Source: an optimization exercise on an open RTL-to-GDS flow (aim: a short achievable clock period and few clock cycles). Production flows keep margins and buffers that such runs may drop. Where RTL was checked, it was by simulation tests only, not by an equivalence proof against the original. Some runs may be left out. An edit can pass the tests and still lose a function that they never use. Function not checked in run 2: the RTL went through the layout flow alone.

--- flow/design.v ---
`timescale 1ns / 1ps
module ALU(
        input [31:0] a,         
        input [31:0] b,         
        input [3:0] aluc,     
        output [31:0] r,     
        output zero,
        output carry,
        output negative,
        output overflow);
    parameter Addu    =    4'b0000;     
    parameter Add    =    4'b0010;     
    parameter Subu    =    4'b0001;     
    parameter Sub    =    4'b0011;     
    parameter And    =    4'b0100;     
    parameter Or    =    4'b0101;     
    parameter Xor    =    4'b0110;     
    parameter Nor    =    4'b0111;     
    parameter Lui1    =    4'b1000;     
    parameter Lui2    =    4'b1001;     
    parameter Slt    =    4'b1011;     
    parameter Sltu    =    4'b1010;     
    parameter Sra    =    4'b1100;     
    parameter Sll    =    4'b1110;     
    parameter Srl    =    4'b1101;     
    parameter bits=31;
    parameter ENABLE=1,DISABLE=0;
    reg [32:0] result;
    wire signed [31:0] sa=a,sb=b;
    always@(*)begin
        case(aluc)
            Addu: begin
                result=a+b;
            end
            Subu: begin
                result=a-b;
            end
            Add: begin
                result=sa+sb;
            end
            Sub: begin
                result=sa-sb;
            end
            Sra: begin
                if(a==0) {result[31:0],result[32]}={b,1'b0};
                else {result[31:0],result[32]}=sb>>>(a-1);
            end
            Srl: begin
                if(a==0) {result[31:0],result[32]}={b,1'b0};
                else {result[31:0],result[32]}=b>>(a-1);
            end
            Sll: begin
                result=b<<a;
            end
            And: begin
                result=a&b;
            end
            Or: begin
                result=a|b;
            end
            Xor: begin
                result=a^b;
            end
            Nor: begin
                result=~(a|b);
            end
            Sltu: begin
                result=a<b?1:0;
            end
            Slt: begin
                result=sa<sb?1:0;
            end
            Lui1,Lui2: result = {b[15:0], 16'b0};
            default:
                result=a+b;
        endcase
    end
    assign r=result[31:0];
    assign carry = result[32]; 
    assign zero=(r==32'b0)?1:0;
    assign negative=result[31];
    assign overflow=result[32];
endmodule
`timescale 1ns / 1ps
module CP0(
    input clk,
    input rst,
    input mfc0,          
    input mtc0,          
    input [31:0] pc,    
    input [4:0] addr,     
    input [31:0] wdata,    
    input exception,      
    input eret,              
    input [4:0] cause,
    output [31:0]  rdata,   
    output [31:0] status,
    output [31:0] exc_addr   
    );
    parameter  SYSCALL = 5'b01000,
                        BREAK    = 5'b01001,
                        REQ         = 5'b01101;
reg [31:0] cp0_reg [0:31];  
assign  status = cp0_reg [12];
always @(posedge clk or posedge rst)
begin
    if(rst)
       begin 
         cp0_reg [0] <=0 ;
         cp0_reg [1] <=0 ;
         cp0_reg [2] <=0 ;
         cp0_reg [3] <=0 ;
         cp0_reg [4] <=0 ;
         cp0_reg [5] <=0 ;
         cp0_reg [6] <=0 ;
         cp0_reg [7] <=0 ;
         cp0_reg [8] <=0 ;
         cp0_reg [9] <=0 ;
         cp0_reg [10] <=0 ;
         cp0_reg [11] <=0 ;
         cp0_reg [12] <=0 ;
         cp0_reg [13] <=0 ;
         cp0_reg [14] <=0 ;
         cp0_reg [15] <=0 ;
         cp0_reg [16] <=0 ;
         cp0_reg [17] <=0 ;
         cp0_reg [18] <=0 ;
         cp0_reg [19] <=0 ;
         cp0_reg [20] <=0 ;
         cp0_reg [21] <=0 ;
         cp0_reg [22] <=0 ;
         cp0_reg [23] <=0 ;
         cp0_reg [24] <=0 ;
         cp0_reg [25] <=0 ;
         cp0_reg [26] <=0 ;
         cp0_reg [27] <=0 ;
         cp0_reg [28] <=0 ;
         cp0_reg [29] <=0 ;
         cp0_reg [30] <=0 ;
         cp0_reg [31] <=0 ;        
       end
    else 
       begin
          if(mtc0)
             cp0_reg [addr] <= wdata;
          else if (exception)    
             begin
                cp0_reg [14] <=   pc;  
                cp0_reg [12] <=   status<<5;  
                cp0_reg [13] <=   {24'b0,cause,2'b0};  
             end
          else if(eret)  
             begin
                 cp0_reg [12] <= status>>5;
             end
       end
end
assign exc_addr  = eret? cp0_reg [14]:32'h00400004;
assign rdata = cp0_reg [addr];   
endmodule
`timescale 1ns / 1ps
  module DIV(
  input [31:0]dividend,
  input [31:0]divisor,
  input start,
  input clock,
  input reset,
  output [31:0]q,
  output [31:0]r,
  output reg busy,
  output reg done
  );
  reg [4:0]count;
  reg [31:0]reg_q;
  reg [31:0]reg_r;
  reg [31:0]reg_b;
  reg q_sign;
  reg r_sign;
  reg a_sign;
  wire [32:0]sub_add=r_sign?{reg_r,reg_q[31]}+{1'b0,reg_b}:{reg_r,reg_q[31]}-{1'b0,reg_b};
  assign r=a_sign?(-(r_sign?reg_r+reg_b:reg_r)):(r_sign?reg_r+reg_b:reg_r);
  assign q=q_sign?-reg_q:reg_q;
  always@(posedge clock or posedge reset)
  begin
  if(reset)
  begin count<=0;busy<=0;done<=0;end
  else if(start&&(!busy)&&(!done))begin 
  count<=0;reg_q<=dividend[31]?-dividend:dividend;
  reg_r<=0;
  reg_b<=divisor[31]?-divisor:divisor;
  r_sign<=0;busy<=1'b1;
  q_sign<=dividend[31]^divisor[31];
  a_sign<=dividend[31];
  end
  else if(busy)begin
  reg_r<=sub_add[31:0];
  r_sign<=sub_add[32];
  reg_q<={reg_q[30:0],~sub_add[32]};
  count<=count+1;
  if(count==31)begin busy<=0;done<=1'b1;end
  end
  else done<=1'b0;
  end
  endmodule
`timescale 1ns / 1ps
module DIVU(
    input [31:0] dividend,
    input [31:0] divisor,
    input start,
    input clock,
    input reset,
    output [31:0] q,
    output [31:0] r,
    output reg busy,
    output reg done
    );
    reg [4:0]count;
    reg [31:0] reg_q;
    reg [31:0] reg_r;
    reg [31:0] reg_b;
    reg r_sign;
    wire [32:0] sub_add = r_sign?({reg_r,q[31]} + {1'b0,reg_b}):({reg_r,q[31]} - {1'b0,reg_b});  
    assign r = r_sign? reg_r + reg_b : reg_r;
    assign q = reg_q;
    always @ (posedge clock or posedge reset)begin
    if (reset == 1) begin  
    count <=5'b0;
    busy <= 0;
    done <= 0;
    end 
    else begin
    if (start&&(!busy)&&(!done)) begin  
    reg_r <= 32'b0;
    r_sign <= 0;
    reg_q <= dividend;
    reg_b <= divisor;
    count <= 5'b0;
    busy <= 1'b1;
    end else if (busy) 
    begin  
    reg_r <= sub_add[31:0];  
    r_sign <= sub_add[32];  
    reg_q <= {reg_q[30:0],~sub_add[32]};
    count <= count +5'b1;  
    if (count == 5'b11111) begin busy <= 0; done <= 1'b1; end
    end else done <= 1'b0;
    end
    end
endmodule
`timescale 1ns / 1ps
module HLreg(
input clk,
input rst,
input wena,
input [31:0]data_in,
output[31:0]data_out
);
reg     [31:0]data;
always @(posedge clk or posedge rst)
    if (rst)
        data <= 32'h00000000;
    else if ( wena)
        data <= data_in;
assign data_out = data;
endmodule
`timescale 1ns / 1ps
module MULTU(
    input clk,
    input reset,
    input start,
    input [31:0] a,
    input [31:0] b,
    output [63:0] z
    );
    wire [65:0] temp;
    assign temp={1'b0,a}*{1'b0,b};
    assign z=temp[63:0];
endmodule
`timescale 1ns / 1ps
 module regfile(
 input clk,    
 input rst,
 input ena,    
 input we, 
 input [4:0] raddr1,  
 input [4:0] raddr2, 
 input [4:0] waddr,   
 input  [31:0] wdata, 
 output wire [31:0] rdata1,
 output wire [31:0] rdata2
);
reg [31:0]array_reg[31:0];
assign rdata1 = array_reg[raddr1];
assign rdata2 = array_reg[raddr2];
    always @(posedge clk or posedge rst)
        begin
        if (rst) begin
        array_reg[0] <= 32'h0;
        array_reg[1] <= 32'h0;
        array_reg[2] <= 32'h0;
        array_reg[3] <= 32'h0;
        array_reg[4] <= 32'h0;
        array_reg[5] <= 32'h0;
        array_reg[6] <= 32'h0;
        array_reg[7] <= 32'h0;
        array_reg[8] <= 32'h0;
        array_reg[9] <= 32'h0;
        array_reg[10] <= 32'h0;
        array_reg[11] <= 32'h0;
        array_reg[12] <= 32'h0;
        array_reg[13] <= 32'h0;
        array_reg[14] <= 32'h0;
        array_reg[15] <= 32'h0;
        array_reg[16] <= 32'h0;
        array_reg[17] <= 32'h0;
        array_reg[18] <= 32'h0;
        array_reg[19] <= 32'h0;
        array_reg[20] <= 32'h0;
        array_reg[21] <= 32'h0;
        array_reg[22] <= 32'h0;
        array_reg[23] <= 32'h0;
        array_reg[24] <= 32'h0;
        array_reg[25] <= 32'h0;
        array_reg[26] <= 32'h0;
        array_reg[27] <= 32'h0;
        array_reg[28] <= 32'h0;
        array_reg[29] <= 32'h0;
        array_reg[30] <= 32'h0;
        array_reg[31] <= 32'h0;
        end
        else if ((ena&we)&& (waddr != 0))
            array_reg[waddr] <= wdata;
    end
endmodule
`timescale 1ns / 1ps
module pcreg(
input clk,
input rst,
input ena,
input wena,
input [31:0]data_in,
output[31:0]data_out
);
reg     [31:0]data;
always @(posedge clk or posedge rst)
    if (rst)
        data <= 32'h00400000;
    else if (ena & wena)
        data <= data_in;
assign data_out = data;
endmodule
`timescale 1ns / 1ps
module cpu(
    input clk_in,
    input reset,
    input [31:0]imem,
    input [31:0] ram_out,
    output  [31:0] dmem_in,
    output [2:0] select,  
    output [31:0] alu_r,
    output [31:0] pc,
    output [31:0] addr,
    output cs,  
    output dm_w,  
    output dm_r 
    );
    wire [31:0]Rt;
    wire [31:0]npc;
    wire M3,M3_2,M4,M4_2, M2,M5,M1,M1_2,M6,M7;  
    wire ALUC3,ALUC2,ALUC1,ALUC0;
    wire RF_W;  
    wire RL_CLK;  
    wire [3:0]ALUC; 
    wire [31:0] PC;
    wire [31:0] mux_out_1;
    wire [31:0] mux_out_1_2;
    reg [31:0] Rd;
    wire [31:0] mux_out_3;
    wire [31:0] mux_out_3_2;
    wire [31:0] mux_in_4;
    wire [31:0] mux_out_4;
    wire [31:0] mux_out_4_2;
    wire [31:0] mux_out_5;
    wire [31:0] Rs;  
    wire [31:0] ext18_sign;
    wire [4:0] rdc;
    wire [4:0] rsc;
    wire [4:0] rtc;
    wire [31:0] ext16;
    wire [31:0] ext16_sign;
    wire ext16_sin_judge;
    wire zero;
    wire carry;
    wire negative;
    wire overflow;
    assign pc = PC;
    assign addr = alu_r;
    assign  dmem_in    =   Rt;
 wire _add, _addu, _sub, _subu, _and, _or, _xor, _nor;
   wire _slt, _sltu, _sll, _srl, _sra, _sllv, _srlv, _srav, _jr;
   wire  _addi, _addiu, _andi, _ori, _xori, _lw, _sw;
   wire _beq, _bne, _slti, _sltiu, _lui, _j, _jal;
wire _break,_syscall,_teq,_eret,_mfc0,_mtc0;
   assign _add = (imem[31:26]==6'b000000&&imem[5:0]==6'b100000)?1'b1:1'b0;
   assign _addu = (imem[31:26]==6'b000000&&imem[5:0]==6'b100001)?1'b1:1'b0;
   assign _sub = (imem[31:26]==6'b000000&&imem[5:0]==6'b100010)?1'b1:1'b0;
   assign _subu = (imem[31:26]==6'b000000&&imem[5:0]==6'b100011)?1'b1:1'b0;
   assign _and = (imem[31:26]==6'b000000&&imem[5:0]==6'b100100)?1'b1:1'b0;
   assign _or = (imem[31:26]==6'b000000&&imem[5:0]==6'b100101)?1'b1:1'b0;
   assign _xor = (imem[31:26]==6'b000000&&imem[5:0]==6'b100110)?1'b1:1'b0;
   assign _nor = (imem[31:26]==6'b000000&&imem[5:0]==6'b100111)?1'b1:1'b0;
   assign _slt = (imem[31:26]==6'b000000&&imem[5:0]==6'b101010)?1'b1:1'b0;
   assign _sltu = (imem[31:26]==6'b000000&&imem[5:0]==6'b101011)?1'b1:1'b0;
   assign _sll = (imem[31:26]==6'b000000&&imem[5:0]==6'b000000)?1'b1:1'b0;
   assign _srl = (imem[31:26]==6'b000000&&imem[5:0]==6'b000010)?1'b1:1'b0;
   assign _sra = (imem[31:26]==6'b000000&&imem[5:0]==6'b000011)?1'b1:1'b0;
   assign _sllv = (imem[31:26]==6'b000000&&imem[5:0]==6'b000100)?1'b1:1'b0;
   assign _srlv = (imem[31:26]==6'b000000&&imem[5:0]==6'b000110)?1'b1:1'b0;
   assign _srav = (imem[31:26]==6'b000000&&imem[5:0]==6'b000111)?1'b1:1'b0;
   assign _jr = (imem[31:26]==6'b000000&&imem[5:0]==6'b001000)?1'b1:1'b0;
   assign _addi = (imem[31:26]==6'b001000)?1'b1:1'b0;
   assign _addiu = (imem[31:26]==6'b001001)?1'b1:1'b0;
   assign _andi = (imem[31:26]==6'b001100)?1'b1:1'b0;
   assign _ori = (imem[31:26]==6'b001101)?1'b1:1'b0;
   assign _xori = (imem[31:26]==6'b001110)?1'b1:1'b0;
   assign _lw = (imem[31:26]==6'b100011)?1'b1:1'b0;
   assign _sw = (imem[31:26]==6'b101011)?1'b1:1'b0;
   assign _beq = (imem[31:26]==6'b000100)?1'b1:1'b0;
   assign _bne = (imem[31:26]==6'b000101)?1'b1:1'b0;
   assign _slti = (imem[31:26]==6'b001010)?1'b1:1'b0;
   assign _sltiu = (imem[31:26]==6'b001011)?1'b1:1'b0;
   assign _lui = (imem[31:26]==6'b001111)?1'b1:1'b0;
   assign _j = (imem[31:26]==6'b000010)?1'b1:1'b0;
   assign _jal = (imem[31:26]==6'b000011)?1'b1:1'b0;
   wire _clz,_divu,_div,_multu,_mul;
   wire _lb,_lbu,_lhu, _lh;
   wire _sb,_sh;
   assign _clz = (imem[31:26]==6'b011100&&imem[5:0]==6'b100000)?1'b1:1'b0;
   assign _divu = (imem[31:26]==6'b000000&&imem[5:0]==6'b011011)?1'b1:1'b0;
   assign _div = (imem[31:26]==6'b000000&&imem[5:0]==6'b011010)?1'b1:1'b0;
   assign _multu = (imem[31:26]==6'b000000&&imem[5:0]==6'b011001)?1'b1:1'b0;
   assign _mul = (imem[31:26]==6'b011100&&imem[5:0]==6'b000010)?1'b1:1'b0;
   assign _lb = (imem[31:26]==6'b100_000)?1'b1:1'b0;
   assign _lbu = (imem[31:26]==6'b100_100)?1'b1:1'b0;
   assign _lh = (imem[31:26]==6'b100_001)?1'b1:1'b0;
   assign _lhu = (imem[31:26]==6'b100_101)?1'b1:1'b0;
   assign _sb = (imem[31:26]==6'b101_000)?1'b1:1'b0;
   assign _sh = (imem[31:26]==6'b101_001)?1'b1:1'b0;
   assign _mfhi = (imem[31:26]==6'b000000&&imem[5:0]==6'b010000)?1'b1:1'b0;
   assign _mflo = (imem[31:26]==6'b000000&&imem[5:0]==6'b010010)?1'b1:1'b0;
   assign _mthi = (imem[31:26]==6'b000000&&imem[5:0]==6'b010001)?1'b1:1'b0;
   assign _mtlo = (imem[31:26]==6'b000000&&imem[5:0]==6'b010011)?1'b1:1'b0;
   assign _bgez = (imem[31:26]==6'b000001)?1'b1:1'b0;
   assign _jalr = (imem[31:26]==6'b000000&&imem[5:0]==6'b001001)?1'b1:1'b0;
wire [31:0] CLZ;
  assign CLZ =Rs[31]==1? 32'h00000000:Rs[30]==1? 32'h00000001:Rs[29]==1? 32'h00000002:Rs[28]==1? 32'h00000003:Rs[27]==1? 32'h00000004:
          Rs[26]==1? 32'h00000005:Rs[25]==1? 32'h00000006:Rs[24]==1? 32'h00000007:Rs[23]==1? 32'h00000008:Rs[22]==1? 32'h00000009:
          Rs[21]==1? 32'h0000000a:Rs[20]==1? 32'h0000000b:Rs[19]==1? 32'h0000000c:Rs[18]==1? 32'h0000000d:Rs[17]==1? 32'h0000000e:
          Rs[16]==1? 32'h0000000f:Rs[15]==1? 32'h00000010:Rs[14]==1? 32'h00000011:Rs[13]==1? 32'h00000012:Rs[12]==1? 32'h00000013:
          Rs[11]==1? 32'h00000014:Rs[10]==1? 32'h00000015:Rs[9]==1? 32'h00000016:Rs[8]==1? 32'h00000017:Rs[7]==1? 32'h00000018:
          Rs[6]==1? 32'h00000019:Rs[5]==1? 32'h0000001a:Rs[4]==1? 32'h0000001b:Rs[3]==1? 32'h0000001c:Rs[2]==1? 32'h0000001d:
          Rs[1]==1? 32'h0000001e:Rs[0]==1? 32'h0000001f:32'h00000020;
   wire [31:0]divu_q;
   wire [31:0] du_q;
   wire [31:0]divu_r;
   wire [31:0] du_r;
   wire divu_busy;
   wire divu_done;
  DIVU divu(
  .dividend(Rs),
  .divisor(Rt),
  .start(_divu),
  .clock(clk_in),
   .reset(reset),
   .q(du_q),
   .r(du_r),
   .busy(divu_busy),
   .done(divu_done)
       );
  assign      divu_q=du_q;
  assign      divu_r=du_r;   
    wire [31:0]div_q;
    wire [31:0] d_q;
    wire [31:0]div_r;
    wire [31:0] d_r;
    wire div_busy;
    wire div_done;
       DIV div(
       .dividend(Rs),
       .divisor(Rt),
       .start(_div),
       .clock(clk_in),
        .reset(reset),
        .q(d_q),
        .r(d_r),
        .busy(div_busy),
        .done(div_done)
            );
       assign      div_q=d_q;
       assign      div_r=d_r;  
      wire [63:0]multu_r;
      wire [63:0] mu_r;
         MULTU  multu(
         .clk(clk_in),
          .reset(reset),
          .start(_multu),
          .a(Rs),
          .b(Rt),
          .z(mu_r)
              );
          assign      multu_r=mu_r;
      wire [63:0]mul_r;
      wire [63:0] m_r;
         assign      mul_r=Rs*Rt;
         assign m_r=mul_r[31:0];
  wire busy;
    assign busy= (_div&&!div_done)||(_divu&&!divu_done);
  wire [5:0]  op =  imem[31:26];
  reg [31:0] dmem_data;
  always@(*)begin
   case(op)
             6'b100_000:     dmem_data   =   {{24{ram_out[31]}},ram_out[31:24]};
             6'b100_100:    dmem_data   =   {24'b0,ram_out[31:24]};
             6'b100_001:     dmem_data   =   {{16{ram_out[31]}},ram_out[31:16]};
             6'b100_101:    dmem_data   =   {16'b0,ram_out[31:16]};
             6'b100011:     dmem_data   =   ram_out;
             default:dmem_data   =   ram_out;
         endcase
  end
  assign select = _sb?3'b001:(_sh?3'b010:3'b100);
  wire [31:0]lo_out;
  reg [31:0]lo_in;
  wire [31:0]hi_out;
  reg [31:0]hi_in;
  wire [11:0]  op12 = {imem[31:26],imem[5:0]};
  wire LO_ctrl,HI_ctrl;
  assign LO_ctrl=(_divu&&divu_done) || (_div&&div_done)||_mtlo||_multu?1'b1:1'b0;
  assign HI_ctrl=(_divu&&divu_done) || (_div&&div_done)||_mthi||_multu?1'b1:1'b0;
  always@(*)begin
     lo_in   =  Rs;
     hi_in   =  Rs;
     case(op12)
               12'b000000_011011:    begin
                lo_in   =  divu_q;
                hi_in   =  divu_r;
                end
               12'b000000_011010:    begin
               lo_in   =  div_q;
               hi_in   =  div_r;
               end
               12'b000000_011001:begin
               lo_in = multu_r[31:0];
               hi_in = multu_r[63:32];
               end
               12'b000000_010011:     lo_in   =  Rs;
               12'b000000_010001:    hi_in   =   Rs;
           endcase  
    end
 HLreg LO(
   .clk(clk_in),
   .rst(reset),
   .wena(LO_ctrl),
   .data_in(lo_in),
   .data_out(lo_out)
   );  
 HLreg HI(
  .clk(clk_in),
  .rst(reset),
  .wena(HI_ctrl),
  .data_in(hi_in),
  .data_out(hi_out)
  );
   assign _break = (imem[31:26]==6'b000000&&imem[5:0]==6'b001101)?1'b1:1'b0;
   assign _syscall = (imem[31:26]==6'b000000&&imem[5:0]==6'b001100)?1'b1:1'b0;
   assign _teq = (imem[31:26]==6'b000000&&imem[5:0]==6'b110100)?1'b1:1'b0;
   assign _eret = (imem[31:26]==6'b010000&&imem[5:0]==6'b011000)?1'b1:1'b0;
   assign _mfc0 = (imem[31:26]==6'b010000&&imem[25:21]==5'b00000)?1'b1:1'b0;
   assign _mtc0 = (imem[31:26]==6'b010000&&imem[25:21]==5'b00100)?1'b1:1'b0;
   wire exception;
   wire [4:0] cause;
   assign exception = (_break||_syscall||(_teq&&zero)) ?1'b1:1'b0;
   assign cause = _break?5'b01001:(_syscall?5'b01000:(_teq?5'b01101:5'b00000));
   wire [31:0] rdata; 
   wire [31:0] status;
   wire [31:0] exc_addr;   
CP0 cp0(clk_in,reset,_mfc0,_mtc0,PC,imem[15:11],
Rt, 
exception,_eret,
cause,
rdata, status,exc_addr );
   assign M3 = _sll || _srl || _sra ;
   assign M3_2 = _jal||_jalr ;
   assign M4 = _addi || _addiu || _andi || _ori || _xori || _slti || _sltiu || _lui || _lw||_lb || _lbu || _lh ||_lhu || _sw ||_sb||_sh;
   assign M4_2 = _jal ||_jalr;
   assign M6 =_addi||_addiu||_andi||_ori||_xori|||_slti||_sltiu||_lui||_lw ||_lb || _lbu || _lh ||_lhu||_mfc0;
   assign M7 =_jal;
   assign ALUC[3] = _slt || _sltu ||_sllv || _srlv || _srav || _sll || _srl || _sra || _slti || _sltiu || _lui ;
   assign ALUC[2] = _and || _or ||_xor || _nor || _sllv || _srlv || _srav || _sll || _srl || _sra || _andi || _ori || _xori ;
   assign ALUC[1] = _add || _sub ||_xor || _nor || _slt || _sltu || _sllv || _sll || _addi || _xori || _slti || _sltiu;
   assign ALUC[0] = _sub || _subu ||_or || _nor || _slt || _srlv || _srl || _ori || _slti || _beq || _bne ||_teq; 
   assign M2 = (!_lw) && (!_lb) && (!_lbu) &&  (!_lh) && (!_lhu);
   assign rdc = M6?imem[20:16]:(M7?5'd31:imem[15:11]);
   assign RF_W= (!_sw)&&(!_beq)&&(!_bne)&&(!_bgez)&&(!_j)&&(!_jr)&&(!_sb)&&(!_sh)&&(!_mtc0)&&(!_eret)&&(!_syscall)&&(!_teq)&&(!_break)&&(!_divu)&&(!_div)&&(!_multu)&&(!_mthi)&&(!_mtlo); 
   assign M5 = (_beq&&zero) || (_bne&&(!zero)) ||(_bgez&&(Rs[31]==1'b0));
   assign M1 = (!_j)&&(!_jal)&&(!_jalr) ;
   assign M1_2 = _jr||_jalr ;
   assign cs = _lw||_lb || _lbu || _lh ||_lhu || _sw||_sb||_sh;
   assign dm_r = _lw||_lb || _lbu || _lh ||_lhu;
   assign dm_w = _sw||_sb||_sh;
   assign ext16_sin_judge = _addi || _addiu || _slti||_sltiu || _lw||_lb || _lbu || _lh ||_lhu;  
    assign ext18_sign = {{14{imem[15]}},{imem[15:0],2'h0}};
    assign npc = PC + 4;
    assign ext16_sign = {{16{imem[15]}},imem[15:0]};
    assign ext16 = {16'h0,imem[15:0]};
    assign mux_in_4 = ext16_sin_judge?ext16_sign:ext16;
    assign rsc = imem[25:21];
    assign rtc = imem[20:16];
assign mux_out_1=M1?mux_out_5:{PC[31:28],imem[25:0],2'b00};   
assign mux_out_1_2=M1_2?Rs:((_eret||exception)?exc_addr:mux_out_1);  
wire [6:0]  op3 =  {M2,_mfc0,_clz,_mfhi,_mflo,_multu,_mul};
  always@(*)begin
   case(op3)
             7'b0000000:     Rd   =  dmem_data;
             7'b1000000:    Rd   =  alu_r;
             7'b1100000:     Rd   =  rdata;
             7'b1010000:    Rd   =  CLZ;
             7'b1001000:     Rd   =   hi_out;
             7'b1000100:     Rd   =   lo_out;
             7'b1000010:     Rd   =   mu_r[31:0];
             7'b1000001:     Rd   =   m_r[31:0];
             default:Rd   =   alu_r;
         endcase
  end
assign mux_out_3=M3?{27'b0,imem[10:6]}:Rs;
assign mux_out_3_2=M3_2?PC:mux_out_3;
assign mux_out_4=M4?mux_in_4:Rt;
assign mux_out_4_2=M4_2?32'd4:mux_out_4;
assign mux_out_5=M5?ext18_sign+npc:npc;
pcreg PCreg(
.clk(clk_in),
.rst(reset),
.ena(1),
.wena(!busy),
.data_in(mux_out_1_2),
.data_out(PC)
);
regfile cpu_ref(
.clk(clk_in),
.rst(reset),
.ena(1),
.we(RF_W),
.raddr1(rsc),  
.raddr2(rtc), 
.waddr(rdc),   
.wdata(Rd),  
.rdata1(Rs),  
.rdata2(Rt)  
        );
ALU alu(
.a(mux_out_3_2),
.b(mux_out_4_2),
.aluc(ALUC),
.r(alu_r),
.zero(zero),
.carry(carry),
.negative(negative),
.overflow(overflow)
            );
endmodule
--- flow/run.sh ---
#!/bin/bash
# synth_recipe.tcl (not shown) runs the flow's synth.tcl, then flattens the netlist and writes it again
# the make line also repeats each setting of config.mk as NAME=value (left out here)
make -C /OpenROAD-flow-scripts/flow DESIGN_CONFIG=/design/flow/config.mk WORK_HOME=/design/flow/orfs CLKGATE_MAP_FILE= SYNTH_SCRIPT=/design/flow/synth_recipe.tcl finish
--- flow/config.mk ---
export PLATFORM = sky130hd
export DESIGN_NAME = cpu
export DESIGN_NICKNAME = cpu
export VERILOG_FILES = /design/flow/design.v
export SDC_FILE = /design/flow/constraint.sdc
export NUM_CORES = 8
export LEC_CHECK = 0
export CAP_MARGIN = 20
export CORE_MARGIN = 2
export CORE_UTILIZATION = 40
export PLACE_DENSITY = 0.6
export SETUP_SLACK_MARGIN = 3
export SLEW_MARGIN = 20
--- flow/constraint.sdc ---
create_clock -name core_clock -period 16.0 [get_ports {clk_in}]
set_input_delay 3.2000 -clock core_clock [delete_from_list [all_inputs] [get_ports {clk_in}]]
set_output_delay 3.2000 -clock core_clock [all_outputs]
set_load 0.01 [all_outputs]
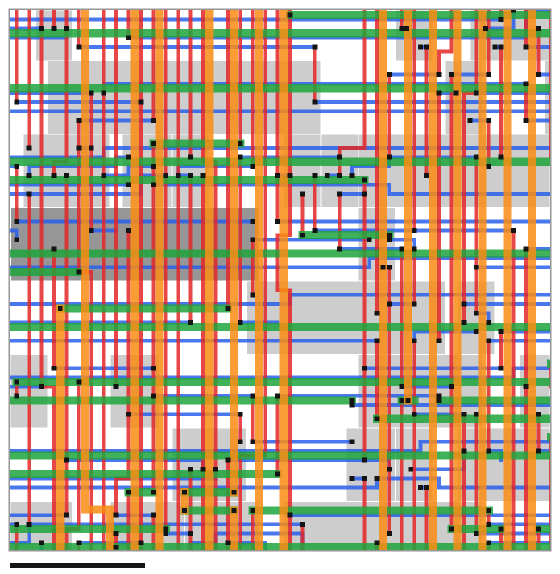
Figure 1: run 1, a small window of the routed layout.
The bar under the picture is 5 µm long. Region (316, 447) to (336, 467) µm. Cells in gray, sequential cells in the stronger gray; small squares are vias.
Key: M1 = blue; M2 = red; M3 = green; M4 = orange
26 logic cells have their middle in the window. Netlist names of flops here include PCreg.data (1). Sequential cells in the window: 1. Most frequent: nand2_1 (5), inv_1 (5), buf_4 (4).

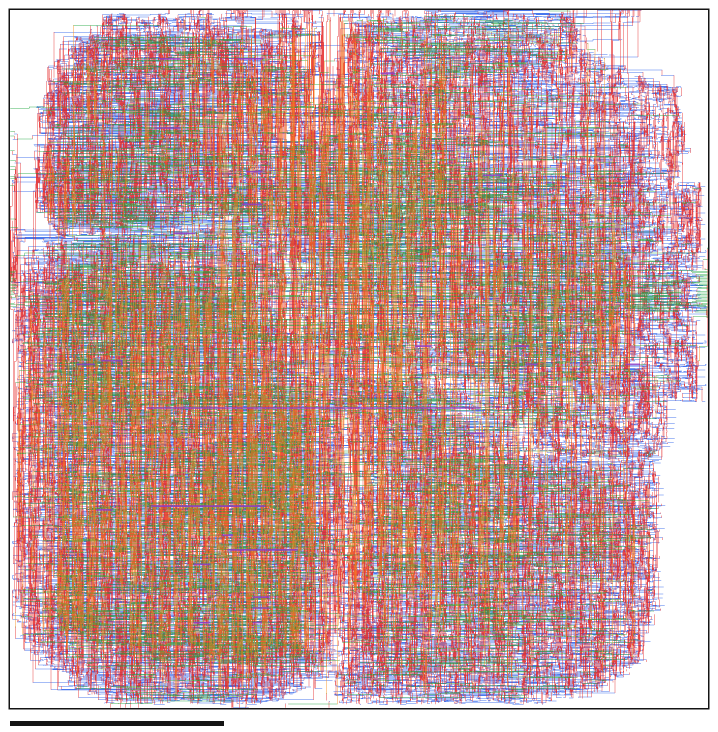
Figure 2: run 1, routed metal, one color a layer.
The bar under the picture is 200 µm long.
Key: M3 = green [wire length 142 mm]; M1 = blue [wire length 373 mm]; M2 = red [wire length 403 mm]; M4 = orange [wire length 108 mm]; M5 = purple [wire length 818 µm]

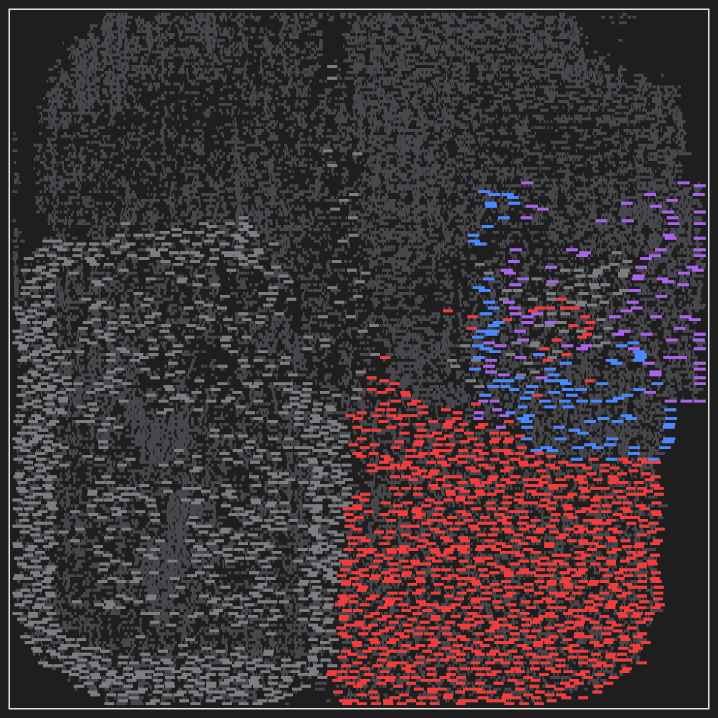
Figure 3: run 1, hierarchy map of the flops.
Other sequential cells in the stronger gray, the rest of the logic in the fainter gray.
Key: div = blue [flops 106, where middle right]; cp0 = red [flops 1024]; divu = purple [flops 104, where middle right]
fin util: 49.4%
Layout Cells excl Fill: 26390
area of the die: 426000 µm²

==> flow_summary.ini, run 1 <==
[placement]
placed_cells = 25207
gp_congestion = 1.08
dpl_worst_slack_ns = -0.240

[sta]
finalCritPeriodShare_pct = 85.7
slew_headroom_pct = 9.88
grt_setup_unrepaired = yes
hold_ws_ns = 0.404
finalSetupViolCount = 0
fmax_mhz = 72.9
fin_crit_ns = 13.71

[setup_path]
cp.buffers_inverters = 13
crit_start = imem[21]
path_max_fanout = 7
required_ns = 12.80
critPathKind = in -> out
r2r_cells = 49
rrSetupSlack_ns = 4.86
critical_path.top_delay_family = compound AO/OA/AOI/OAI gates
start_kind = primary input
slowest_delay_ns = 0.58
cp.depth = 40
rr_startpoint = cpu_ref.array_reg[20][5]

[logic_synthesis]
synth-xor-area-share_pct = 2.54
synth_edf_count = 196
syn_avg_cell_area_um2 = 8.61
ys_seq_elements = 2354
yosys_warnings = 18
yosysTopAreaCellShare_pct = 32.1
synth_compound_area_share_pct = 18.2
synth_common_cells = 3941 x nand2_1, 2157 x dfrtp_1, 1719 x o21ai_0
ys_types = 110

[grt]
grt_max_degree = 165
grt_pass1_wl_mm = 1380
grt_use_met2_pct = 64.2
grtUsageTotal_pct = 46.6
met1_usage_pct = 58.2

[cells_and_area]
layout_commonest_cell = nand2_1
nFillCells = 40136
clkbuf_count = 411
multi_input_comb_area_um2 = 103000
drive_above_1_share_pct = 19.8
nets = 22100
multi_input_gates = 14311
multi_input_area_share_pct = 49.7
final-clk-cell-share_pct = 4.63
final_cell_mix = 3856 x nand2_1, 2157 x dfrtp_1, 1661 x buf_4

[floorplan]
start_util_pct = 40.1
core_area_um2 = 420000
die-height_um = 653

[worst_hold_path]
holdPathStages = 0
hp-start = cpu_ref.array_reg[0][19]

[clock_tree]
cts_buffers = 280
clock-root-buffer = clkbuf_16
cts_sinks = 2354
ctsResizeCount = 633
postCtsHoldBufs = 0
htree_levels = 5

[route]
maxUsedRoutingLayer = met5
finalWirelength_mm = 1030
dr_wl_met2_mm = 403
wl_per_cell_um = 38.9
wl_met1_mm = 373
post-route-drc-count = 0
drtAntennaViolNets = 0
drt_iter0_drc = 26951

[status]
outcome = no timing/DRC/antenna violations

[run]
drv_cap = 0
Testbench counts for the RTL of run 1, summed over its fixed seeds: cycles 160,645.
Figure 4. Clock wiring as the flow saved it (run 1).
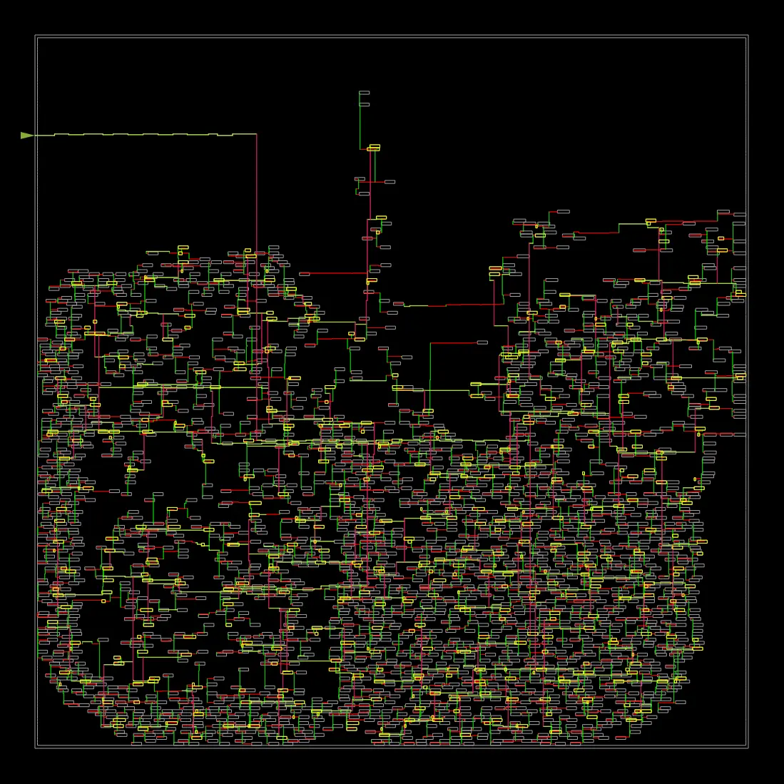

--- run 2 (changed files replaced; the others as in run 1) ---
==> flow/design.v <==
module divider(
    input clk,
    input rst,
    input start,
    input sgn,
    input [31:0] a,
    input [31:0] b,
    output busy,
    output done,
    output [31:0] q,
    output [31:0] r
    );
    localparam IDLE = 2'd0, NORM = 2'd1, ITER = 2'd2, FIX = 2'd3;
    reg [1:0]  st;
    reg [31:0] A, B;
    reg [31:0] R, Q;
    reg [62:0] D;
    reg [4:0]  cnt;
    reg        qneg, rneg;
    assign busy = (st != IDLE);
    assign done = (st == FIX);
    assign q = qneg ? -Q : Q;
    assign r = rneg ? -R : R;
    function [4:0] clz5;
        input [31:0] v;
        integer i;
        begin
            clz5 = 5'd31;
            for (i = 0; i < 32; i = i + 1)
                if (v[i]) clz5 = 5'd31 - i[4:0];
        end
    endfunction
    wire [4:0]  za = clz5(A);
    wire [4:0]  zb = clz5(B);
    wire [4:0]  sh = zb - za;
    wire [32:0] diff = {1'b0, R} - {1'b0, D[31:0]};
    wire        dhi  = |D[62:32];
    always @(posedge clk or posedge rst) begin
        if (rst) begin
            st <= IDLE;
        end else begin
            case (st)
            IDLE: if (start) st <= NORM;
            NORM: st <= (B == 32'h0 || A < B) ? FIX : ITER;
            ITER: if (cnt == 5'd0) st <= FIX;
            FIX:  st <= IDLE;
            endcase
        end
    end
    always @(posedge clk) begin
        case (st)
        IDLE: if (start) begin
            A    <= (sgn & a[31]) ? -a : a;
            B    <= (sgn & b[31]) ? -b : b;
            qneg <= sgn & (a[31] ^ b[31]);
            rneg <= sgn & a[31];
        end
        NORM: begin
            R   <= A;
            Q   <= (B == 32'h0) ? 32'hFFFFFFFF : 32'h0;
            D   <= {31'b0, B} << sh;
            cnt <= sh;
        end
        ITER: begin
            if (!dhi && !diff[32]) begin
                R <= diff[31:0];
                Q <= {Q[30:0], 1'b1};
            end else begin
                Q <= {Q[30:0], 1'b0};
            end
            D   <= D >> 1;
            cnt <= cnt - 5'd1;
        end
        default: ;
        endcase
    end
endmodule
module cpu(
    input clk_in,
    input reset,
    input [31:0] imem,
    input [31:0] ram_out,
    output [31:0] dmem_in,
    output [2:0] select,
    output [31:0] alu_r,
    output [31:0] pc,
    output [31:0] addr,
    output cs,
    output dm_w,
    output dm_r
    );
    reg  [31:0] PC;
    reg         d_valid;
    reg  [31:0] IR;
    reg  [31:0] IPC;
    reg  [31:0] IPC4;
    reg         d_ptaken;      
    reg  [29:0] d_bt;          
    reg  [31:0] d_pnpc;        
    reg         m_cs, m_r, m_w;
    reg  [31:0] m_addr;
    reg  [31:0] m_din;
    reg  [2:0]  m_sel;
    reg  [2:0]  m_ldt;         
    reg         m_ld;          
    reg  [4:0]  m_rd;
    reg         m_mul, m_multu;
    reg  [31:0] m_a, m_b;
    reg         p_mul, p_multu;
    reg  [4:0]  p_rd;
    reg  [63:0] p_prod;
    reg  [31:0] HI, LO;
    assign pc      = PC;
    assign addr    = m_addr;
    assign alu_r   = m_addr;
    assign dmem_in = m_din;
    assign select  = m_sel;
    assign cs      = m_cs;
    assign dm_r    = m_r;
    assign dm_w    = m_w;
    wire        wa_en;  wire [4:0] wa_addr; wire [31:0] wa_data;
    wire        wb_en;  wire [4:0] wb_addr; wire [31:0] wb_data;
    wire        wc_en;  wire [4:0] wc_addr; wire [31:0] wc_data;
    wire [31:0] rf [0:31];
    assign rf[0] = 32'h0;
    genvar gi;
    generate
        for (gi = 1; gi < 32; gi = gi + 1) begin : gpr
            reg [31:0] r;
            always @(posedge clk_in or posedge reset)
                if (reset) r <= 32'h0;
                else if (wa_en && wa_addr == gi) r <= wa_data;
                else if (wb_en && wb_addr == gi) r <= wb_data;
                else if (wc_en && wc_addr == gi) r <= wc_data;
            assign rf[gi] = r;
        end
    endgenerate
    wire        c_mtc0_en;
    wire        c_exc_en;
    wire        c_eret_en;
    wire [4:0]  c_cause;
    wire [31:0] cp0 [0:31];
    generate
        for (gi = 0; gi < 32; gi = gi + 1) begin : cp0r
            reg [31:0] r;
            always @(posedge clk_in or posedge reset)
                if (reset) r <= 32'h0;
                else if (c_mtc0_en && IR[15:11] == gi) r <= rt_val;
                else if (c_exc_en && gi == 14) r <= IPC;
                else if (c_exc_en && gi == 12) r <= {cp0[12][26:0], 5'b0};
                else if (c_exc_en && gi == 13) r <= {24'b0, c_cause, 2'b0};
                else if (c_eret_en && gi == 12) r <= {5'b0, cp0[12][31:5]};
            assign cp0[gi] = r;
        end
    endgenerate
    wire [31:0] EPC = cp0[14];
    wire [5:0]  f_op = imem[31:26];
    wire [5:0]  f_fn = imem[5:0];
    wire        f_r    = (f_op == 6'b000000);
    wire        f_same = (imem[25:21] == imem[20:16]);
    wire        f_j    = (f_op[5:1] == 5'b00001);
    wire        f_beq  = (f_op == 6'b000100);
    wire        f_bne  = (f_op == 6'b000101);
    wire        f_bgez = (f_op == 6'b000001);
    wire        f_bpt  = (f_beq & (f_same | imem[15])) | (f_bne & ~f_same) | f_bgez;
    wire        f_jr   = f_r & (f_fn == 6'b001000);
    wire        f_sys  = f_r & (f_fn[5:1] == 5'b00110);
    wire        f_teq  = f_r & (f_fn == 6'b110100);
    wire        f_tpt  = f_sys | (f_teq & f_same);
    wire        f_eret = (f_op == 6'b010000) & (f_fn == 6'b011000);
    wire [29:0] f_pc4w = PC[31:2] + 30'd1;
    wire [29:0] f_bt   = f_pc4w + {{14{imem[15]}}, imem[15:0]};
    wire [31:0] f_pc4  = {f_pc4w, PC[1:0]};
    wire [31:0] f_jt   = {PC[31:28], imem[25:0], 2'b00};
    wire [31:0] epc_fwd = (d_valid & d_mtc0 & (IR[15:11] == 5'd14)) ? rt_val : EPC;
    wire [31:0] f_pred = f_j    ? f_jt :
                         f_bpt  ? {f_bt, PC[1:0]} :
                         f_jr   ? rf[31] :
                         f_tpt  ? 32'h00400004 :
                         f_eret ? epc_fwd :
                         f_pc4;
    wire [5:0] op = IR[31:26];
    wire [5:0] fn = IR[5:0];
    wire [4:0] rs = IR[25:21];
    wire [4:0] rt = IR[20:16];
    wire [4:0] rd = IR[15:11];
    wire       rty = (op == 6'b000000);
    wire d_add   = rty & (fn == 6'b100000);
    wire d_addu  = rty & (fn == 6'b100001);
    wire d_sub   = rty & (fn == 6'b100010);
    wire d_subu  = rty & (fn == 6'b100011);
    wire d_and   = rty & (fn == 6'b100100);
    wire d_or    = rty & (fn == 6'b100101);
    wire d_xor   = rty & (fn == 6'b100110);
    wire d_nor   = rty & (fn == 6'b100111);
    wire d_slt   = rty & (fn == 6'b101010);
    wire d_sltu  = rty & (fn == 6'b101011);
    wire d_sll   = rty & (fn == 6'b000000);
    wire d_srl   = rty & (fn == 6'b000010);
    wire d_sra   = rty & (fn == 6'b000011);
    wire d_sllv  = rty & (fn == 6'b000100);
    wire d_srlv  = rty & (fn == 6'b000110);
    wire d_srav  = rty & (fn == 6'b000111);
    wire d_jr    = rty & (fn == 6'b001000);
    wire d_jalr  = rty & (fn == 6'b001001);
    wire d_syscall = rty & (fn == 6'b001100);
    wire d_break = rty & (fn == 6'b001101);
    wire d_mfhi  = rty & (fn == 6'b010000);
    wire d_mthi  = rty & (fn == 6'b010001);
    wire d_mflo  = rty & (fn == 6'b010010);
    wire d_mtlo  = rty & (fn == 6'b010011);
    wire d_multu = rty & (fn == 6'b011001);
    wire d_div   = rty & (fn == 6'b011010);
    wire d_divu  = rty & (fn == 6'b011011);
    wire d_teq   = rty & (fn == 6'b110100);
    wire d_addi  = (op == 6'b001000);
    wire d_addiu = (op == 6'b001001);
    wire d_slti  = (op == 6'b001010);
    wire d_sltiu = (op == 6'b001011);
    wire d_andi  = (op == 6'b001100);
    wire d_ori   = (op == 6'b001101);
    wire d_xori  = (op == 6'b001110);
    wire d_lui   = (op == 6'b001111);
    wire d_lb    = (op == 6'b100000);
    wire d_lh    = (op == 6'b100001);
    wire d_lw    = (op == 6'b100011);
    wire d_lbu   = (op == 6'b100100);
    wire d_lhu   = (op == 6'b100101);
    wire d_sb    = (op == 6'b101000);
    wire d_sh    = (op == 6'b101001);
    wire d_sw    = (op == 6'b101011);
    wire d_beq   = (op == 6'b000100);
    wire d_bne   = (op == 6'b000101);
    wire d_bgez  = (op == 6'b000001);
    wire d_j     = (op == 6'b000010);
    wire d_jal   = (op == 6'b000011);
    wire d_mul   = (op == 6'b011100) & (fn == 6'b000010);
    wire d_clz   = (op == 6'b011100) & (fn == 6'b100000);
    wire d_eret  = (op == 6'b010000) & (fn == 6'b011000);
    wire d_mfc0  = (op == 6'b010000) & (rs == 5'b00000);
    wire d_mtc0  = (op == 6'b010000) & (rs == 5'b00100);
    wire d_load  = d_lb | d_lh | d_lw | d_lbu | d_lhu;
    wire d_store = d_sb | d_sh | d_sw;
    wire d_br    = d_beq | d_bne | d_bgez;
    wire d_hilo  = d_mfhi | d_mflo | d_mthi | d_mtlo | d_multu | d_div | d_divu;
    wire d_wrt   = d_addi | d_addiu | d_slti | d_sltiu | d_andi | d_ori | d_xori | d_lui | d_mfc0;
    wire d_wrd   = d_add | d_addu | d_sub | d_subu | d_and | d_or | d_xor | d_nor | d_slt | d_sltu |
                   d_sll | d_srl | d_sra | d_sllv | d_srlv | d_srav | d_jalr | d_mfhi | d_mflo | d_clz;
    wire [4:0] d_dst = d_jal ? 5'd31 : d_wrt ? rt : d_wrd ? rd : 5'd0;
    wire [4:0] d_muldst = d_mul ? rd : 5'd0;
    wire [4:0] d_lddst  = d_load ? rt : 5'd0;
    wire d_urs = ~(d_sll | d_srl | d_sra | d_j | d_jal | d_lui | d_mfhi | d_mflo | d_syscall | d_break |
                   d_eret | d_mfc0 | d_mtc0);
    wire d_urt = d_add | d_addu | d_sub | d_subu | d_and | d_or | d_xor | d_nor | d_slt | d_sltu |
                 d_sll | d_srl | d_sra | d_sllv | d_srlv | d_srav | d_multu | d_div | d_divu | d_teq |
                 d_store | d_beq | d_bne | d_mul | d_mtc0;
    wire div_busy;
    wire haz_ld  = m_ld & (((m_rd == rs) & d_urs) | ((m_rd == rt) & d_urt));
    wire haz_mul = (m_mul & (((m_rd == rs) & d_urs) | ((m_rd == rt) & d_urt))) |
                   (p_mul & (((p_rd == rs) & d_urs) | ((p_rd == rt) & d_urt)));
    wire haz_hl  = d_hilo & (div_busy | m_multu | p_multu);
    wire stall   = d_valid & (haz_ld | haz_mul | haz_hl);
    wire go      = d_valid & ~stall;
    wire [31:0] rs_val = rf[rs];
    wire [31:0] rt_val = rf[rt];
    wire [31:0] imm_s = {{16{IR[15]}}, IR[15:0]};
    wire [31:0] imm_z = {16'h0, IR[15:0]};
    wire        use_imm_s = d_addi | d_addiu | d_slti | d_sltiu;
    wire        use_imm_z = d_andi | d_ori | d_xori;
    wire [31:0] opb = use_imm_s ? imm_s : use_imm_z ? imm_z : rt_val;
    wire [31:0] sum  = rs_val + opb;
    wire [32:0] dif  = {1'b0, rs_val} - {1'b0, opb};
    wire        ltu  = dif[32];
    wire        lts  = (rs_val[31] ^ opb[31]) ? rs_val[31] : dif[31];
    wire        shv     = d_sllv | d_srlv | d_srav;
    wire [4:0]  sh_amt  = shv ? rs_val[4:0] : IR[10:6];
    wire        sh_big  = shv & (|rs_val[31:5]);
    wire [31:0] sh_l    = rt_val << sh_amt;
    wire [31:0] sh_r    = rt_val >> sh_amt;
    wire [31:0] sh_a    = $signed(rt_val) >>> sh_amt;
    reg [5:0] clz_n;
    integer ci;
    always @(*) begin
        clz_n = 6'd32;
        for (ci = 0; ci < 32; ci = ci + 1)
            if (rs_val[ci]) clz_n = 6'd31 - ci[5:0];
    end
    reg [31:0] res;
    always @(*) begin
        res = sum;
        if (d_sub | d_subu)               res = dif[31:0];
        else if (d_and | d_andi)          res = rs_val & opb;
        else if (d_or  | d_ori)           res = rs_val | opb;
        else if (d_xor | d_xori)          res = rs_val ^ opb;
        else if (d_nor)                   res = ~(rs_val | opb);
        else if (d_slt | d_slti)          res = {31'b0, lts};
        else if (d_sltu | d_sltiu)        res = {31'b0, ltu};
        else if (d_sll | d_sllv)          res = sh_big ? 32'h0 : sh_l;
        else if (d_srl | d_srlv)          res = sh_big ? 32'h0 : sh_r;
        else if (d_sra | d_srav)          res = sh_big ? {32{rt_val[31]}} : sh_a;
        else if (d_lui)                   res = {IR[15:0], 16'h0};
        else if (d_jal | d_jalr)          res = IPC4;
        else if (d_mfhi)                  res = HI;
        else if (d_mflo)                  res = LO;
        else if (d_mfc0)                  res = cp0[rd];
        else if (d_clz)                   res = {26'b0, clz_n};
    end
    assign wa_en   = go & (d_dst != 5'd0);
    assign wa_addr = d_dst;
    assign wa_data = res;
    wire eq    = (rs_val == rt_val);
    wire taken = (d_beq & eq) | (d_bne & ~eq) | (d_bgez & ~rs_val[31]);
    wire trap  = d_syscall | d_break | (d_teq & eq);
    wire mis_br   = d_br  & (taken != d_ptaken);
    wire mis_teq  = d_teq & (eq != d_ptaken);
    wire mis_jr   = (d_jr | d_jalr) & (rs_val != d_pnpc);
    wire mis_eret = d_eret & (EPC != d_pnpc);
    wire redirect = go & (mis_br | mis_teq | mis_jr | mis_eret);
    wire [31:0] rtarget = (d_jr | d_jalr) ? rs_val :
                          d_eret ? EPC :
                          d_teq ? (eq ? 32'h00400004 : IPC4) :
                          (taken ? {d_bt, IPC[1:0]} : IPC4);
    assign c_mtc0_en = go & d_mtc0;
    assign c_exc_en  = go & trap;
    assign c_eret_en = go & d_eret;
    assign c_cause   = d_break ? 5'b01001 : d_syscall ? 5'b01000 : 5'b01101;
    always @(posedge clk_in or posedge reset) begin
        if (reset) begin
            PC      <= 32'h00400000;
            d_valid <= 1'b0;
        end else if (redirect) begin
            PC      <= rtarget;
            d_valid <= 1'b0;
        end else if (!stall) begin
            PC      <= f_pred;
            d_valid <= 1'b1;
        end
    end
    always @(posedge clk_in) begin
        if (!stall) begin
            IR       <= imem;
            IPC      <= PC;
            IPC4     <= f_pc4;
            d_ptaken <= f_bpt | f_tpt;
            d_bt     <= f_bt;
            d_pnpc   <= f_pred;
        end
    end
    wire [31:0] maddr = rs_val + (d_store ? imm_z : imm_s);
    always @(posedge clk_in or posedge reset) begin
        if (reset) begin
            m_cs <= 1'b0; m_r <= 1'b0; m_w <= 1'b0;
            m_ld <= 1'b0; m_mul <= 1'b0; m_multu <= 1'b0;
            m_rd <= 5'd0;
        end else begin
            m_cs    <= go & (d_load | d_store);
            m_r     <= go & d_load;
            m_w     <= go & d_store;
            m_ld    <= go & d_load & (rt != 5'd0);
            m_mul   <= go & d_mul & (rd != 5'd0);
            m_multu <= go & d_multu;
            m_rd    <= d_mul ? rd : rt;
        end
    end
    always @(posedge clk_in) begin
        m_addr <= maddr;
        m_din  <= rt_val;
        m_sel  <= d_sb ? 3'b001 : d_sh ? 3'b010 : 3'b100;
        m_ldt  <= {d_lw, d_lh | d_lhu, d_lb | d_lh};
        if (go & (d_mul | d_multu)) begin
            m_a <= rs_val;
            m_b <= rt_val;
        end
    end
    wire [31:0] ld_data = m_ldt[2] ? ram_out :
                          m_ldt[1] ? {{16{m_ldt[0] & ram_out[31]}}, ram_out[31:16]} :
                                     {{24{m_ldt[0] & ram_out[31]}}, ram_out[31:24]};
    assign wb_en   = m_ld;
    assign wb_addr = m_rd;
    assign wb_data = ld_data;
    wire mul_kill = wa_en & (wa_addr == m_rd);
    always @(posedge clk_in or posedge reset) begin
        if (reset) begin
            p_mul <= 1'b0; p_multu <= 1'b0; p_rd <= 5'd0;
        end else begin
            p_mul   <= m_mul & ~mul_kill;
            p_multu <= m_multu;
            p_rd    <= m_rd;
        end
    end
    always @(posedge clk_in) begin
        if (m_mul | m_multu) p_prod <= m_a * m_b;
    end
    assign wc_en   = p_mul;
    assign wc_addr = p_rd;
    assign wc_data = p_prod[31:0];
    wire        dv_done;
    wire [31:0] dv_q, dv_r;
    divider dv(
        .clk(clk_in), .rst(reset),
        .start(go & (d_div | d_divu)), .sgn(d_div),
        .a(rs_val), .b(rt_val),
        .busy(div_busy), .done(dv_done), .q(dv_q), .r(dv_r));
    always @(posedge clk_in or posedge reset) begin
        if (reset) begin
            HI <= 32'h0; LO <= 32'h0;
        end else begin
            if (go & d_mthi) HI <= rs_val;
            else if (p_multu) HI <= p_prod[63:32];
            else if (dv_done) HI <= dv_r;
            if (go & d_mtlo) LO <= rs_val;
            else if (p_multu) LO <= p_prod[31:0];
            else if (dv_done) LO <= dv_q;
        end
    end
endmodule
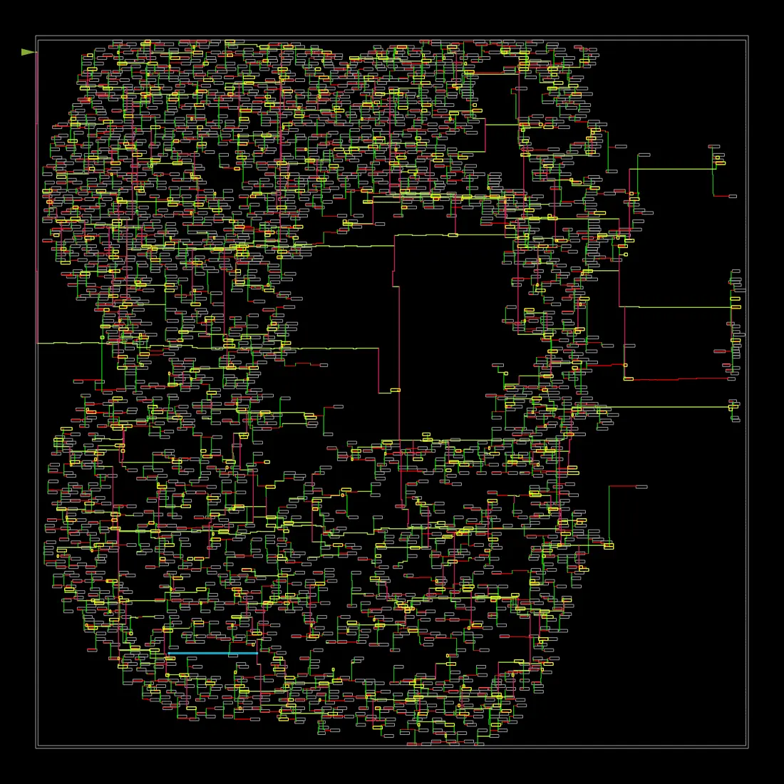
Figure 5: run 2, clock wiring as the flow saved it.
Clk Latency, worst-skew pair: 1.07 ns

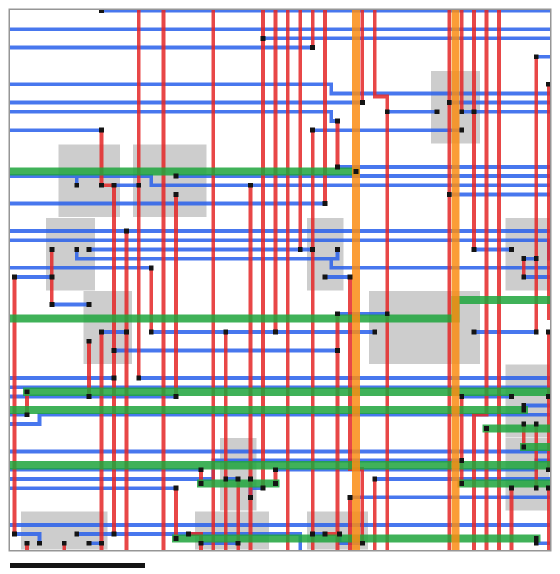
Figure 6: run 2, a small window of the routed layout.
The bar under the picture is 5 µm long. Region (340, 480) to (360, 500) µm. Cells in gray, sequential cells in the stronger gray; small squares are vias.
Key: M4 = orange; M3 = green; M1 = blue; M2 = red
Sequential cells in the window: 0. 14 logic cells have their middle in the window. Most frequent: buf_4 (3), nand2_1 (2), a21oi_1 (2).

==> flow_summary.ini, run 2 <==
[logic_synthesis]
ys_types = 110
synth-simple-area-share_pct = 17.7
ys_seq_elements = 2686
yosys_warnings = 2
yosysTopAreaCellShare_pct = 27.5
synth_compound_area_share_pct = 22.8
muxShareOfSynthArea_pct = 2.01
synth_common_cells = 2213 x nor2_1, 2195 x nand2_1, 2132 x dfrtp_1
synth-xor-area-share_pct = 2.08
synth_most_common_cell = nor2_1
yosysTopAreaCell = dfrtp_1
syn_avg_cell_area_um2 = 8.55
synth_edf_count = 483
synth_top_family_by_area = compound AO/OA/AOI/OAI gates

[floorplan]
start_util_pct = 40.2
core_area_um2 = 483000
row_count = 255
die_w_um = 701
die_area_um2 = 491000
die-height_um = 701

[cells_and_area]
final_cell_mix = 2189 x nand2_1, 2130 x dfrtp_1, 2096 x nor2_1
multi_input_comb_area_um2 = 113000
nonClkBufAreaFrac_pct = 4.11
nets = 23285
utilization_pct = 44.7
regMostFlops = cp0r.r
nFillCells = 46978
multi_input_area_share_pct = 52.6
clkbuf_count = 477
drive_above_1_share_pct = 8.99
multi_input_gates = 16514
final-clk-cell-share_pct = 5.02
final_cells = 28692
final_area_um2 = 216000
layout_commonest_cell = nand2_1

[setup_path]
rr_startpoint = IR[25]
critical_path.top_delay_family = buffers and inverters
crit_start = IR[25]
worstReg2RegEnd = gpr[22].r[31]
endpoint_kind = flop
rrSetupSlack_ns = 4.91
cp.buffers_inverters = 7
cp.depth = 24
r2r_cells = 24
slowest_delay_ns = 1.08
start_kind = flop
critPathKind = reg -> reg
path_max_fanout = 71
required_ns = 16.92

[clock_tree]
cts_buffers = 320
ctsResizeCount = 0
cts_sinks = 2686
postCtsHoldBufs = 0
htree_levels = 5
clock-root-buffer = clkbuf_16

[grt]
grt_use_met2_pct = 57.0
grt_max_degree = 161
antenna_found_initial = 160
met1_usage_pct = 53.8
grt_pass1_wl_mm = 1500
grt-busiest-layer = met2
grtUsageTotal_pct = 43.1

[route]
drtAntennaViolNets = 0
wl_met1_mm = 396
dr_wl_met2_mm = 415
finalWirelength_mm = 1090
wl_per_cell_um = 38.1
via_per_inst = 7.05
drt_iter0_drc = 39287
post-route-drc-count = 0
dr.pass1.iters = 22
met3_wirelength_mm = 177
maxUsedRoutingLayer = met5

[placement]
dpl_worst_slack_ns = 5.73
gp_congestion = 1.10
placed_cells = 27910
port_buffers = 199

[sta]
finClkSkew_ns = 0.102
slew_headroom_pct = 10.4
finalSetupViolCount = 0
fin_crit_ns = 11.09
worst_slack_ns = 4.91
finalCritPeriodShare_pct = 69.3
fmax_mhz = 90.2
grt_setup_unrepaired = no
hold_ws_ns = 0.477

[worst_hold_path]
holdPathStages = 1
hp-start = IPC[11]
min_to = cp0r[14].r[11]

[run]
drv_cap = 0

[status]
outcome = no timing/DRC/antenna violations
Figure 7. Routed metal, one color a layer (run 2).
The bar under the picture is 200 µm long.
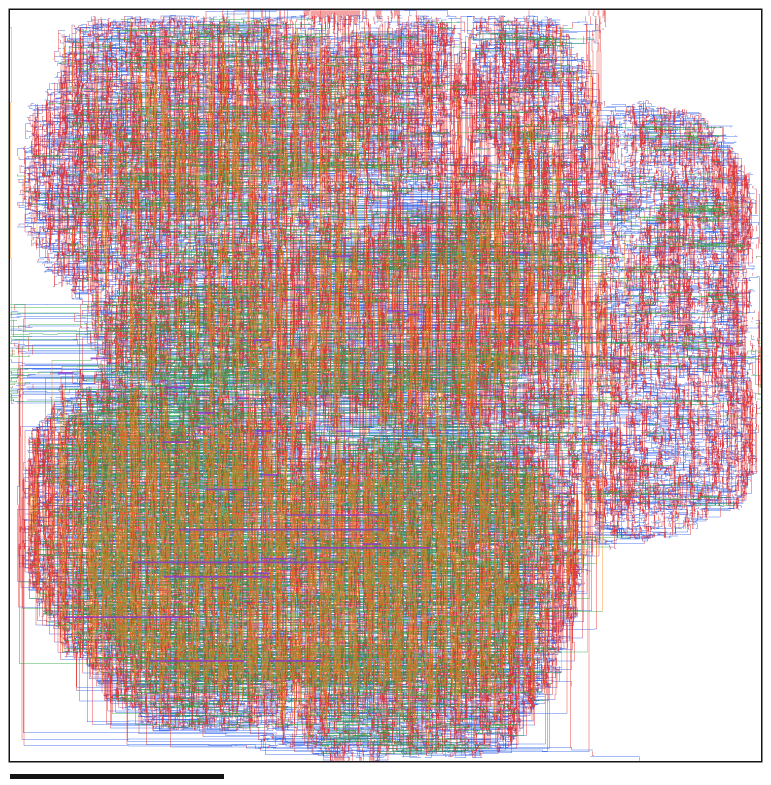

## Run 3: large edit since run 2, in outline
flow/design.v: 416 -> 4295 lines; modules unchanged: 0
  divider: edited, 77 -> 94 lines
  clz32: new, 34 lines
  booth_enc: new, 14 lines
  mul_pp: new, 3029 lines
  mul_fin: new, 618 lines
  opsel: new, 29 lines
  ifpred: new, 48 lines
  cpu: edited, 339 -> 429 lines
==> module ifpred as of run 3 <==
module ifpred(
    input [31:0] imem,
    input [29:0] pcw4,        
    input [3:0]  pchi,        
    input [1:0]  pclo,        
    input [31:0] r31,
    output [31:0] pred,
    output pt                 
    );
    wire [5:0]  f_op   = imem[31:26];
    wire [5:0]  f_fn   = imem[5:0];
    wire        f_r    = (f_op == 6'b000000);
    wire        f_same = (imem[25:21] == imem[20:16]);
    wire        f_j    = (f_op[5:1] == 5'b00001);
    wire        f_beq  = (f_op == 6'b000100);
    wire        f_bne  = (f_op == 6'b000101);
    wire        f_bgez = (f_op == 6'b000001);
    wire        f_short = (imem[15:8] == 8'h00) | (imem[15:8] == 8'hFF);
    wire        f_bpt  = f_short & ((f_beq & (f_same | imem[15])) | (f_bne & ~f_same) | f_bgez);
    wire        f_jr   = f_r & (f_fn == 6'b001000);
    wire        f_sys  = f_r & (f_fn[5:1] == 5'b00110);
    wire        f_teq  = f_r & (f_fn == 6'b110100);
    wire        f_tpt  = f_sys | (f_teq & f_same);
    wire [7:0]  k_g0 = pcw4[7:0] & imem[7:0];
    wire [7:0]  k_p0 = pcw4[7:0] ^ imem[7:0];
    wire [7:0]  k_g1 = k_g0 | ({k_p0[7:1], 1'b0} & {k_g0[6:0], 1'b0});
    wire [7:0]  k_p1 = k_p0 & {k_p0[6:0], 1'b0};
    wire [7:0]  k_g2 = k_g1 | ({k_p1[7:2], 2'b0} & {k_g1[5:0], 2'b0});
    wire [7:0]  k_p2 = k_p1 & {k_p1[5:0], 2'b0};
    wire [7:0]  k_g3 = k_g2 | ({k_p2[7:4], 4'b0} & {k_g2[3:0], 4'b0});
    wire [7:0]  f_lo  = k_p0 ^ {k_g3[6:0], 1'b0};
    wire        f_c8  = k_g3[7];
    wire        f_bok = f_bpt & (f_c8 == imem[15]);
    wire [31:0] f_jt   = {pchi, imem[25:0], 2'b00};
    wire        f_hnone = ~(f_j | f_jr | f_tpt);
    wire [21:0] f_pred_h = ({22{f_j}}     & f_jt[31:10]) |
                           ({22{f_jr}}    & r31[31:10]) |
                           ({22{f_tpt}}   & 22'h001000) |
                           ({22{f_hnone}} & pcw4[29:8]);
    wire        f_lnone = ~(f_j | f_bok | f_jr | f_tpt);
    wire [9:0]  f_pred_l = ({10{f_j}}     & f_jt[9:0]) |
                           ({10{f_bok}}   & {f_lo, pclo}) |
                           ({10{f_jr}}    & r31[9:0]) |
                           ({10{f_tpt}}   & 10'h004) |
                           ({10{f_lnone}} & {pcw4[7:0], pclo});
    assign pred = {f_pred_h, f_pred_l};
    assign pt = f_bok | f_tpt;
endmodule
==> module opsel as of run 3 <==
module opsel(
    input [31:0] res,       
    input [31:0] ram,       
    input [31:0] prod,      
    input [31:0] ro,        
    input s_a,              
    input s_lw,             
    input s_lh,             
    input s_lb,             
    input s_sh,             
    input s_sb,             
    input s_mu,             
    input s_o,              
    output [31:0] v
    );
    genvar i;
    generate
        for (i = 0; i < 32; i = i + 1) begin : b
            wire ld;
            if (i < 8)
                assign ld = (s_lw & ram[i]) | (s_lh & ram[i+16]) | (s_lb & ram[i+24]);
            else if (i < 16)
                assign ld = (s_lw & ram[i]) | (s_lh & ram[i+16]) | (s_sb & ram[31]);
            else
                assign ld = (s_lw & ram[i]) | (s_sh & ram[31]);
            assign v[i] = (s_a & res[i]) | ld | (s_mu & prod[i]) | (s_o & ro[i]);
        end
    endgenerate
endmodule
==> module booth_enc as of run 3 <==
module booth_enc(
    input [31:0] b,
    output [16:0] one,
    output [16:0] two,
    output [16:0] neg);
wire [34:0] bx = {2'b00, b, 1'b0};
genvar i;
generate for (i = 0; i < 17; i = i + 1) begin : dig
    wire b0 = bx[2*i], b1 = bx[2*i+1], b2 = bx[2*i+2];
    assign one[i] = b1 ^ b0;
    assign two[i] = (b2 & ~b1 & ~b0) | (~b2 & b1 & b0);
    assign neg[i] = b2;
end endgenerate
endmodule
==> module clz32 as of run 3 <==
module clz32(
    input [31:0] v,
    output [5:0] n
    );
    wire [15:0] a1;
    wire [15:0] c1;
    wire [7:0]  a2;
    wire [15:0] c2;
    wire [3:0]  a3;
    wire [11:0] c3;
    wire [1:0]  a4;
    wire [7:0]  c4;
    genvar i;
    generate
        for (i = 0; i < 16; i = i + 1) begin : l1
            assign a1[i] = v[2*i+1] | v[2*i];
            assign c1[i] = ~v[2*i+1];
        end
        for (i = 0; i < 8; i = i + 1) begin : l2
            assign a2[i] = a1[2*i+1] | a1[2*i];
            assign c2[2*i+1:2*i] = a1[2*i+1] ? {1'b0, c1[2*i+1]} : {1'b1, c1[2*i]};
        end
        for (i = 0; i < 4; i = i + 1) begin : l3
            assign a3[i] = a2[2*i+1] | a2[2*i];
            assign c3[3*i+2:3*i] = a2[2*i+1] ? {1'b0, c2[4*i+3:4*i+2]} : {1'b1, c2[4*i+1:4*i]};
        end
        for (i = 0; i < 2; i = i + 1) begin : l4
            assign a4[i] = a3[2*i+1] | a3[2*i];
            assign c4[4*i+3:4*i] = a3[2*i+1] ? {1'b0, c3[6*i+5:6*i+3]} : {1'b1, c3[6*i+2:6*i]};
        end
    endgenerate
    assign n = ~(a4[1] | a4[0]) ? 6'd32 :
               a4[1] ? {2'b00, c4[7:4]} : {2'b01, c4[3:0]};
endmodule
==> module divider as of run 3 <==
module divider(
    input clk,
    input rst,
    input start,
    input sgn,
    input [31:0] a,
    input [31:0] b,
    output busy,
    output done,
    output [31:0] q,
    output [31:0] r,
    output qn,
    output rn
    );
    localparam IDLE = 2'd0, NORM = 2'd1, SHIFT = 2'd2, ITER = 2'd3;
    reg [1:0]  st;
    reg [31:0] A, B;
    reg [33:0] B3;           
    reg [4:0]  SH;
    reg [31:0] R, Q;
    reg [31:0] D1;           
    reg [31:0] E;            
    reg [32:0] E3;           
    reg [4:0]  cnt;
    reg        qneg, rneg;
    wire [5:0]  za6, zb6;
    clz32 cza(.v(A), .n(za6));
    clz32 czb(.v(B), .n(zb6));
    wire [4:0]  sh = zb6[4:0] - za6[4:0];
    wire        bz = (B == 32'h0);
    wire        alb = (A < B);
    wire [65:0] b3s = {32'b0, B3} << SH;
    wire [63:0] b1s = {32'b0, B} << SH;
    wire [34:0] t3 = {3'b0, R} - {2'b0, E3};
    wire [32:0] t2 = {1'b0, R} - {1'b0, D1};
    wire [32:0] t1 = {1'b0, R} - {1'b0, E};
    wire        c3 = ~t3[34];
    wire        c2 = ~t2[32];
    wire        c1 = ~t1[32];
    wire        two = (cnt != 5'd0);    
    wire [1:0]  dig = c3 ? 2'd3 : c2 ? 2'd2 : c1 ? 2'd1 : 2'd0;
    wire [31:0] rn2 = c3 ? t3[31:0] : c2 ? t2[31:0] : c1 ? t1[31:0] : R;
    wire [31:0] rn1 = c2 ? t2[31:0] : R;
    wire        last = (cnt[4:1] == 4'd0);    
    assign busy = (st != IDLE);
    assign done = ((st == NORM) & (bz | alb)) | ((st == ITER) & last);
    assign q = (st == NORM) ? (bz ? 32'hFFFFFFFF : 32'h0) :
               (two ? {Q[29:0], dig} : {Q[30:0], c2});
    assign r = (st == NORM) ? A : (two ? rn2 : rn1);
    assign qn = qneg;
    assign rn = rneg;
    always @(posedge clk or posedge rst) begin
        if (rst) begin
            st <= IDLE;
        end else begin
            case (st)
            IDLE:  if (start) st <= NORM;
            NORM:  st <= (bz | alb) ? IDLE : SHIFT;
            SHIFT: st <= ITER;
            ITER:  if (last) st <= IDLE;
            endcase
        end
    end
    always @(posedge clk) begin
        case (st)
        IDLE: if (start) begin
            A    <= (sgn & a[31]) ? -a : a;
            B    <= (sgn & b[31]) ? -b : b;
            qneg <= sgn & (a[31] ^ b[31]);
            rneg <= sgn & a[31];
        end
        NORM: begin
            B3  <= {2'b0, B} + {1'b0, B, 1'b0};
            SH  <= sh;
        end
        SHIFT: begin
            R   <= A;
            Q   <= 32'h0;
            D1  <= b1s[31:0];
            E   <= b1s[32:1];
            E3  <= b3s[33:1];
            cnt <= SH;
        end
        ITER: begin
            R   <= rn2;
            Q   <= {Q[29:0], dig};
            D1  <= D1 >> 2;
            E   <= E >> 2;
            E3  <= E3 >> 2;
            cnt <= cnt - 5'd2;
        end
        endcase
    end
endmodule
==> flow/flow/run.sh (new file) <==
#!/bin/bash
# Own layout flow: the standard ORFS flow (standard synthesis unchanged),
# with the resizer allowed to swap cells across footprints, 8x-drive port
# buffers, timing repair aimed at a 4.4 ns cycle (an 11.6 ns setup margin on
# the design's 16 ns clock), and wider slew and capacitance margins.
set -uo pipefail
bash standard.sh \
  MATCH_CELL_FOOTPRINT=0 \
  "BUFFER_PORTS_ARGS=-buffer_cell sky130_fd_sc_hd__buf_8" \
  SETUP_SLACK_MARGIN=11.6 \
  CAP_MARGIN=35 \
  SLEW_MARGIN=30 \
  finish > standard_flow.log 2>&1
status=$?
tail -20 standard_flow.log
exit $status
==> flow/standard.sh (new file) <==
#!/bin/bash
# synth_recipe.tcl (not shown) runs the flow's synth.tcl, then flattens the netlist and writes it again
# the make line also repeats each setting of config.mk as NAME=value (left out here)
make -C /OpenROAD-flow-scripts/flow DESIGN_CONFIG=/design/flow/config.mk WORK_HOME=/design/flow/orfs CLKGATE_MAP_FILE= SYNTH_SCRIPT=/design/flow/synth_recipe.tcl "${@:-finish}"
--- a/flow/config.mk
+++ b/flow/config.mk
@@ -12,2 +12,3 @@
 export SETUP_SLACK_MARGIN = 3
 export SLEW_MARGIN = 20
+export SYNTH_HIERARCHICAL = 1
removed: flow/run.sh
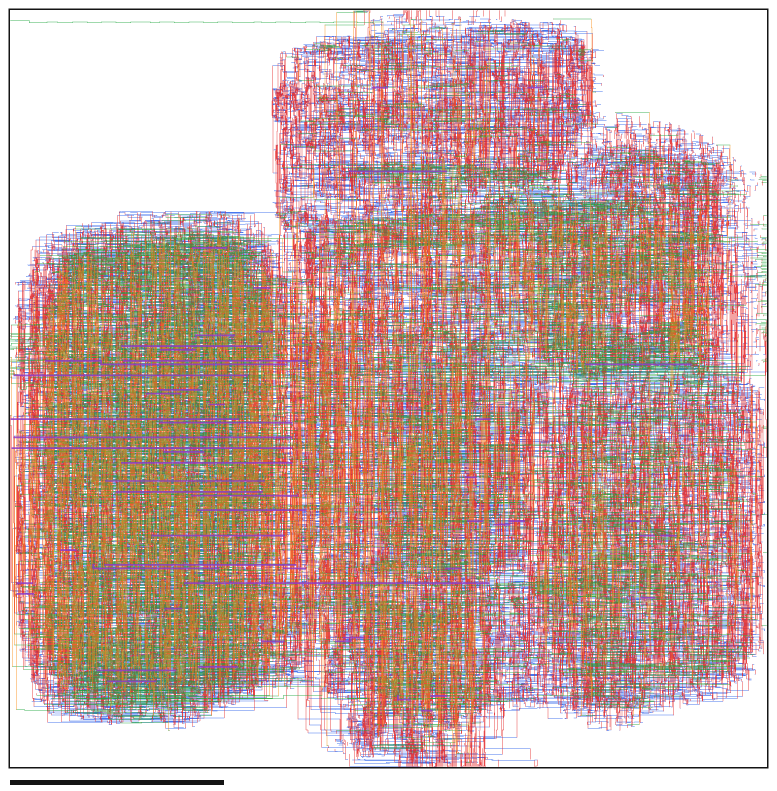
Figure 8: run 3, routed metal, one color a layer.
The bar under the picture is 200 µm long.
routed wire length: 1080 mm
Vias: 184712
All-Layer GR Usage: 41.2%
WL per Instance: 42.0 µm

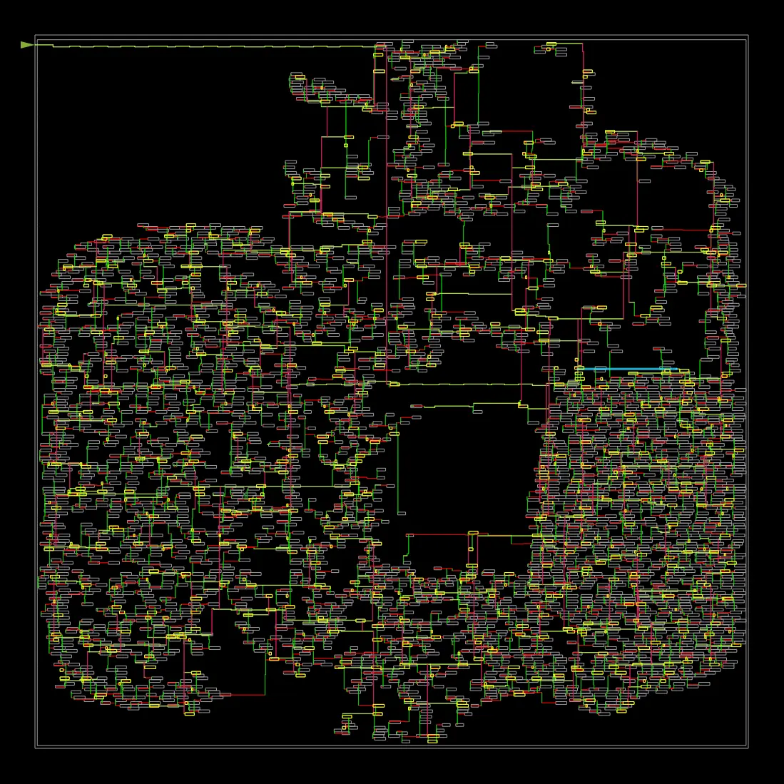
Figure 9: run 3, clock wiring as the flow saved it.
Fin Clk Skew: 0.0867 ns
total CTS buffers: 369
CLK BUF: 475

==> flow_summary.ini, run 3 <==
[clock_tree]
cts.clk_slew.worst_paths_ns = 0.07
ctsResizeCount = 858
insertion_delay_ns = 1.09
cts_tree = done
htree_levels = 5
cts_sinks = 3233
postCtsHoldBufs = 0
cts_buffer_depth = 4
postCtsSetupBuffers = 198
clock-root-buffer = clkbuf_16

[cells_and_area]
n_antenna_cell = 142
utilization_pct = 46.9
area_growth_syn_to_layout_pct = 16.7
layout_commonest_cell = edfxtp_1
multi_input_comb_area_um2 = 98700
nonClkBufAreaFrac_pct = 6.40
final_cells = 25747
register_area_um2 = 93000
final_area_um2 = 230000
final-clk-cell-share_pct = 5.44
multi_input_gates = 13127
regMostFlops = cp0r.r
inv_count = 734
nFillCells = 45156
drive_above_1_share_pct = 19.9
multi_input_area_share_pct = 42.9
design.seq.count = 3233
buffers = 1354
nets = 19727
final_cell_mix = 2735 x edfxtp_1, 2202 x nand3_1, 1546 x nand2_1

[grt]
grt-ovfl-total = 0
grt_use_met3_pct = 19.9
antenna_found_initial = 130
grt-busiest-layer = met2
grt_pass1_wl_mm = 1430
grt_max_degree = 163
grt_use_met2_pct = 56.3
met1_usage_pct = 48.9

[setup_path]
worstReg2RegEnd = HI[17]
cp.depth = 1
slowest_stage = edfxtp_1
worst_ep_arrival_time_ns = 1.98
endpoint_kind = primary output
critical_path.top_delay_family = flip-flops
required_ns = 12.80
crit_start = m_addr[18]
critPathKind = reg -> out
rr_startpoint = m_rows[15]
slowest_delay_ns = 0.78
rrSetupSlack_ns = 11.04
path_max_fanout = 1
cp.buffers_inverters = 1
crit_chain = buf_8
start_kind = flop
r2r_cells = 18

[worst_hold_path]
min_to = m_ldt[1]
hp-class = reg -> reg
holdPathStages = 0
hp-start = e_ldt[1]

[floorplan]
die-height_um = 706
pin_count = 200
start_util_pct = 40.2
core_area_um2 = 491000
row_count = 257
die_w_um = 706
die_area_um2 = 499000
taps = 6475

[placement]
placed_cells = 24525
dp_hpwl_mm = 677
port_buffers = 199
gp_congestion = 1.06
dpl_worst_slack_ns = 9.80

[sta]
grt_setup_unrepaired = yes
hold_viol_final = 0
hold_ws_ns = 0.321
finalSetupViolCount = 0
finalCritPeriodShare_pct = 32.4
worst_slack_ns = 10.82
fin_crit_ns = 5.18
slew_viol_final = 0
slew_headroom_pct = 15.9
fmax_mhz = 193

[route]
maxUsedRoutingLayer = met5
post-route-drc-count = 0
drtAntennaViolNets = 0
via_per_inst = 7.17
drt_iter0_drc = 38727
dr_wl_met2_mm = 422
dr.pass1.iters = 15
wl_met1_mm = 361
met3_wirelength_mm = 182

[logic_synthesis]
syn_avg_cell_area_um2 = 10.4
netlist_area_um2 = 197000
yosys_warnings = 8

[run]
drv_cap = 0

[status]
outcome = no timing/DRC/antenna violations
Testbench counts for the RTL of run 3, summed over its fixed seeds: cycles 138,658.
Figure 10. A small window of the routed layout (run 3).
The bar under the picture is 5 µm long. Region (343, 485) to (363, 505) µm. Cells in gray, sequential cells in the stronger gray; small squares are vias.
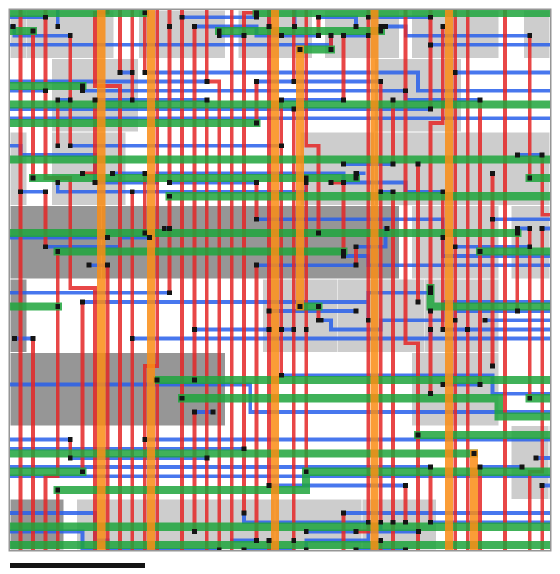

## Run 4: large edit since run 3, in outline
flow/design.v: 4295 -> 4414 lines; modules unchanged: 3
  addk: new, 29 lines
  alu: new, 33 lines
  divider: edited, 94 -> 97 lines
  mul_fin: edited, 618 -> 617 lines
  opsel: edited, 29 -> 16 lines
  ifpred: edited, 48 -> 45 lines
  cpu: edited, 429 -> 500 lines
==> module alu as of run 4 <==
module alu(
    input  [31:0] a,
    input  [31:0] b,
    input         sub,       
    input         logic_op,  
    input  [3:0]  lop,       
    input         sll,
    input         srl,
    input         sra,
    input         slt,
    input         sltu,
    output [31:0] res,       
    output [31:0] sum,
    output [31:0] lg
    );
    wire        cout;
    addk #(32, 5) add(.a(a), .b(b ^ {32{sub}}), .cin(sub), .s(sum), .cout(cout));
    wire        ltu = ~cout;
    wire        lts = (a[31] ^ b[31]) ? a[31] : sum[31];
    genvar i;
    generate
        for (i = 0; i < 32; i = i + 1) begin : lgu
            assign lg[i] = lop[{a[i], b[i]}];
        end
    endgenerate
    wire        big  = |a[31:5];
    wire [31:0] shl  = b << a[4:0];
    wire [63:0] shr64 = {{32{sra & b[31]}}, b} >> a[4:0];
    assign res = ({32{logic_op}} & lg) |
                 ({32{sll}}      & (big ? 32'h0 : shl)) |
                 ({32{srl | sra}} & (big ? {32{sra & b[31]}} : shr64[31:0])) |
                 {31'b0, (slt & lts) | (sltu & ltu)};
endmodule
==> module ifpred as of run 4 <==
module ifpred #(parameter LO = 0, parameter HI = 31) (
    input [31:0] imem,
    input [29:0] pcw4,        
    input [3:0]  pchi,        
    input [1:0]  pclo,        
    input [31:0] r31,
    input        sel_p,       
    input [31:0] alt,         
    output [HI:LO] npc,
    output pt,                
    output jrp                
    );
    wire [5:0]  f_op   = imem[31:26];
    wire [5:0]  f_fn   = imem[5:0];
    wire        f_r    = (f_op == 6'b000000);
    wire        f_j    = (f_op[5:1] == 5'b00001);
    wire        f_beq  = (f_op == 6'b000100);
    wire        f_bne  = (f_op == 6'b000101);
    wire        f_bgez = (f_op == 6'b000001);
    wire        f_b    = (f_beq & imem[15]) | f_bne | f_bgez;
    wire        f_jr   = f_r & (f_fn == 6'b001000);
    wire        f_tpt  = f_r & (f_fn[5:1] == 5'b00110);    
    wire [7:0]  k_g0 = pcw4[7:0] & imem[7:0];
    wire [7:0]  k_p0 = pcw4[7:0] ^ imem[7:0];
    wire [7:0]  k_g1 = k_g0 | ({k_p0[7:1], 1'b0} & {k_g0[6:0], 1'b0});
    wire [7:0]  k_p1 = k_p0 & {k_p0[6:0], 1'b0};
    wire [7:0]  k_g2 = k_g1 | ({k_p1[7:2], 2'b0} & {k_g1[5:0], 2'b0});
    wire [7:0]  k_p2 = k_p1 & {k_p1[5:0], 2'b0};
    wire [7:0]  k_g3 = k_g2 | ({k_p2[7:4], 4'b0} & {k_g2[3:0], 4'b0});
    wire [7:0]  f_lo  = k_p0 ^ {k_g3[6:0], 1'b0};
    wire [31:0] f_jt  = {pchi, imem[25:0], 2'b00};
    wire [31:0] f_pc4 = {pcw4, pclo};
    wire [31:0] f_bt  = {pcw4[29:8], f_lo, pclo};
    wire [31:0] f_tv  = 32'h00400004;
    wire        f_none = ~(f_j | f_b | f_jr | f_tpt);
    wire [31:0] pred = ({32{f_j}}    & f_jt) |
                       ({32{f_b}}    & f_bt) |
                       ({32{f_jr}}   & r31) |
                       ({32{f_tpt}}  & f_tv) |
                       ({32{f_none}} & f_pc4);
    wire [31:0] n = ({32{sel_p}} & pred) | ({32{~sel_p}} & alt);
    assign npc = n[HI:LO];
    assign pt  = f_b;
    assign jrp = f_jr;
endmodule
==> module opsel as of run 4 <==
module opsel(
    input [31:0] sum,       
    input [31:0] oth,       
    input [31:0] prod,      
    input [31:0] ro,        
    input [31:0] imm,       
    input s_sum,
    input s_oth,
    input s_mu,
    input s_o,
    input s_imm,
    output [31:0] v
    );
    assign v = ({32{s_sum}} & sum) | ({32{s_oth}} & oth) | ({32{s_mu}} & prod) |
               ({32{s_o}} & ro) | ({32{s_imm}} & imm);
endmodule
==> module divider as of run 4 <==
module divider(
    input clk,
    input rst,
    input start,
    input sgn,
    input [31:0] a,
    input [31:0] b,
    output busy,
    output done,
    output [31:0] q,
    output [31:0] r,
    output qn,
    output rn
    );
    localparam IDLE = 2'd0, NORM = 2'd1, SHIFT = 2'd2, ITER = 2'd3;
    reg [1:0]  st;
    reg [31:0] A, B;
    reg [33:0] B3;           
    reg [4:0]  SH;
    reg [31:0] R, Q;
    reg [31:0] D1;           
    reg [31:0] E;            
    reg [32:0] E3;           
    reg [4:0]  cnt;
    reg        qneg, rneg;
    reg        qk, bz;        
    wire [5:0]  za6, zb6;
    clz32 cza(.v(A), .n(za6));
    clz32 czb(.v(B), .n(zb6));
    wire [4:0]  sh = zb6[4:0] - za6[4:0];
    wire [31:0] na = (sgn & a[31]) ? -a : a;
    wire [31:0] nb = (sgn & b[31]) ? -b : b;
    wire [65:0] b3s = {32'b0, B3} << SH;
    wire [63:0] b1s = {32'b0, B} << SH;
    wire [34:0] t3 = {3'b0, R} - {2'b0, E3};
    wire [32:0] t2 = {1'b0, R} - {1'b0, D1};
    wire [32:0] t1 = {1'b0, R} - {1'b0, E};
    wire        c3 = ~t3[34];
    wire        c2 = ~t2[32];
    wire        c1 = ~t1[32];
    wire        two = (cnt != 5'd0);    
    wire [1:0]  dig = c3 ? 2'd3 : c2 ? 2'd2 : c1 ? 2'd1 : 2'd0;
    wire [31:0] rn2 = c3 ? t3[31:0] : c2 ? t2[31:0] : c1 ? t1[31:0] : R;
    wire [31:0] rn1 = c2 ? t2[31:0] : R;
    wire        last = (cnt[4:1] == 4'd0);    
    assign busy = (st != IDLE);
    assign done = ((st == NORM) & qk) | ((st == ITER) & last);
    assign q = (st == NORM) ? (bz ? 32'hFFFFFFFF : 32'h0) :
               (two ? {Q[29:0], dig} : {Q[30:0], c2});
    assign r = (st == NORM) ? A : (two ? rn2 : rn1);
    assign qn = qneg;
    assign rn = rneg;
    always @(posedge clk or posedge rst) begin
        if (rst) begin
            st <= IDLE;
        end else begin
            case (st)
            IDLE:  if (start) st <= NORM;
            NORM:  st <= qk ? IDLE : SHIFT;
            SHIFT: st <= ITER;
            ITER:  if (last) st <= IDLE;
            endcase
        end
    end
    always @(posedge clk) begin
        case (st)
        IDLE: if (start) begin
            A    <= na;
            B    <= nb;
            bz   <= (nb == 32'h0);
            qk   <= (nb == 32'h0) | (na < nb);
            qneg <= sgn & (a[31] ^ b[31]);
            rneg <= sgn & a[31];
        end
        NORM: begin
            B3  <= {2'b0, B} + {1'b0, B, 1'b0};
            SH  <= sh;
        end
        SHIFT: begin
            R   <= A;
            Q   <= 32'h0;
            D1  <= b1s[31:0];
            E   <= b1s[32:1];
            E3  <= b3s[33:1];
            cnt <= SH;
        end
        ITER: begin
            R   <= rn2;
            Q   <= {Q[29:0], dig};
            D1  <= D1 >> 2;
            E   <= E >> 2;
            E3  <= E3 >> 2;
            cnt <= cnt - 5'd2;
        end
        endcase
    end
endmodule
==> module addk as of run 4 <==
module addk #(parameter W = 32, parameter L = 5) (    
    input  [W-1:0] a,
    input  [W-1:0] b,
    input          cin,
    output [W-1:0] s,
    output         cout
    );
    wire [W-1:0] g [0:L];
    wire [W-1:0] p [0:L];
    wire [W-1:0] p0 = a ^ b;
    assign g[0] = (a & b) | {{(W-1){1'b0}}, p0[0] & cin};
    assign p[0] = p0;
    genvar l, i;
    generate
        for (l = 0; l < L; l = l + 1) begin : lev
            for (i = 0; i < W; i = i + 1) begin : bt
                if (i >= (1 << l)) begin : m
                    assign g[l+1][i] = g[l][i] | (p[l][i] & g[l][i-(1<<l)]);
                    assign p[l+1][i] = p[l][i] & p[l][i-(1<<l)];
                end else begin : k
                    assign g[l+1][i] = g[l][i];
                    assign p[l+1][i] = p[l][i];
                end
            end
        end
    endgenerate
    assign s    = p0 ^ {g[L][W-2:0], cin};
    assign cout = g[L][W-1];
endmodule
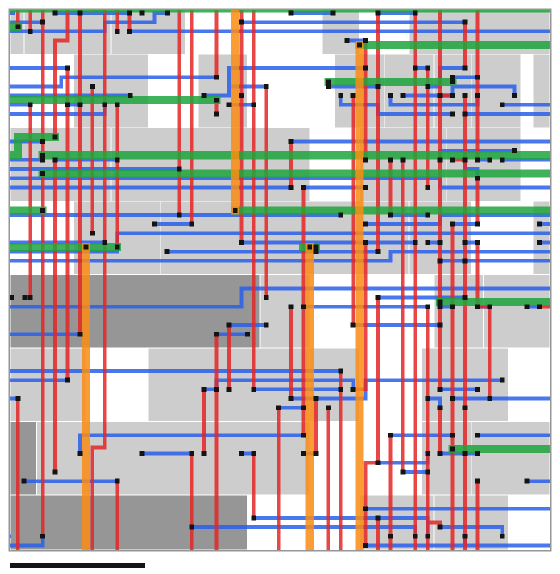
Figure 11: run 4, a small window of the routed layout.
The bar under the picture is 5 µm long. Region (350, 493) to (370, 513) µm. Cells in gray, sequential cells in the stronger gray; small squares are vias.

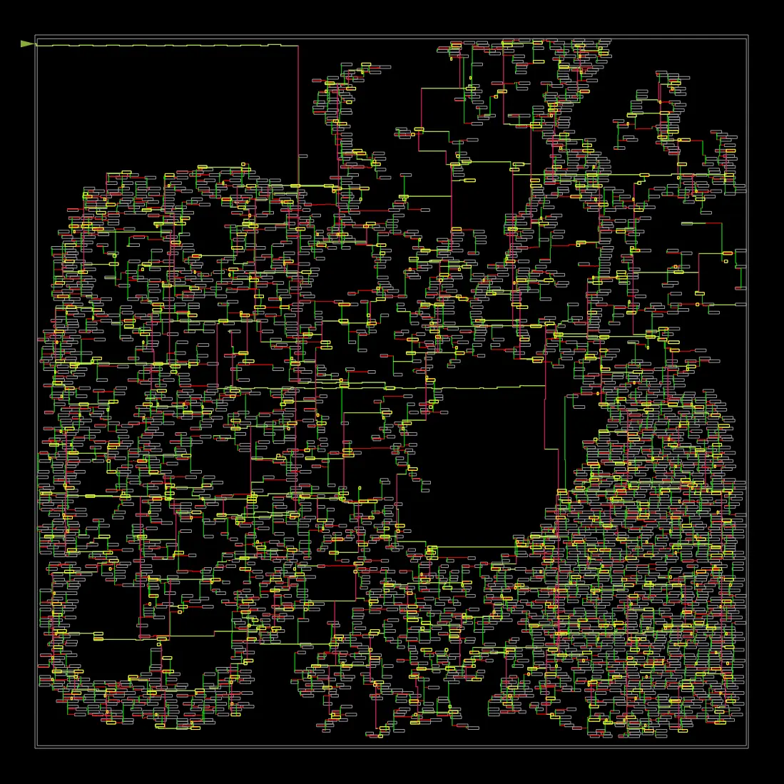
Figure 12: run 4, clock wiring as the flow saved it.
number of sequential cells: 3330
CTS sink cnt: 3330
Clk Latency, worst-skew pair: 1.12 ns

==> flow_summary.ini, run 4 <==
[grt]
grt_use_met2_pct = 61.2
met1_usage_pct = 51.5
grt-ovfl-total = 0
antenna_found_initial = 126
grt_use_met3_pct = 16.0
grt_pass1_wl_mm = 1520

[floorplan]
die_w_um = 719
die-height_um = 719
pin_count = 200
start_util_pct = 40.2

[setup_path]
slowest_delay_ns = 0.66
rr_startpoint = m_din[5]
critPathKind = reg -> out
path_max_fanout = 2
crit_start = PC[22]

[sta]
fin_crit_ns = 5.08
fmax_mhz = 197
finalSetupViolCount = 0
hold_viol_final = 0
slew_viol_final = 0

[cells_and_area]
register_area_um2 = 95400
nets = 19244
n_antenna_cell = 79
buffers = 1462
nonClkBufAreaFrac_pct = 6.66
final-clk-cell-share_pct = 5.42
final_cells = 25414
layout_commonest_cell = edfxtp_1
multi_input_gates = 12445

[clock_tree]
ctsResizeCount = 1079
htree_levels = 5
cts_buffer_depth = 4

[logic_synthesis]
yosys_warnings = 10
netlist_area_um2 = 205000

[route]
wl_met1_mm = 397
drt_iter0_drc = 32211
met3_wirelength_mm = 164
finalWirelength_mm = 1150

[worst_hold_path]
hp-start = i_pc[3]
holdPathStages = 0

[placement]
placed_cells = 24110
port_buffers = 199

[status]
outcome = no timing/DRC/antenna violations
Testbench counts for the RTL of run 4, summed over its fixed seeds: cycles 134,369.
==> run 5: changes to the inputs <==
--- a/flow/design.v
+++ b/flow/design.v
@@ -3855,2 +3855,3 @@
     input [31:0] sum,       
+    input [31:0] ld,        
     input [31:0] oth,       
@@ -3860,2 +3861,3 @@
     input s_sum,
+    input s_ld,
     input s_oth,
@@ -3866,4 +3868,4 @@
     );
-    assign v = ({32{s_sum}} & sum) | ({32{s_oth}} & oth) | ({32{s_mu}} & prod) |
-               ({32{s_o}} & ro) | ({32{s_imm}} & imm);
+    assign v = ({32{s_sum}} & sum) | ({32{s_ld}} & ld) | ({32{s_oth}} & oth) |
+               ({32{s_mu}} & prod) | ({32{s_o}} & ro) | ({32{s_imm}} & imm);
 endmodule
@@ -3877,2 +3879,4 @@
     input [31:0] alt,         
+    input        idr,         
+    input [31:0] idt,         
     output [HI:LO] npc,
@@ -3909,3 +3913,4 @@
                        ({32{f_none}} & f_pc4);
-    wire [31:0] n = ({32{sel_p}} & pred) | ({32{~sel_p}} & alt);
+    wire [31:0] n0 = ({32{sel_p}} & pred) | ({32{~sel_p}} & alt);
+    wire [31:0] n  = idr ? idt : n0;
     assign npc = n[HI:LO];
@@ -3914,2 +3919,47 @@
 endmodule
+module outregs(
+    input clk,
+    input rst,
+    input [31:0] pc_d,
+    input [31:0] addr_d,
+    input [31:0] din_d,
+    input [2:0]  sel_d,
+    input        cs_d,
+    input        r_d,
+    input        w_d,
+    output [31:0] pc,
+    output [31:0] addr,
+    output [31:0] alu_r,
+    output [31:0] dmem_in,
+    output [2:0]  select,
+    output        cs,
+    output        dm_r,
+    output        dm_w
+    );
+    oreg_r #(32, 32'h00400000) rpc(.clk(clk), .rst(rst), .d(pc_d), .q(pc));
+    oreg_r #(1, 1'b0) rcs(.clk(clk), .rst(rst), .d(cs_d), .q(cs));
+    oreg_r #(1, 1'b0) rdr(.clk(clk), .rst(rst), .d(r_d), .q(dm_r));
+    oreg_r #(1, 1'b0) rdw(.clk(clk), .rst(rst), .d(w_d), .q(dm_w));
+    oreg #(32) rad(.clk(clk), .d(addr_d), .q(addr));
+    oreg #(32) ral(.clk(clk), .d(addr_d), .q(alu_r));
+    oreg #(32) rdi(.clk(clk), .d(din_d), .q(dmem_in));
+    oreg #(3)  rse(.clk(clk), .d(sel_d), .q(select));
+endmodule
+module oreg_r #(parameter W = 1, parameter [W-1:0] RV = 0) (
+    input clk,
+    input rst,
+    input [W-1:0] d,
+    output reg [W-1:0] q
+    );
+    always @(posedge clk or posedge rst)
+        if (rst) q <= RV;
+        else     q <= d;
+endmodule
+module oreg #(parameter W = 1) (
+    input clk,
+    input [W-1:0] d,
+    output reg [W-1:0] q
+    );
+    always @(posedge clk) q <= d;
+endmodule
 module cpu(
@@ -3935,3 +3985,3 @@
     reg         i_pt;           
-    reg  [31:0] i_pnpc;         
+    reg  [31:0] i_r31;          
     reg  [31:0] i_rsoh, i_rtoh;   
@@ -3952,6 +4002,2 @@
     reg  [2:0]  e_ldt;
-    reg         m_cs, m_r, m_w;
-    reg  [31:0] m_addr;
-    reg  [31:0] m_din;
-    reg  [2:0]  m_sel;
     reg  [4:0]  m_rd;
@@ -3971,10 +4017,9 @@
     reg         hv, lv;
-    assign pc      = PC;
-    assign addr    = m_addr;
-    assign alu_r   = m_addr;
-    assign dmem_in = m_din;
-    assign select  = m_sel;
-    assign cs      = m_cs;
-    assign dm_r    = m_r;
-    assign dm_w    = m_w;
+    wire [31:0] d_maddr;
+    outregs outr(.clk(clk_in), .rst(reset),
+                 .pc_d(pc_d), .addr_d(d_maddr), .din_d(rt_val),
+                 .sel_d(d_sb ? 3'b001 : d_sh ? 3'b010 : 3'b100),
+                 .cs_d(id_go & (d_load | d_store)), .r_d(id_go & d_load), .w_d(id_go & d_store),
+                 .pc(pc), .addr(addr), .alu_r(alu_r), .dmem_in(dmem_in), .select(select),
+                 .cs(cs), .dm_r(dm_r), .dm_w(dm_w));
     wire        wa_en;  wire [4:0] wa_addr; wire [31:0] wa_data;    
@@ -4027,11 +4072,13 @@
     wire [31:0] pc_alt;
+    wire        pc_idr;         
+    wire [31:0] id_target;
     wire [31:0] pc_d;
     ifpred #(0, 7) ifp0(.imem(imem), .pcw4(f_pcw4), .pchi(PC[31:28]), .pclo(PC[1:0]), .r31(rf[31]),
-               .sel_p(pc_sel_p), .alt(pc_alt), .npc(pc_d[7:0]), .pt(f_pt), .jrp(f_jrp));
+               .sel_p(pc_sel_p), .alt(pc_alt), .idr(pc_idr), .idt(id_target), .npc(pc_d[7:0]), .pt(f_pt), .jrp(f_jrp));
     ifpred #(8, 15) ifp1(.imem(imem), .pcw4(f_pcw4), .pchi(PC[31:28]), .pclo(PC[1:0]), .r31(rf[31]),
-               .sel_p(pc_sel_p), .alt(pc_alt), .npc(pc_d[15:8]), .pt(), .jrp());
+               .sel_p(pc_sel_p), .alt(pc_alt), .idr(pc_idr), .idt(id_target), .npc(pc_d[15:8]), .pt(), .jrp());
     ifpred #(16, 23) ifp2(.imem(imem), .pcw4(f_pcw4), .pchi(PC[31:28]), .pclo(PC[1:0]), .r31(rf[31]),
-               .sel_p(pc_sel_p), .alt(pc_alt), .npc(pc_d[23:16]), .pt(), .jrp());
+               .sel_p(pc_sel_p), .alt(pc_alt), .idr(pc_idr), .idt(id_target), .npc(pc_d[23:16]), .pt(), .jrp());
     ifpred #(24, 31) ifp3(.imem(imem), .pcw4(f_pcw4), .pchi(PC[31:28]), .pclo(PC[1:0]), .r31(rf[31]),
-               .sel_p(pc_sel_p), .alt(pc_alt), .npc(pc_d[31:24]), .pt(), .jrp());
+               .sel_p(pc_sel_p), .alt(pc_alt), .idr(pc_idr), .idt(id_target), .npc(pc_d[31:24]), .pt(), .jrp());
     wire [5:0] op = IR[31:26];
@@ -4145,8 +4192,10 @@
     wire [31:0] rs_val;
-    opsel osa(.sum(sum), .oth(res_o), .prod(m_prod), .ro(ro_rs), .imm(32'h0),
-              .s_sum(sa_rs & e_arith), .s_oth(sa_rs & ~e_arith), .s_mu(sm_rs), .s_o(so_rs),
+    opsel osa(.sum(sum), .ld(ld_data), .oth(res_o), .prod(m_prod), .ro(ro_rs), .imm(32'h0),
+              .s_sum(sa_rs & e_arith), .s_ld(sa_rs & e_load), .s_oth(sa_rs & ~e_arith & ~e_load),
+              .s_mu(sm_rs), .s_o(so_rs),
               .s_imm(1'b0), .v(rs_val));
     wire [31:0] a_val;
-    opsel oaa(.sum(sum), .oth(res_o), .prod(m_prod), .ro(ro_rs), .imm({27'b0, IR[10:6]}),
-              .s_sum(~d_shimm & sa_rs & e_arith), .s_oth(~d_shimm & sa_rs & ~e_arith),
+    opsel oaa(.sum(sum), .ld(ld_data), .oth(res_o), .prod(m_prod), .ro(ro_rs), .imm({27'b0, IR[10:6]}),
+              .s_sum(~d_shimm & sa_rs & e_arith), .s_ld(~d_shimm & sa_rs & e_load),
+              .s_oth(~d_shimm & sa_rs & ~e_arith & ~e_load),
               .s_mu(~d_shimm & sm_rs), .s_o(~d_shimm & so_rs), .s_imm(d_shimm), .v(a_val));
@@ -4158,11 +4207,12 @@
     wire [31:0] rt_val;
-    opsel ost(.sum(sum), .oth(res_o), .prod(m_prod), .ro(ro_rt), .imm(32'h0),
-              .s_sum(sa_rt & e_arith), .s_oth(sa_rt & ~e_arith), .s_mu(sm_rt), .s_o(so_rt),
+    opsel ost(.sum(sum), .ld(ld_data), .oth(res_o), .prod(m_prod), .ro(ro_rt), .imm(32'h0),
+              .s_sum(sa_rt & e_arith), .s_ld(sa_rt & e_load), .s_oth(sa_rt & ~e_arith & ~e_load),
+              .s_mu(sm_rt), .s_o(so_rt),
               .s_imm(1'b0), .v(rt_val));
     wire [31:0] b_val;
-    opsel obb(.sum(sum), .oth(res_o), .prod(m_prod), .ro(ro_rt), .imm(d_imm),
-              .s_sum(~d_bimm & sa_rt & e_arith), .s_oth(~d_bimm & sa_rt & ~e_arith),
+    opsel obb(.sum(sum), .ld(ld_data), .oth(res_o), .prod(m_prod), .ro(ro_rt), .imm(d_imm),
+              .s_sum(~d_bimm & sa_rt & e_arith), .s_ld(~d_bimm & sa_rt & e_load),
+              .s_oth(~d_bimm & sa_rt & ~e_arith & ~e_load),
               .s_mu(~d_bimm & sm_rt), .s_o(~d_bimm & so_rt), .s_imm(d_bimm), .v(b_val));
     assign haz_ag = (d_load | d_store) & ~so_rs;
-    wire [31:0] d_maddr;
     addk #(32, 5) aag(.a(ro_rs), .b(d_imm), .cin(1'b0), .s(d_maddr), .cout());
@@ -4204,3 +4254,3 @@
     wire id_redirect = i_valid & ~stall & (d_eret | br_mis | jx_mis | tq_tk);
-    wire [31:0] id_target = d_eret ? epc_id :
+    assign id_target = d_eret ? epc_id :
                             d_jalr ? f_rs :
@@ -4229,4 +4279,4 @@
                                      {{24{e_ldt[0] & ram_out[31]}}, ram_out[31:24]};
-    wire [31:0] res_o = alu_res | ({32{e_load}} & ld_data) | other;
-    wire [31:0] res = e_arith ? sum : res_o;
+    wire [31:0] res_o = alu_res | other;       
+    wire [31:0] res = ({32{e_arith}} & sum) | ({32{e_load}} & ld_data) | res_o;
     assign wa_en   = e_valid & (e_dst != 5'd0);
@@ -4260,4 +4310,5 @@
     wire id_go = i_valid & ~stall & ~redirect;
-    assign pc_sel_p = ~redirect & ~id_redirect & ~stall;
-    assign pc_alt   = redirect ? rtarget : id_redirect ? id_target : PC;
+    assign pc_sel_p = ~redirect & ~stall;
+    assign pc_alt   = redirect ? rtarget : PC;
+    assign pc_idr   = ~redirect & id_redirect;
     always @(posedge clk_in or posedge reset) begin
@@ -4286,3 +4337,3 @@
             i_pt   <= f_pt;
-            i_pnpc <= f_jrp ? rf[31] : f_pc4;
+            i_r31  <= rf[31];
         end
@@ -4296,3 +4347,3 @@
         e_bt   <= d_bt;
-        e_pnpc <= jx_ok ? f_rs : i_pnpc;
+        e_pnpc <= jx_ok ? f_rs : d_jr ? i_r31 : i_pc4;
         e_pt   <= d_br ? br_tk : tq_tk;
@@ -4339,8 +4390,4 @@
         if (reset) begin
-            m_cs <= 1'b0; m_r <= 1'b0; m_w <= 1'b0;
             m_mul <= 1'b0; m_multu <= 1'b0;
         end else begin
-            m_cs    <= id_go & (d_load | d_store);
-            m_r     <= id_go & d_load;
-            m_w     <= id_go & d_store;
             m_mul   <= e_valid & e_mul & (e_ldst != 5'd0);
@@ -4350,5 +4397,2 @@
     always @(posedge clk_in) begin
-        m_addr <= d_maddr;
-        m_din  <= rt_val;
-        m_sel  <= d_sb ? 3'b001 : d_sh ? 3'b010 : 3'b100;
         m_rd   <= e_ldst;
--- a/flow/config.mk
+++ b/flow/config.mk
@@ -9,4 +9,4 @@
 export CORE_MARGIN = 2
-export CORE_UTILIZATION = 40
-export PLACE_DENSITY = 0.6
+export CORE_UTILIZATION = 60
+export PLACE_DENSITY = 0.75
 export SETUP_SLACK_MARGIN = 3
==> flow_summary.ini, run 5 <==
[status]
outcome = stopped before the end
lastStage = global routing (5_1_grt)
error_line = [ERROR GRT-0116] Global routing finished with congestion. Check the congestion regions in the DRC Viewer.

[clock_tree]
ctsResizeCount = 838
clock-root-buffer = clkbuf_16
cts_buffers = 364
htree_levels = 5
cts_buffer_depth = 4
cts_sinks = 3426
postCtsSetupBuffers = 168
postCtsHoldBufs = 0

[floorplan]
die-height_um = 591
pin_count = 200
start_util_pct = 60.3
die_w_um = 591
row_count = 215

[placement]
dpl_worst_slack_ns = 9.88
place_area_um2 = 216000
gp_congestion = 1.20
dp_hpwl_mm = 835
port_buffers = 199
placed_cells = 22149

[logic_synthesis]
synthCells = 18397
yosys_warnings = 14
syn_avg_cell_area_um2 = 11.2
netlist_area_um2 = 207000

[grt]
grt_max_degree = 93
Testbench counts for the RTL of run 5, summed over its fixed seeds: cycles 134,369.
==> run 6: changes to the inputs <==
--- a/flow/design.v
+++ b/flow/design.v
@@ -3892,5 +3892,7 @@
     wire        f_bgez = (f_op == 6'b000001);
-    wire        f_b    = (f_beq & imem[15]) | f_bne | f_bgez;
+    wire        f_same = (imem[25:21] == imem[20:16]);
+    wire        f_short = (imem[15:8] == 8'h00) | (imem[15:8] == 8'hFF);
     wire        f_jr   = f_r & (f_fn == 6'b001000);
-    wire        f_tpt  = f_r & (f_fn[5:1] == 5'b00110);    
+    wire        f_teq  = f_r & (f_fn == 6'b110100);
+    wire        f_tpt  = (f_r & (f_fn[5:1] == 5'b00110)) | (f_teq & f_same);    
     wire [7:0]  k_g0 = pcw4[7:0] & imem[7:0];
@@ -3903,2 +3905,4 @@
     wire [7:0]  f_lo  = k_p0 ^ {k_g3[6:0], 1'b0};
+    wire        f_b   = f_short & (k_g3[7] == imem[15]) &
+                        ((f_beq & (f_same | imem[15])) | (f_bne & ~f_same) | f_bgez);
     wire [31:0] f_jt  = {pchi, imem[25:0], 2'b00};
@@ -3916,3 +3920,3 @@
     assign npc = n[HI:LO];
-    assign pt  = f_b;
+    assign pt  = f_b | (f_teq & f_same);
     assign jrp = f_jr;
@@ -4244,4 +4248,2 @@
     wire        d_bpt  = (d_beq & (d_same | IR[15])) | (d_bne & ~d_same) | d_bgez;
-    wire [8:0]  d_lo9  = {1'b0, i_pc4[9:2]} + {1'b0, IR[7:0]};
-    wire        if_ok  = ((IR[15:8] == 8'h00) | (IR[15:8] == 8'hFF)) & (d_lo9[8] == IR[15]);
     wire        d_jx   = d_jr | d_jalr;
@@ -4251,4 +4253,4 @@
     wire        br_tk  = br_ok ? tk_id : d_bpt;
-    wire        br_mis = d_br & ((br_tk != i_pt) | (br_tk & ~if_ok));
-    wire        tq_tk  = d_teq & d_same;
+    wire        br_mis = d_br & (br_tk != i_pt);
+    wire        tq_tk  = d_teq & d_same & ~i_pt;
     wire id_redirect = i_valid & ~stall & (d_eret | br_mis | jx_mis | tq_tk);
@@ -4348,3 +4350,3 @@
         e_pnpc <= jx_ok ? f_rs : d_jr ? i_r31 : i_pc4;
-        e_pt   <= d_br ? br_tk : tq_tk;
+        e_pt   <= d_br ? br_tk : (d_teq & d_same);
         e_dst  <= d_dst;
--- a/flow/config.mk
+++ b/flow/config.mk
@@ -9,4 +9,4 @@
 export CORE_MARGIN = 2
-export CORE_UTILIZATION = 60
-export PLACE_DENSITY = 0.75
+export CORE_UTILIZATION = 40
+export PLACE_DENSITY = 0.6
 export SETUP_SLACK_MARGIN = 3
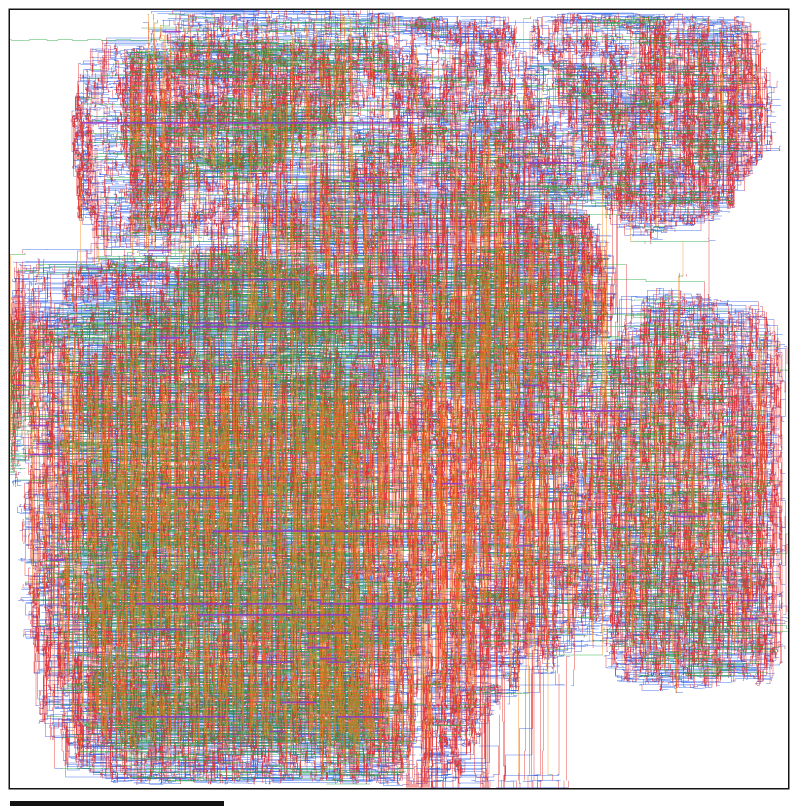
Figure 13: run 6, routed metal, one color a layer.
The bar under the picture is 200 µm long.
Key: M3 = green [wire length 190 mm]; M5 = purple [wire length 2470 µm]; M4 = orange [wire length 113 mm]; M1 = blue [wire length 430 mm]; M2 = red [wire length 475 mm]
routed wire length: 1210 mm
Vias: 187146
All-Layer GR Usage: 44.0%
WL per Instance: 46.7 µm

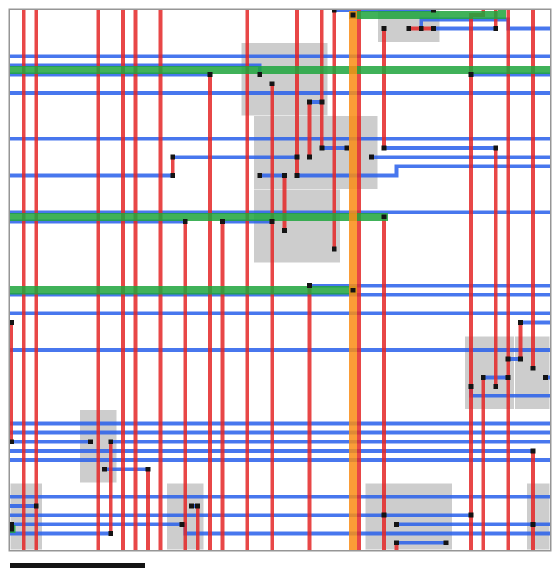
Figure 14: run 6, a small window of the routed layout.
The bar under the picture is 5 µm long. Region (353, 498) to (373, 518) µm. Cells in gray, sequential cells in the stronger gray; small squares are vias.
Key: M1 = blue; M3 = green; M4 = orange; M2 = red
Most frequent: xnor2_1 (3), inv_1 (2). 7 logic cells have their middle in the window. Sequential cells in the window: 0.

==> flow_summary.ini, run 6 <==
[floorplan]
pin_count = 200
die_w_um = 726
row_count = 265
start_util_pct = 40.1
die-height_um = 726

[sta]
hold_viol_final = 0
slew_viol_final = 2
worst_slack_ns = 10.65
finalSetupViolCount = 0
fmax_mhz = 187

[worst_hold_path]
holdPathStages = 0
min_to = e_pc[20]
hp-start = i_pc[20]

[clock_tree]
cts_buffers = 391
ctsResizeCount = 1052
clock-root-buffer = clkbuf_16
insertion_delay_ns = 1.15
htree_levels = 5
cts_sinks = 3426
postCtsHoldBufs = 0
cts_buffer_depth = 4
postCtsSetupBuffers = 193

[cells_and_area]
final_cell_mix = 2770 x edfxtp_1, 1716 x a22oi_1, 1280 x nand2_1
drive_above_1_share_pct = 24.3
n_antenna_cell = 132
layout_commonest_cell = edfxtp_1
final_cells = 25929
buffers = 1376
nFillCells = 47450
nonClkBufAreaFrac_pct = 6.01
utilization_pct = 46.8
nets = 19490
register_area_um2 = 97500
area_growth_syn_to_layout_pct = 16.7
clkbuf_count = 483
regMostFlops = cp0r.r
inv_count = 670
final-clk-cell-share_pct = 5.36
multi_input_area_share_pct = 43.8

[setup_path]
path_max_fanout = 5
start_kind = flop
required_ns = 16.87
slowest_stage = a222oi_1
crit_top_cell = nand3_1
crit_start = e_b[9]
worstReg2RegEnd = e_a[0]
endpoint_kind = flop
r2r_cells = 18
cp.buffers_inverters = 1

[placement]
place_area_um2 = 220000
dpl_worst_slack_ns = 9.35
dp_hpwl_mm = 815
placed_cells = 24726
port_buffers = 199
gp_congestion = 1.11

[route]
drtAntennaViolNets = 0
maxUsedRoutingLayer = met5
dr_wl_met2_mm = 475
wl_met1_mm = 430
post-route-drc-count = 0

[status]
check.faults = capacitance limit, slew limit
outcome = failed layout checks

[grt]
grt_use_met2_pct = 59.9
grt_pass1_wl_mm = 1590
grt_max_degree = 77

[logic_synthesis]
syn_avg_cell_area_um2 = 11.2
yosys_warnings = 14
netlist_area_um2 = 208000
synthCells = 18623

[run]
drv_cap = 1
Testbench counts for the RTL of run 6, summed over its fixed seeds: cycles 133,371.
Figure 15. M3 wires (run 6).
Cells faint in the background.
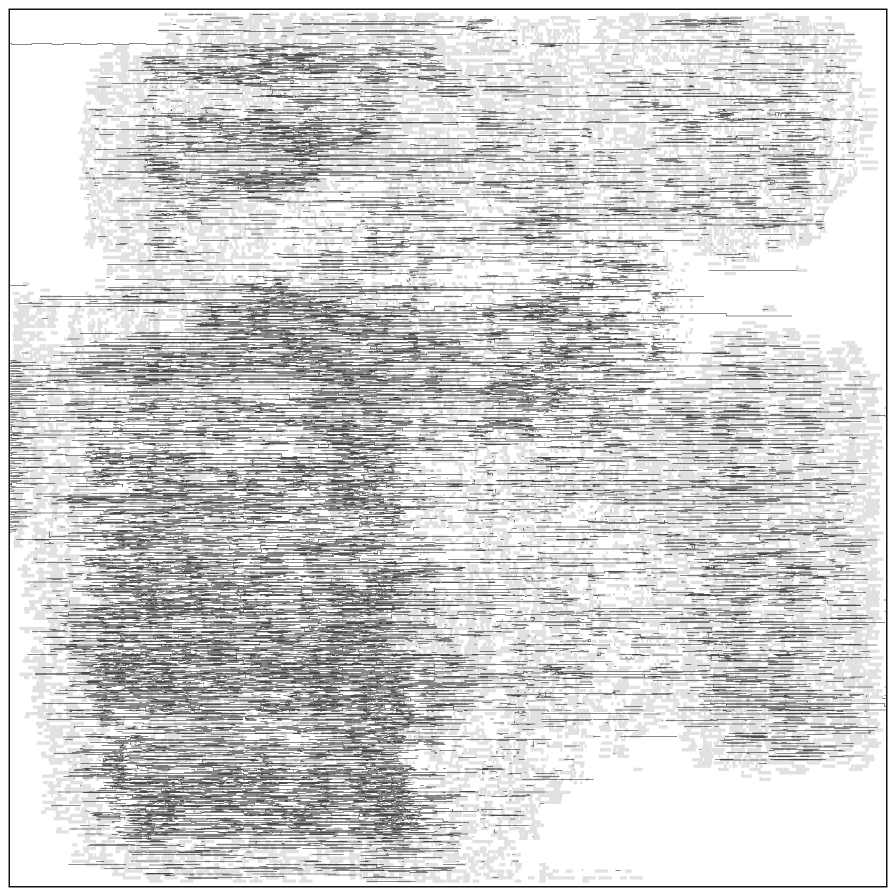

--- run 7: outline of the changes from run 6 ---
flow/design.v: 4460 -> 4510 lines; modules unchanged: 7
  alu: edited, 33 -> 34 lines
  divider: edited, 97 -> 94 lines
  opsel: edited, 18 -> 20 lines
  ifpred: edited, 52 -> 73 lines
  outregs: edited, 28 -> 30 lines
  cpu: edited, 492 -> 519 lines
==> module alu as of run 7 <==
module alu(
    input  [31:0] a,
    input  [31:0] b,
    input         sub,       
    input         logic_op,  
    input  [3:0]  lop,       
    input         sll,
    input         srl,
    input         sra,
    input         slt,
    input         sltu,
    output [31:0] res,       
    output        lt,        
    output [31:0] sum,
    output [31:0] lg
    );
    wire        cout;
    addk #(32, 5) add(.a(a), .b(b ^ {32{sub}}), .cin(sub), .s(sum), .cout(cout));
    wire        ltu = ~cout;
    wire        lts = (a[31] ^ b[31]) ? a[31] : sum[31];
    genvar i;
    generate
        for (i = 0; i < 32; i = i + 1) begin : lgu
            assign lg[i] = lop[{a[i], b[i]}];
        end
    endgenerate
    wire        big  = |a[31:5];
    wire [31:0] shl  = b << a[4:0];
    wire [63:0] shr64 = {{32{sra & b[31]}}, b} >> a[4:0];
    assign res = ({32{logic_op}} & lg) |
                 ({32{sll}}      & (big ? 32'h0 : shl)) |
                 ({32{srl | sra}} & (big ? {32{sra & b[31]}} : shr64[31:0]));
    assign lt  = (slt & lts) | (sltu & ltu);
endmodule
==> module opsel as of run 7 <==
module opsel(
    input [31:0] sum,       
    input        lt,        
    input [31:0] ld,        
    input [31:0] oth,       
    input [31:0] prod,      
    input [31:0] ro,        
    input [31:0] imm,       
    input s_sum,
    input s_ld,
    input s_oth,
    input s_mu,
    input s_o,
    input s_imm,
    output [31:0] v
    );
    assign v = ({32{s_sum}} & sum) | ({32{s_ld}} & ld) | ({32{s_oth}} & oth) |
               {31'b0, s_oth & lt} |
               ({32{s_mu}} & prod) | ({32{s_o}} & ro) | ({32{s_imm}} & imm);
endmodule
==> module outregs as of run 7 <==
module outregs(
    input clk,
    input rst,
    input [31:0] pc_d,
    input [31:0] addr_d,
    input [31:0] din_d,
    input [2:0]  sel_d,
    input        cs_d,
    input        r_d,
    input        w_d,
    output [31:0] pc,
    output [31:0] addr,
    output [31:0] alu_r,
    output [31:0] dmem_in,
    output [2:0]  select,
    output        cs,
    output        dm_r,
    output        dm_w
    );
    wire [31:0] pc_q;
    oreg_r #(32, 32'h00000000) rpc(.clk(clk), .rst(rst), .d(pc_d ^ 32'h00400000), .q(pc_q));
    assign pc = pc_q ^ 32'h00400000;
    oreg_r #(1, 1'b0) rcs(.clk(clk), .rst(rst), .d(cs_d), .q(cs));
    oreg_r #(1, 1'b0) rdr(.clk(clk), .rst(rst), .d(r_d), .q(dm_r));
    oreg_r #(1, 1'b0) rdw(.clk(clk), .rst(rst), .d(w_d), .q(dm_w));
    oreg #(32) rad(.clk(clk), .d(addr_d), .q(addr));
    oreg #(32) ral(.clk(clk), .d(addr_d), .q(alu_r));
    oreg #(32) rdi(.clk(clk), .d(din_d), .q(dmem_in));
    oreg #(3)  rse(.clk(clk), .d(sel_d), .q(select));
endmodule
--- a/flow/flow/run.sh
+++ b/flow/flow/run.sh
@@ -9,6 +9,6 @@
   "BUFFER_PORTS_ARGS=-buffer_cell sky130_fd_sc_hd__buf_8" \
   SETUP_SLACK_MARGIN=11.6 \
-  CAP_MARGIN=35 \
-  SLEW_MARGIN=30 \
+  CAP_MARGIN=45 \
+  SLEW_MARGIN=45 \
   finish > standard_flow.log 2>&1
 status=$?
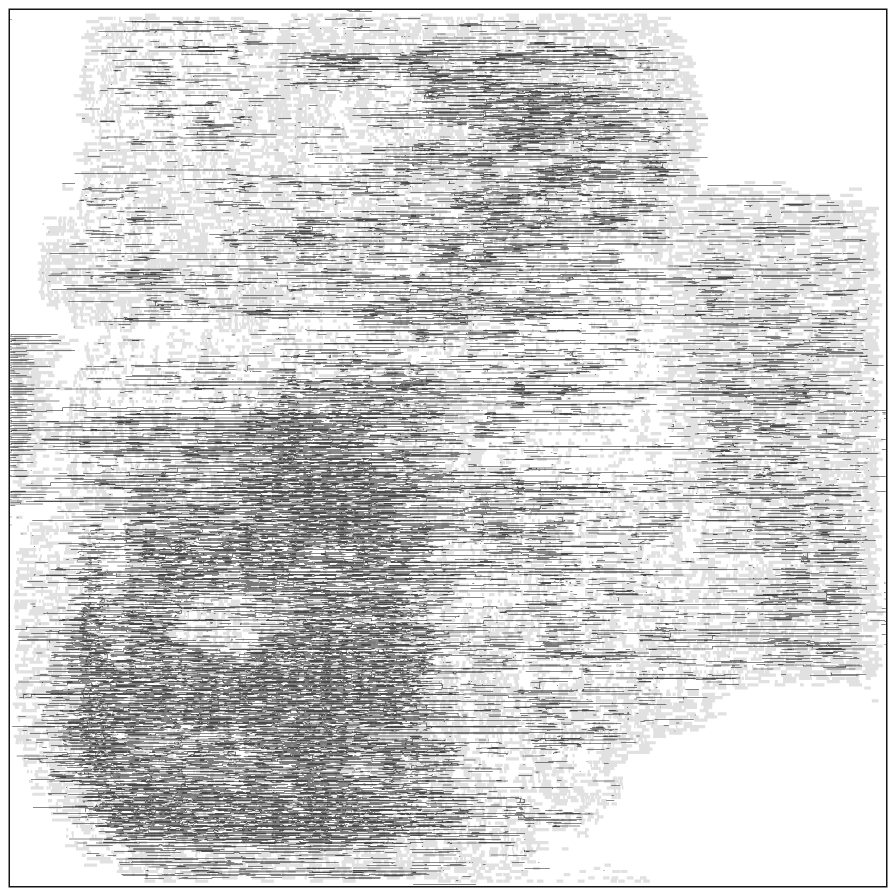
Figure 16: run 7, M3 wires.
Cells faint in the background.
The wires run mostly horizontal. The layer carries 203 mm of wire. The longest straight run is 272 µm. 3728 nets have wire on it. The layer holds 16% of the routed length.
routed wire length: 1250 mm
M3 GR Usage: 21.3%
Vias: 205068

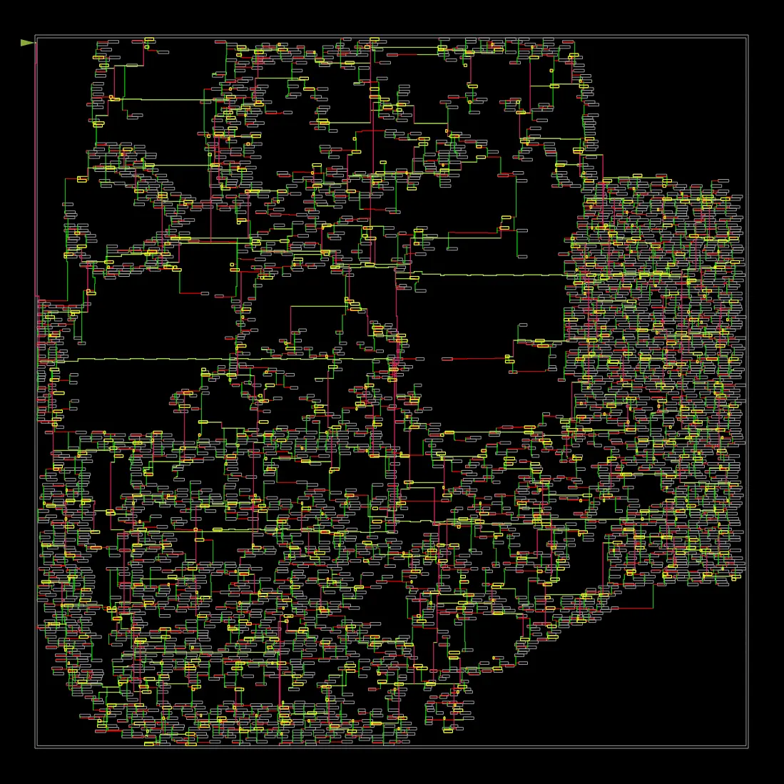
Figure 17: run 7, clock wiring as the flow saved it.
Fin Clk Skew: 0.177 ns
total CTS buffers: 390
CLK BUF: 508
Clk Latency, worst-skew pair: 1.17 ns

==> flow_summary.ini, run 7 <==
[route]
dr_wl_met2_mm = 483
post-route-drc-count = 0
via_per_inst = 7.14
wl_met1_mm = 440
met3_wirelength_mm = 203
maxUsedRoutingLayer = met5
wl_per_cell_um = 43.7
drtAntennaViolNets = 0
drt_iter0_drc = 40210
dr.pass1.iters = 22

[cells_and_area]
multi_input_area_share_pct = 44.9
final_area_um2 = 256000
final-clk-cell-share_pct = 5.16
layout_commonest_cell = edfxtp_1
drive_above_1_share_pct = 19.7
seq_area_share_pct = 38.1
design.seq.count = 3423
area_growth_syn_to_layout_pct = 18.0
final_cell_mix = 2768 x edfxtp_1, 2323 x nand2_1, 1577 x o21ai_0
register_area_um2 = 97400
top_area_cell_class = multi-input combinational cells
nets = 22189
multi_input_gates = 14821
regMostFlops = cp0r.r
inv_count = 819
final_cells = 28734
nFillCells = 49317
n_antenna_cell = 171
utilization_pct = 47.4
buffers = 1568
nonClkBufAreaFrac_pct = 6.95
largest_reg_flops = 1024
multi_input_comb_area_um2 = 115000

[logic_synthesis]
syn_avg_cell_area_um2 = 10.3
yosys_warnings = 15
synthCells = 21135
netlist_area_um2 = 217000

[placement]
place_area_um2 = 228000
dpl_worst_slack_ns = 9.51
gp_congestion = 1.05
port_buffers = 199
dp_hpwl_mm = 810
placed_cells = 27252

[sta]
slew_viol_final = 0
hold_ws_ns = 0.322
worst_slack_ns = 10.94
slew_headroom_pct = 31.6
fmax_mhz = 198
hold_viol_final = 0
finalSetupViolCount = 0

[setup_path]
critical_path.top_delay_family = flip-flops
crit_start = outr.rcs.q
rr_startpoint = gpr[3].v
path_max_fanout = 1
rrSetupSlack_ns = 10.96
critPathKind = reg -> out
start_kind = flop
required_ns = 12.80
r2r_cells = 17
cp.buffers_inverters = 1
endpoint_kind = primary output
worstReg2RegEnd = outr.ral.q[28]
worst_ep_arrival_time_ns = 1.86
slowest_stage = dfrtp_2
endpoint = cs

[floorplan]
die_w_um = 740
pin_count = 200
core_area_um2 = 540000
die-height_um = 740
row_count = 270
start_util_pct = 40.1

[worst_hold_path]
hp-start = i_pc[11]
hp-class = reg -> reg
holdPathStages = 0
min_to = e_pc[11]

[grt]
grt-busiest-layer = met2
first_global_vias = 184595
met1_usage_pct = 53.6
grt_pass1_wl_mm = 1650
grt_max_degree = 109
grtUsageTotal_pct = 43.7
grt_use_met2_pct = 58.7
antenna_found_initial = 139

[clock_tree]
clock-root-buffer = clkbuf_16
postCtsSetupBuffers = 296
postCtsHoldBufs = 0
htree_levels = 5
cts_sinks = 3423
ctsResizeCount = 1304
cts_buffer_depth = 4
cts.clk_slew.worst_paths_ns = 0.06

[status]
outcome = no timing/DRC/antenna violations

[run]
drv_cap = 0
Testbench counts for the RTL of run 7, summed over its fixed seeds: cycles 129,121.

==> afterwards: timing with drivers on the ports <==
In the flow no input, the clock included, has a driving cell. The finished layouts below were timed again as built, in two steps. Step 1: set_driving_cell puts a clkbuf_16 on clk_in and a buf_2 on each other input, an assumption about the parent block. Step 2 moves the port delays by t, midway between the first and last clock arrival at a register: inputs arrive t later, outputs are due t later. That takes back most of the time a late clock gives input paths. Slacks: ideal ports / drivers / drivers and shift; pairs: ideal ports / drivers.
| run | t (ns) | slack for setup (ns) | worst hold slack (ns) | worst slew at a driven data input, ns | pins driven straight from the clock port |
|---|---|---|---|---|---|
| run 1 | 1.089 | 2.290 / 2.033 / 1.118 | 0.404 / 0.404 / 0.404 | 0.36 | 1 |
| run 2 | 1.142 | 4.907 / 4.907 / 4.907 | 0.477 / 0.477 / 0.477 | 0.26 | 1 |
| run 3 | 1.174 | 10.819 / 10.691 / 10.403 | 0.321 / 0.321 / 0.321 | 0.56 | 1 |
| run 4 | 1.178 | 10.915 / 10.780 / 10.427 | 0.245 / 0.245 / 0.245 | 0.19 | 1 |
| run 6 | 1.219 | 10.646 / 10.646 / 10.513 | 0.333 / 0.333 / 0.333 | 0.14 | 1 |
| run 7 | 1.218 | 10.942 / 10.809 / 10.027 | 0.322 / 0.322 / 0.322 | 0.34 | 1 |
For run 1, which loses most, drivers alone change the setup slack by -0.257 ns; drivers and shift together by -1.172 ns.
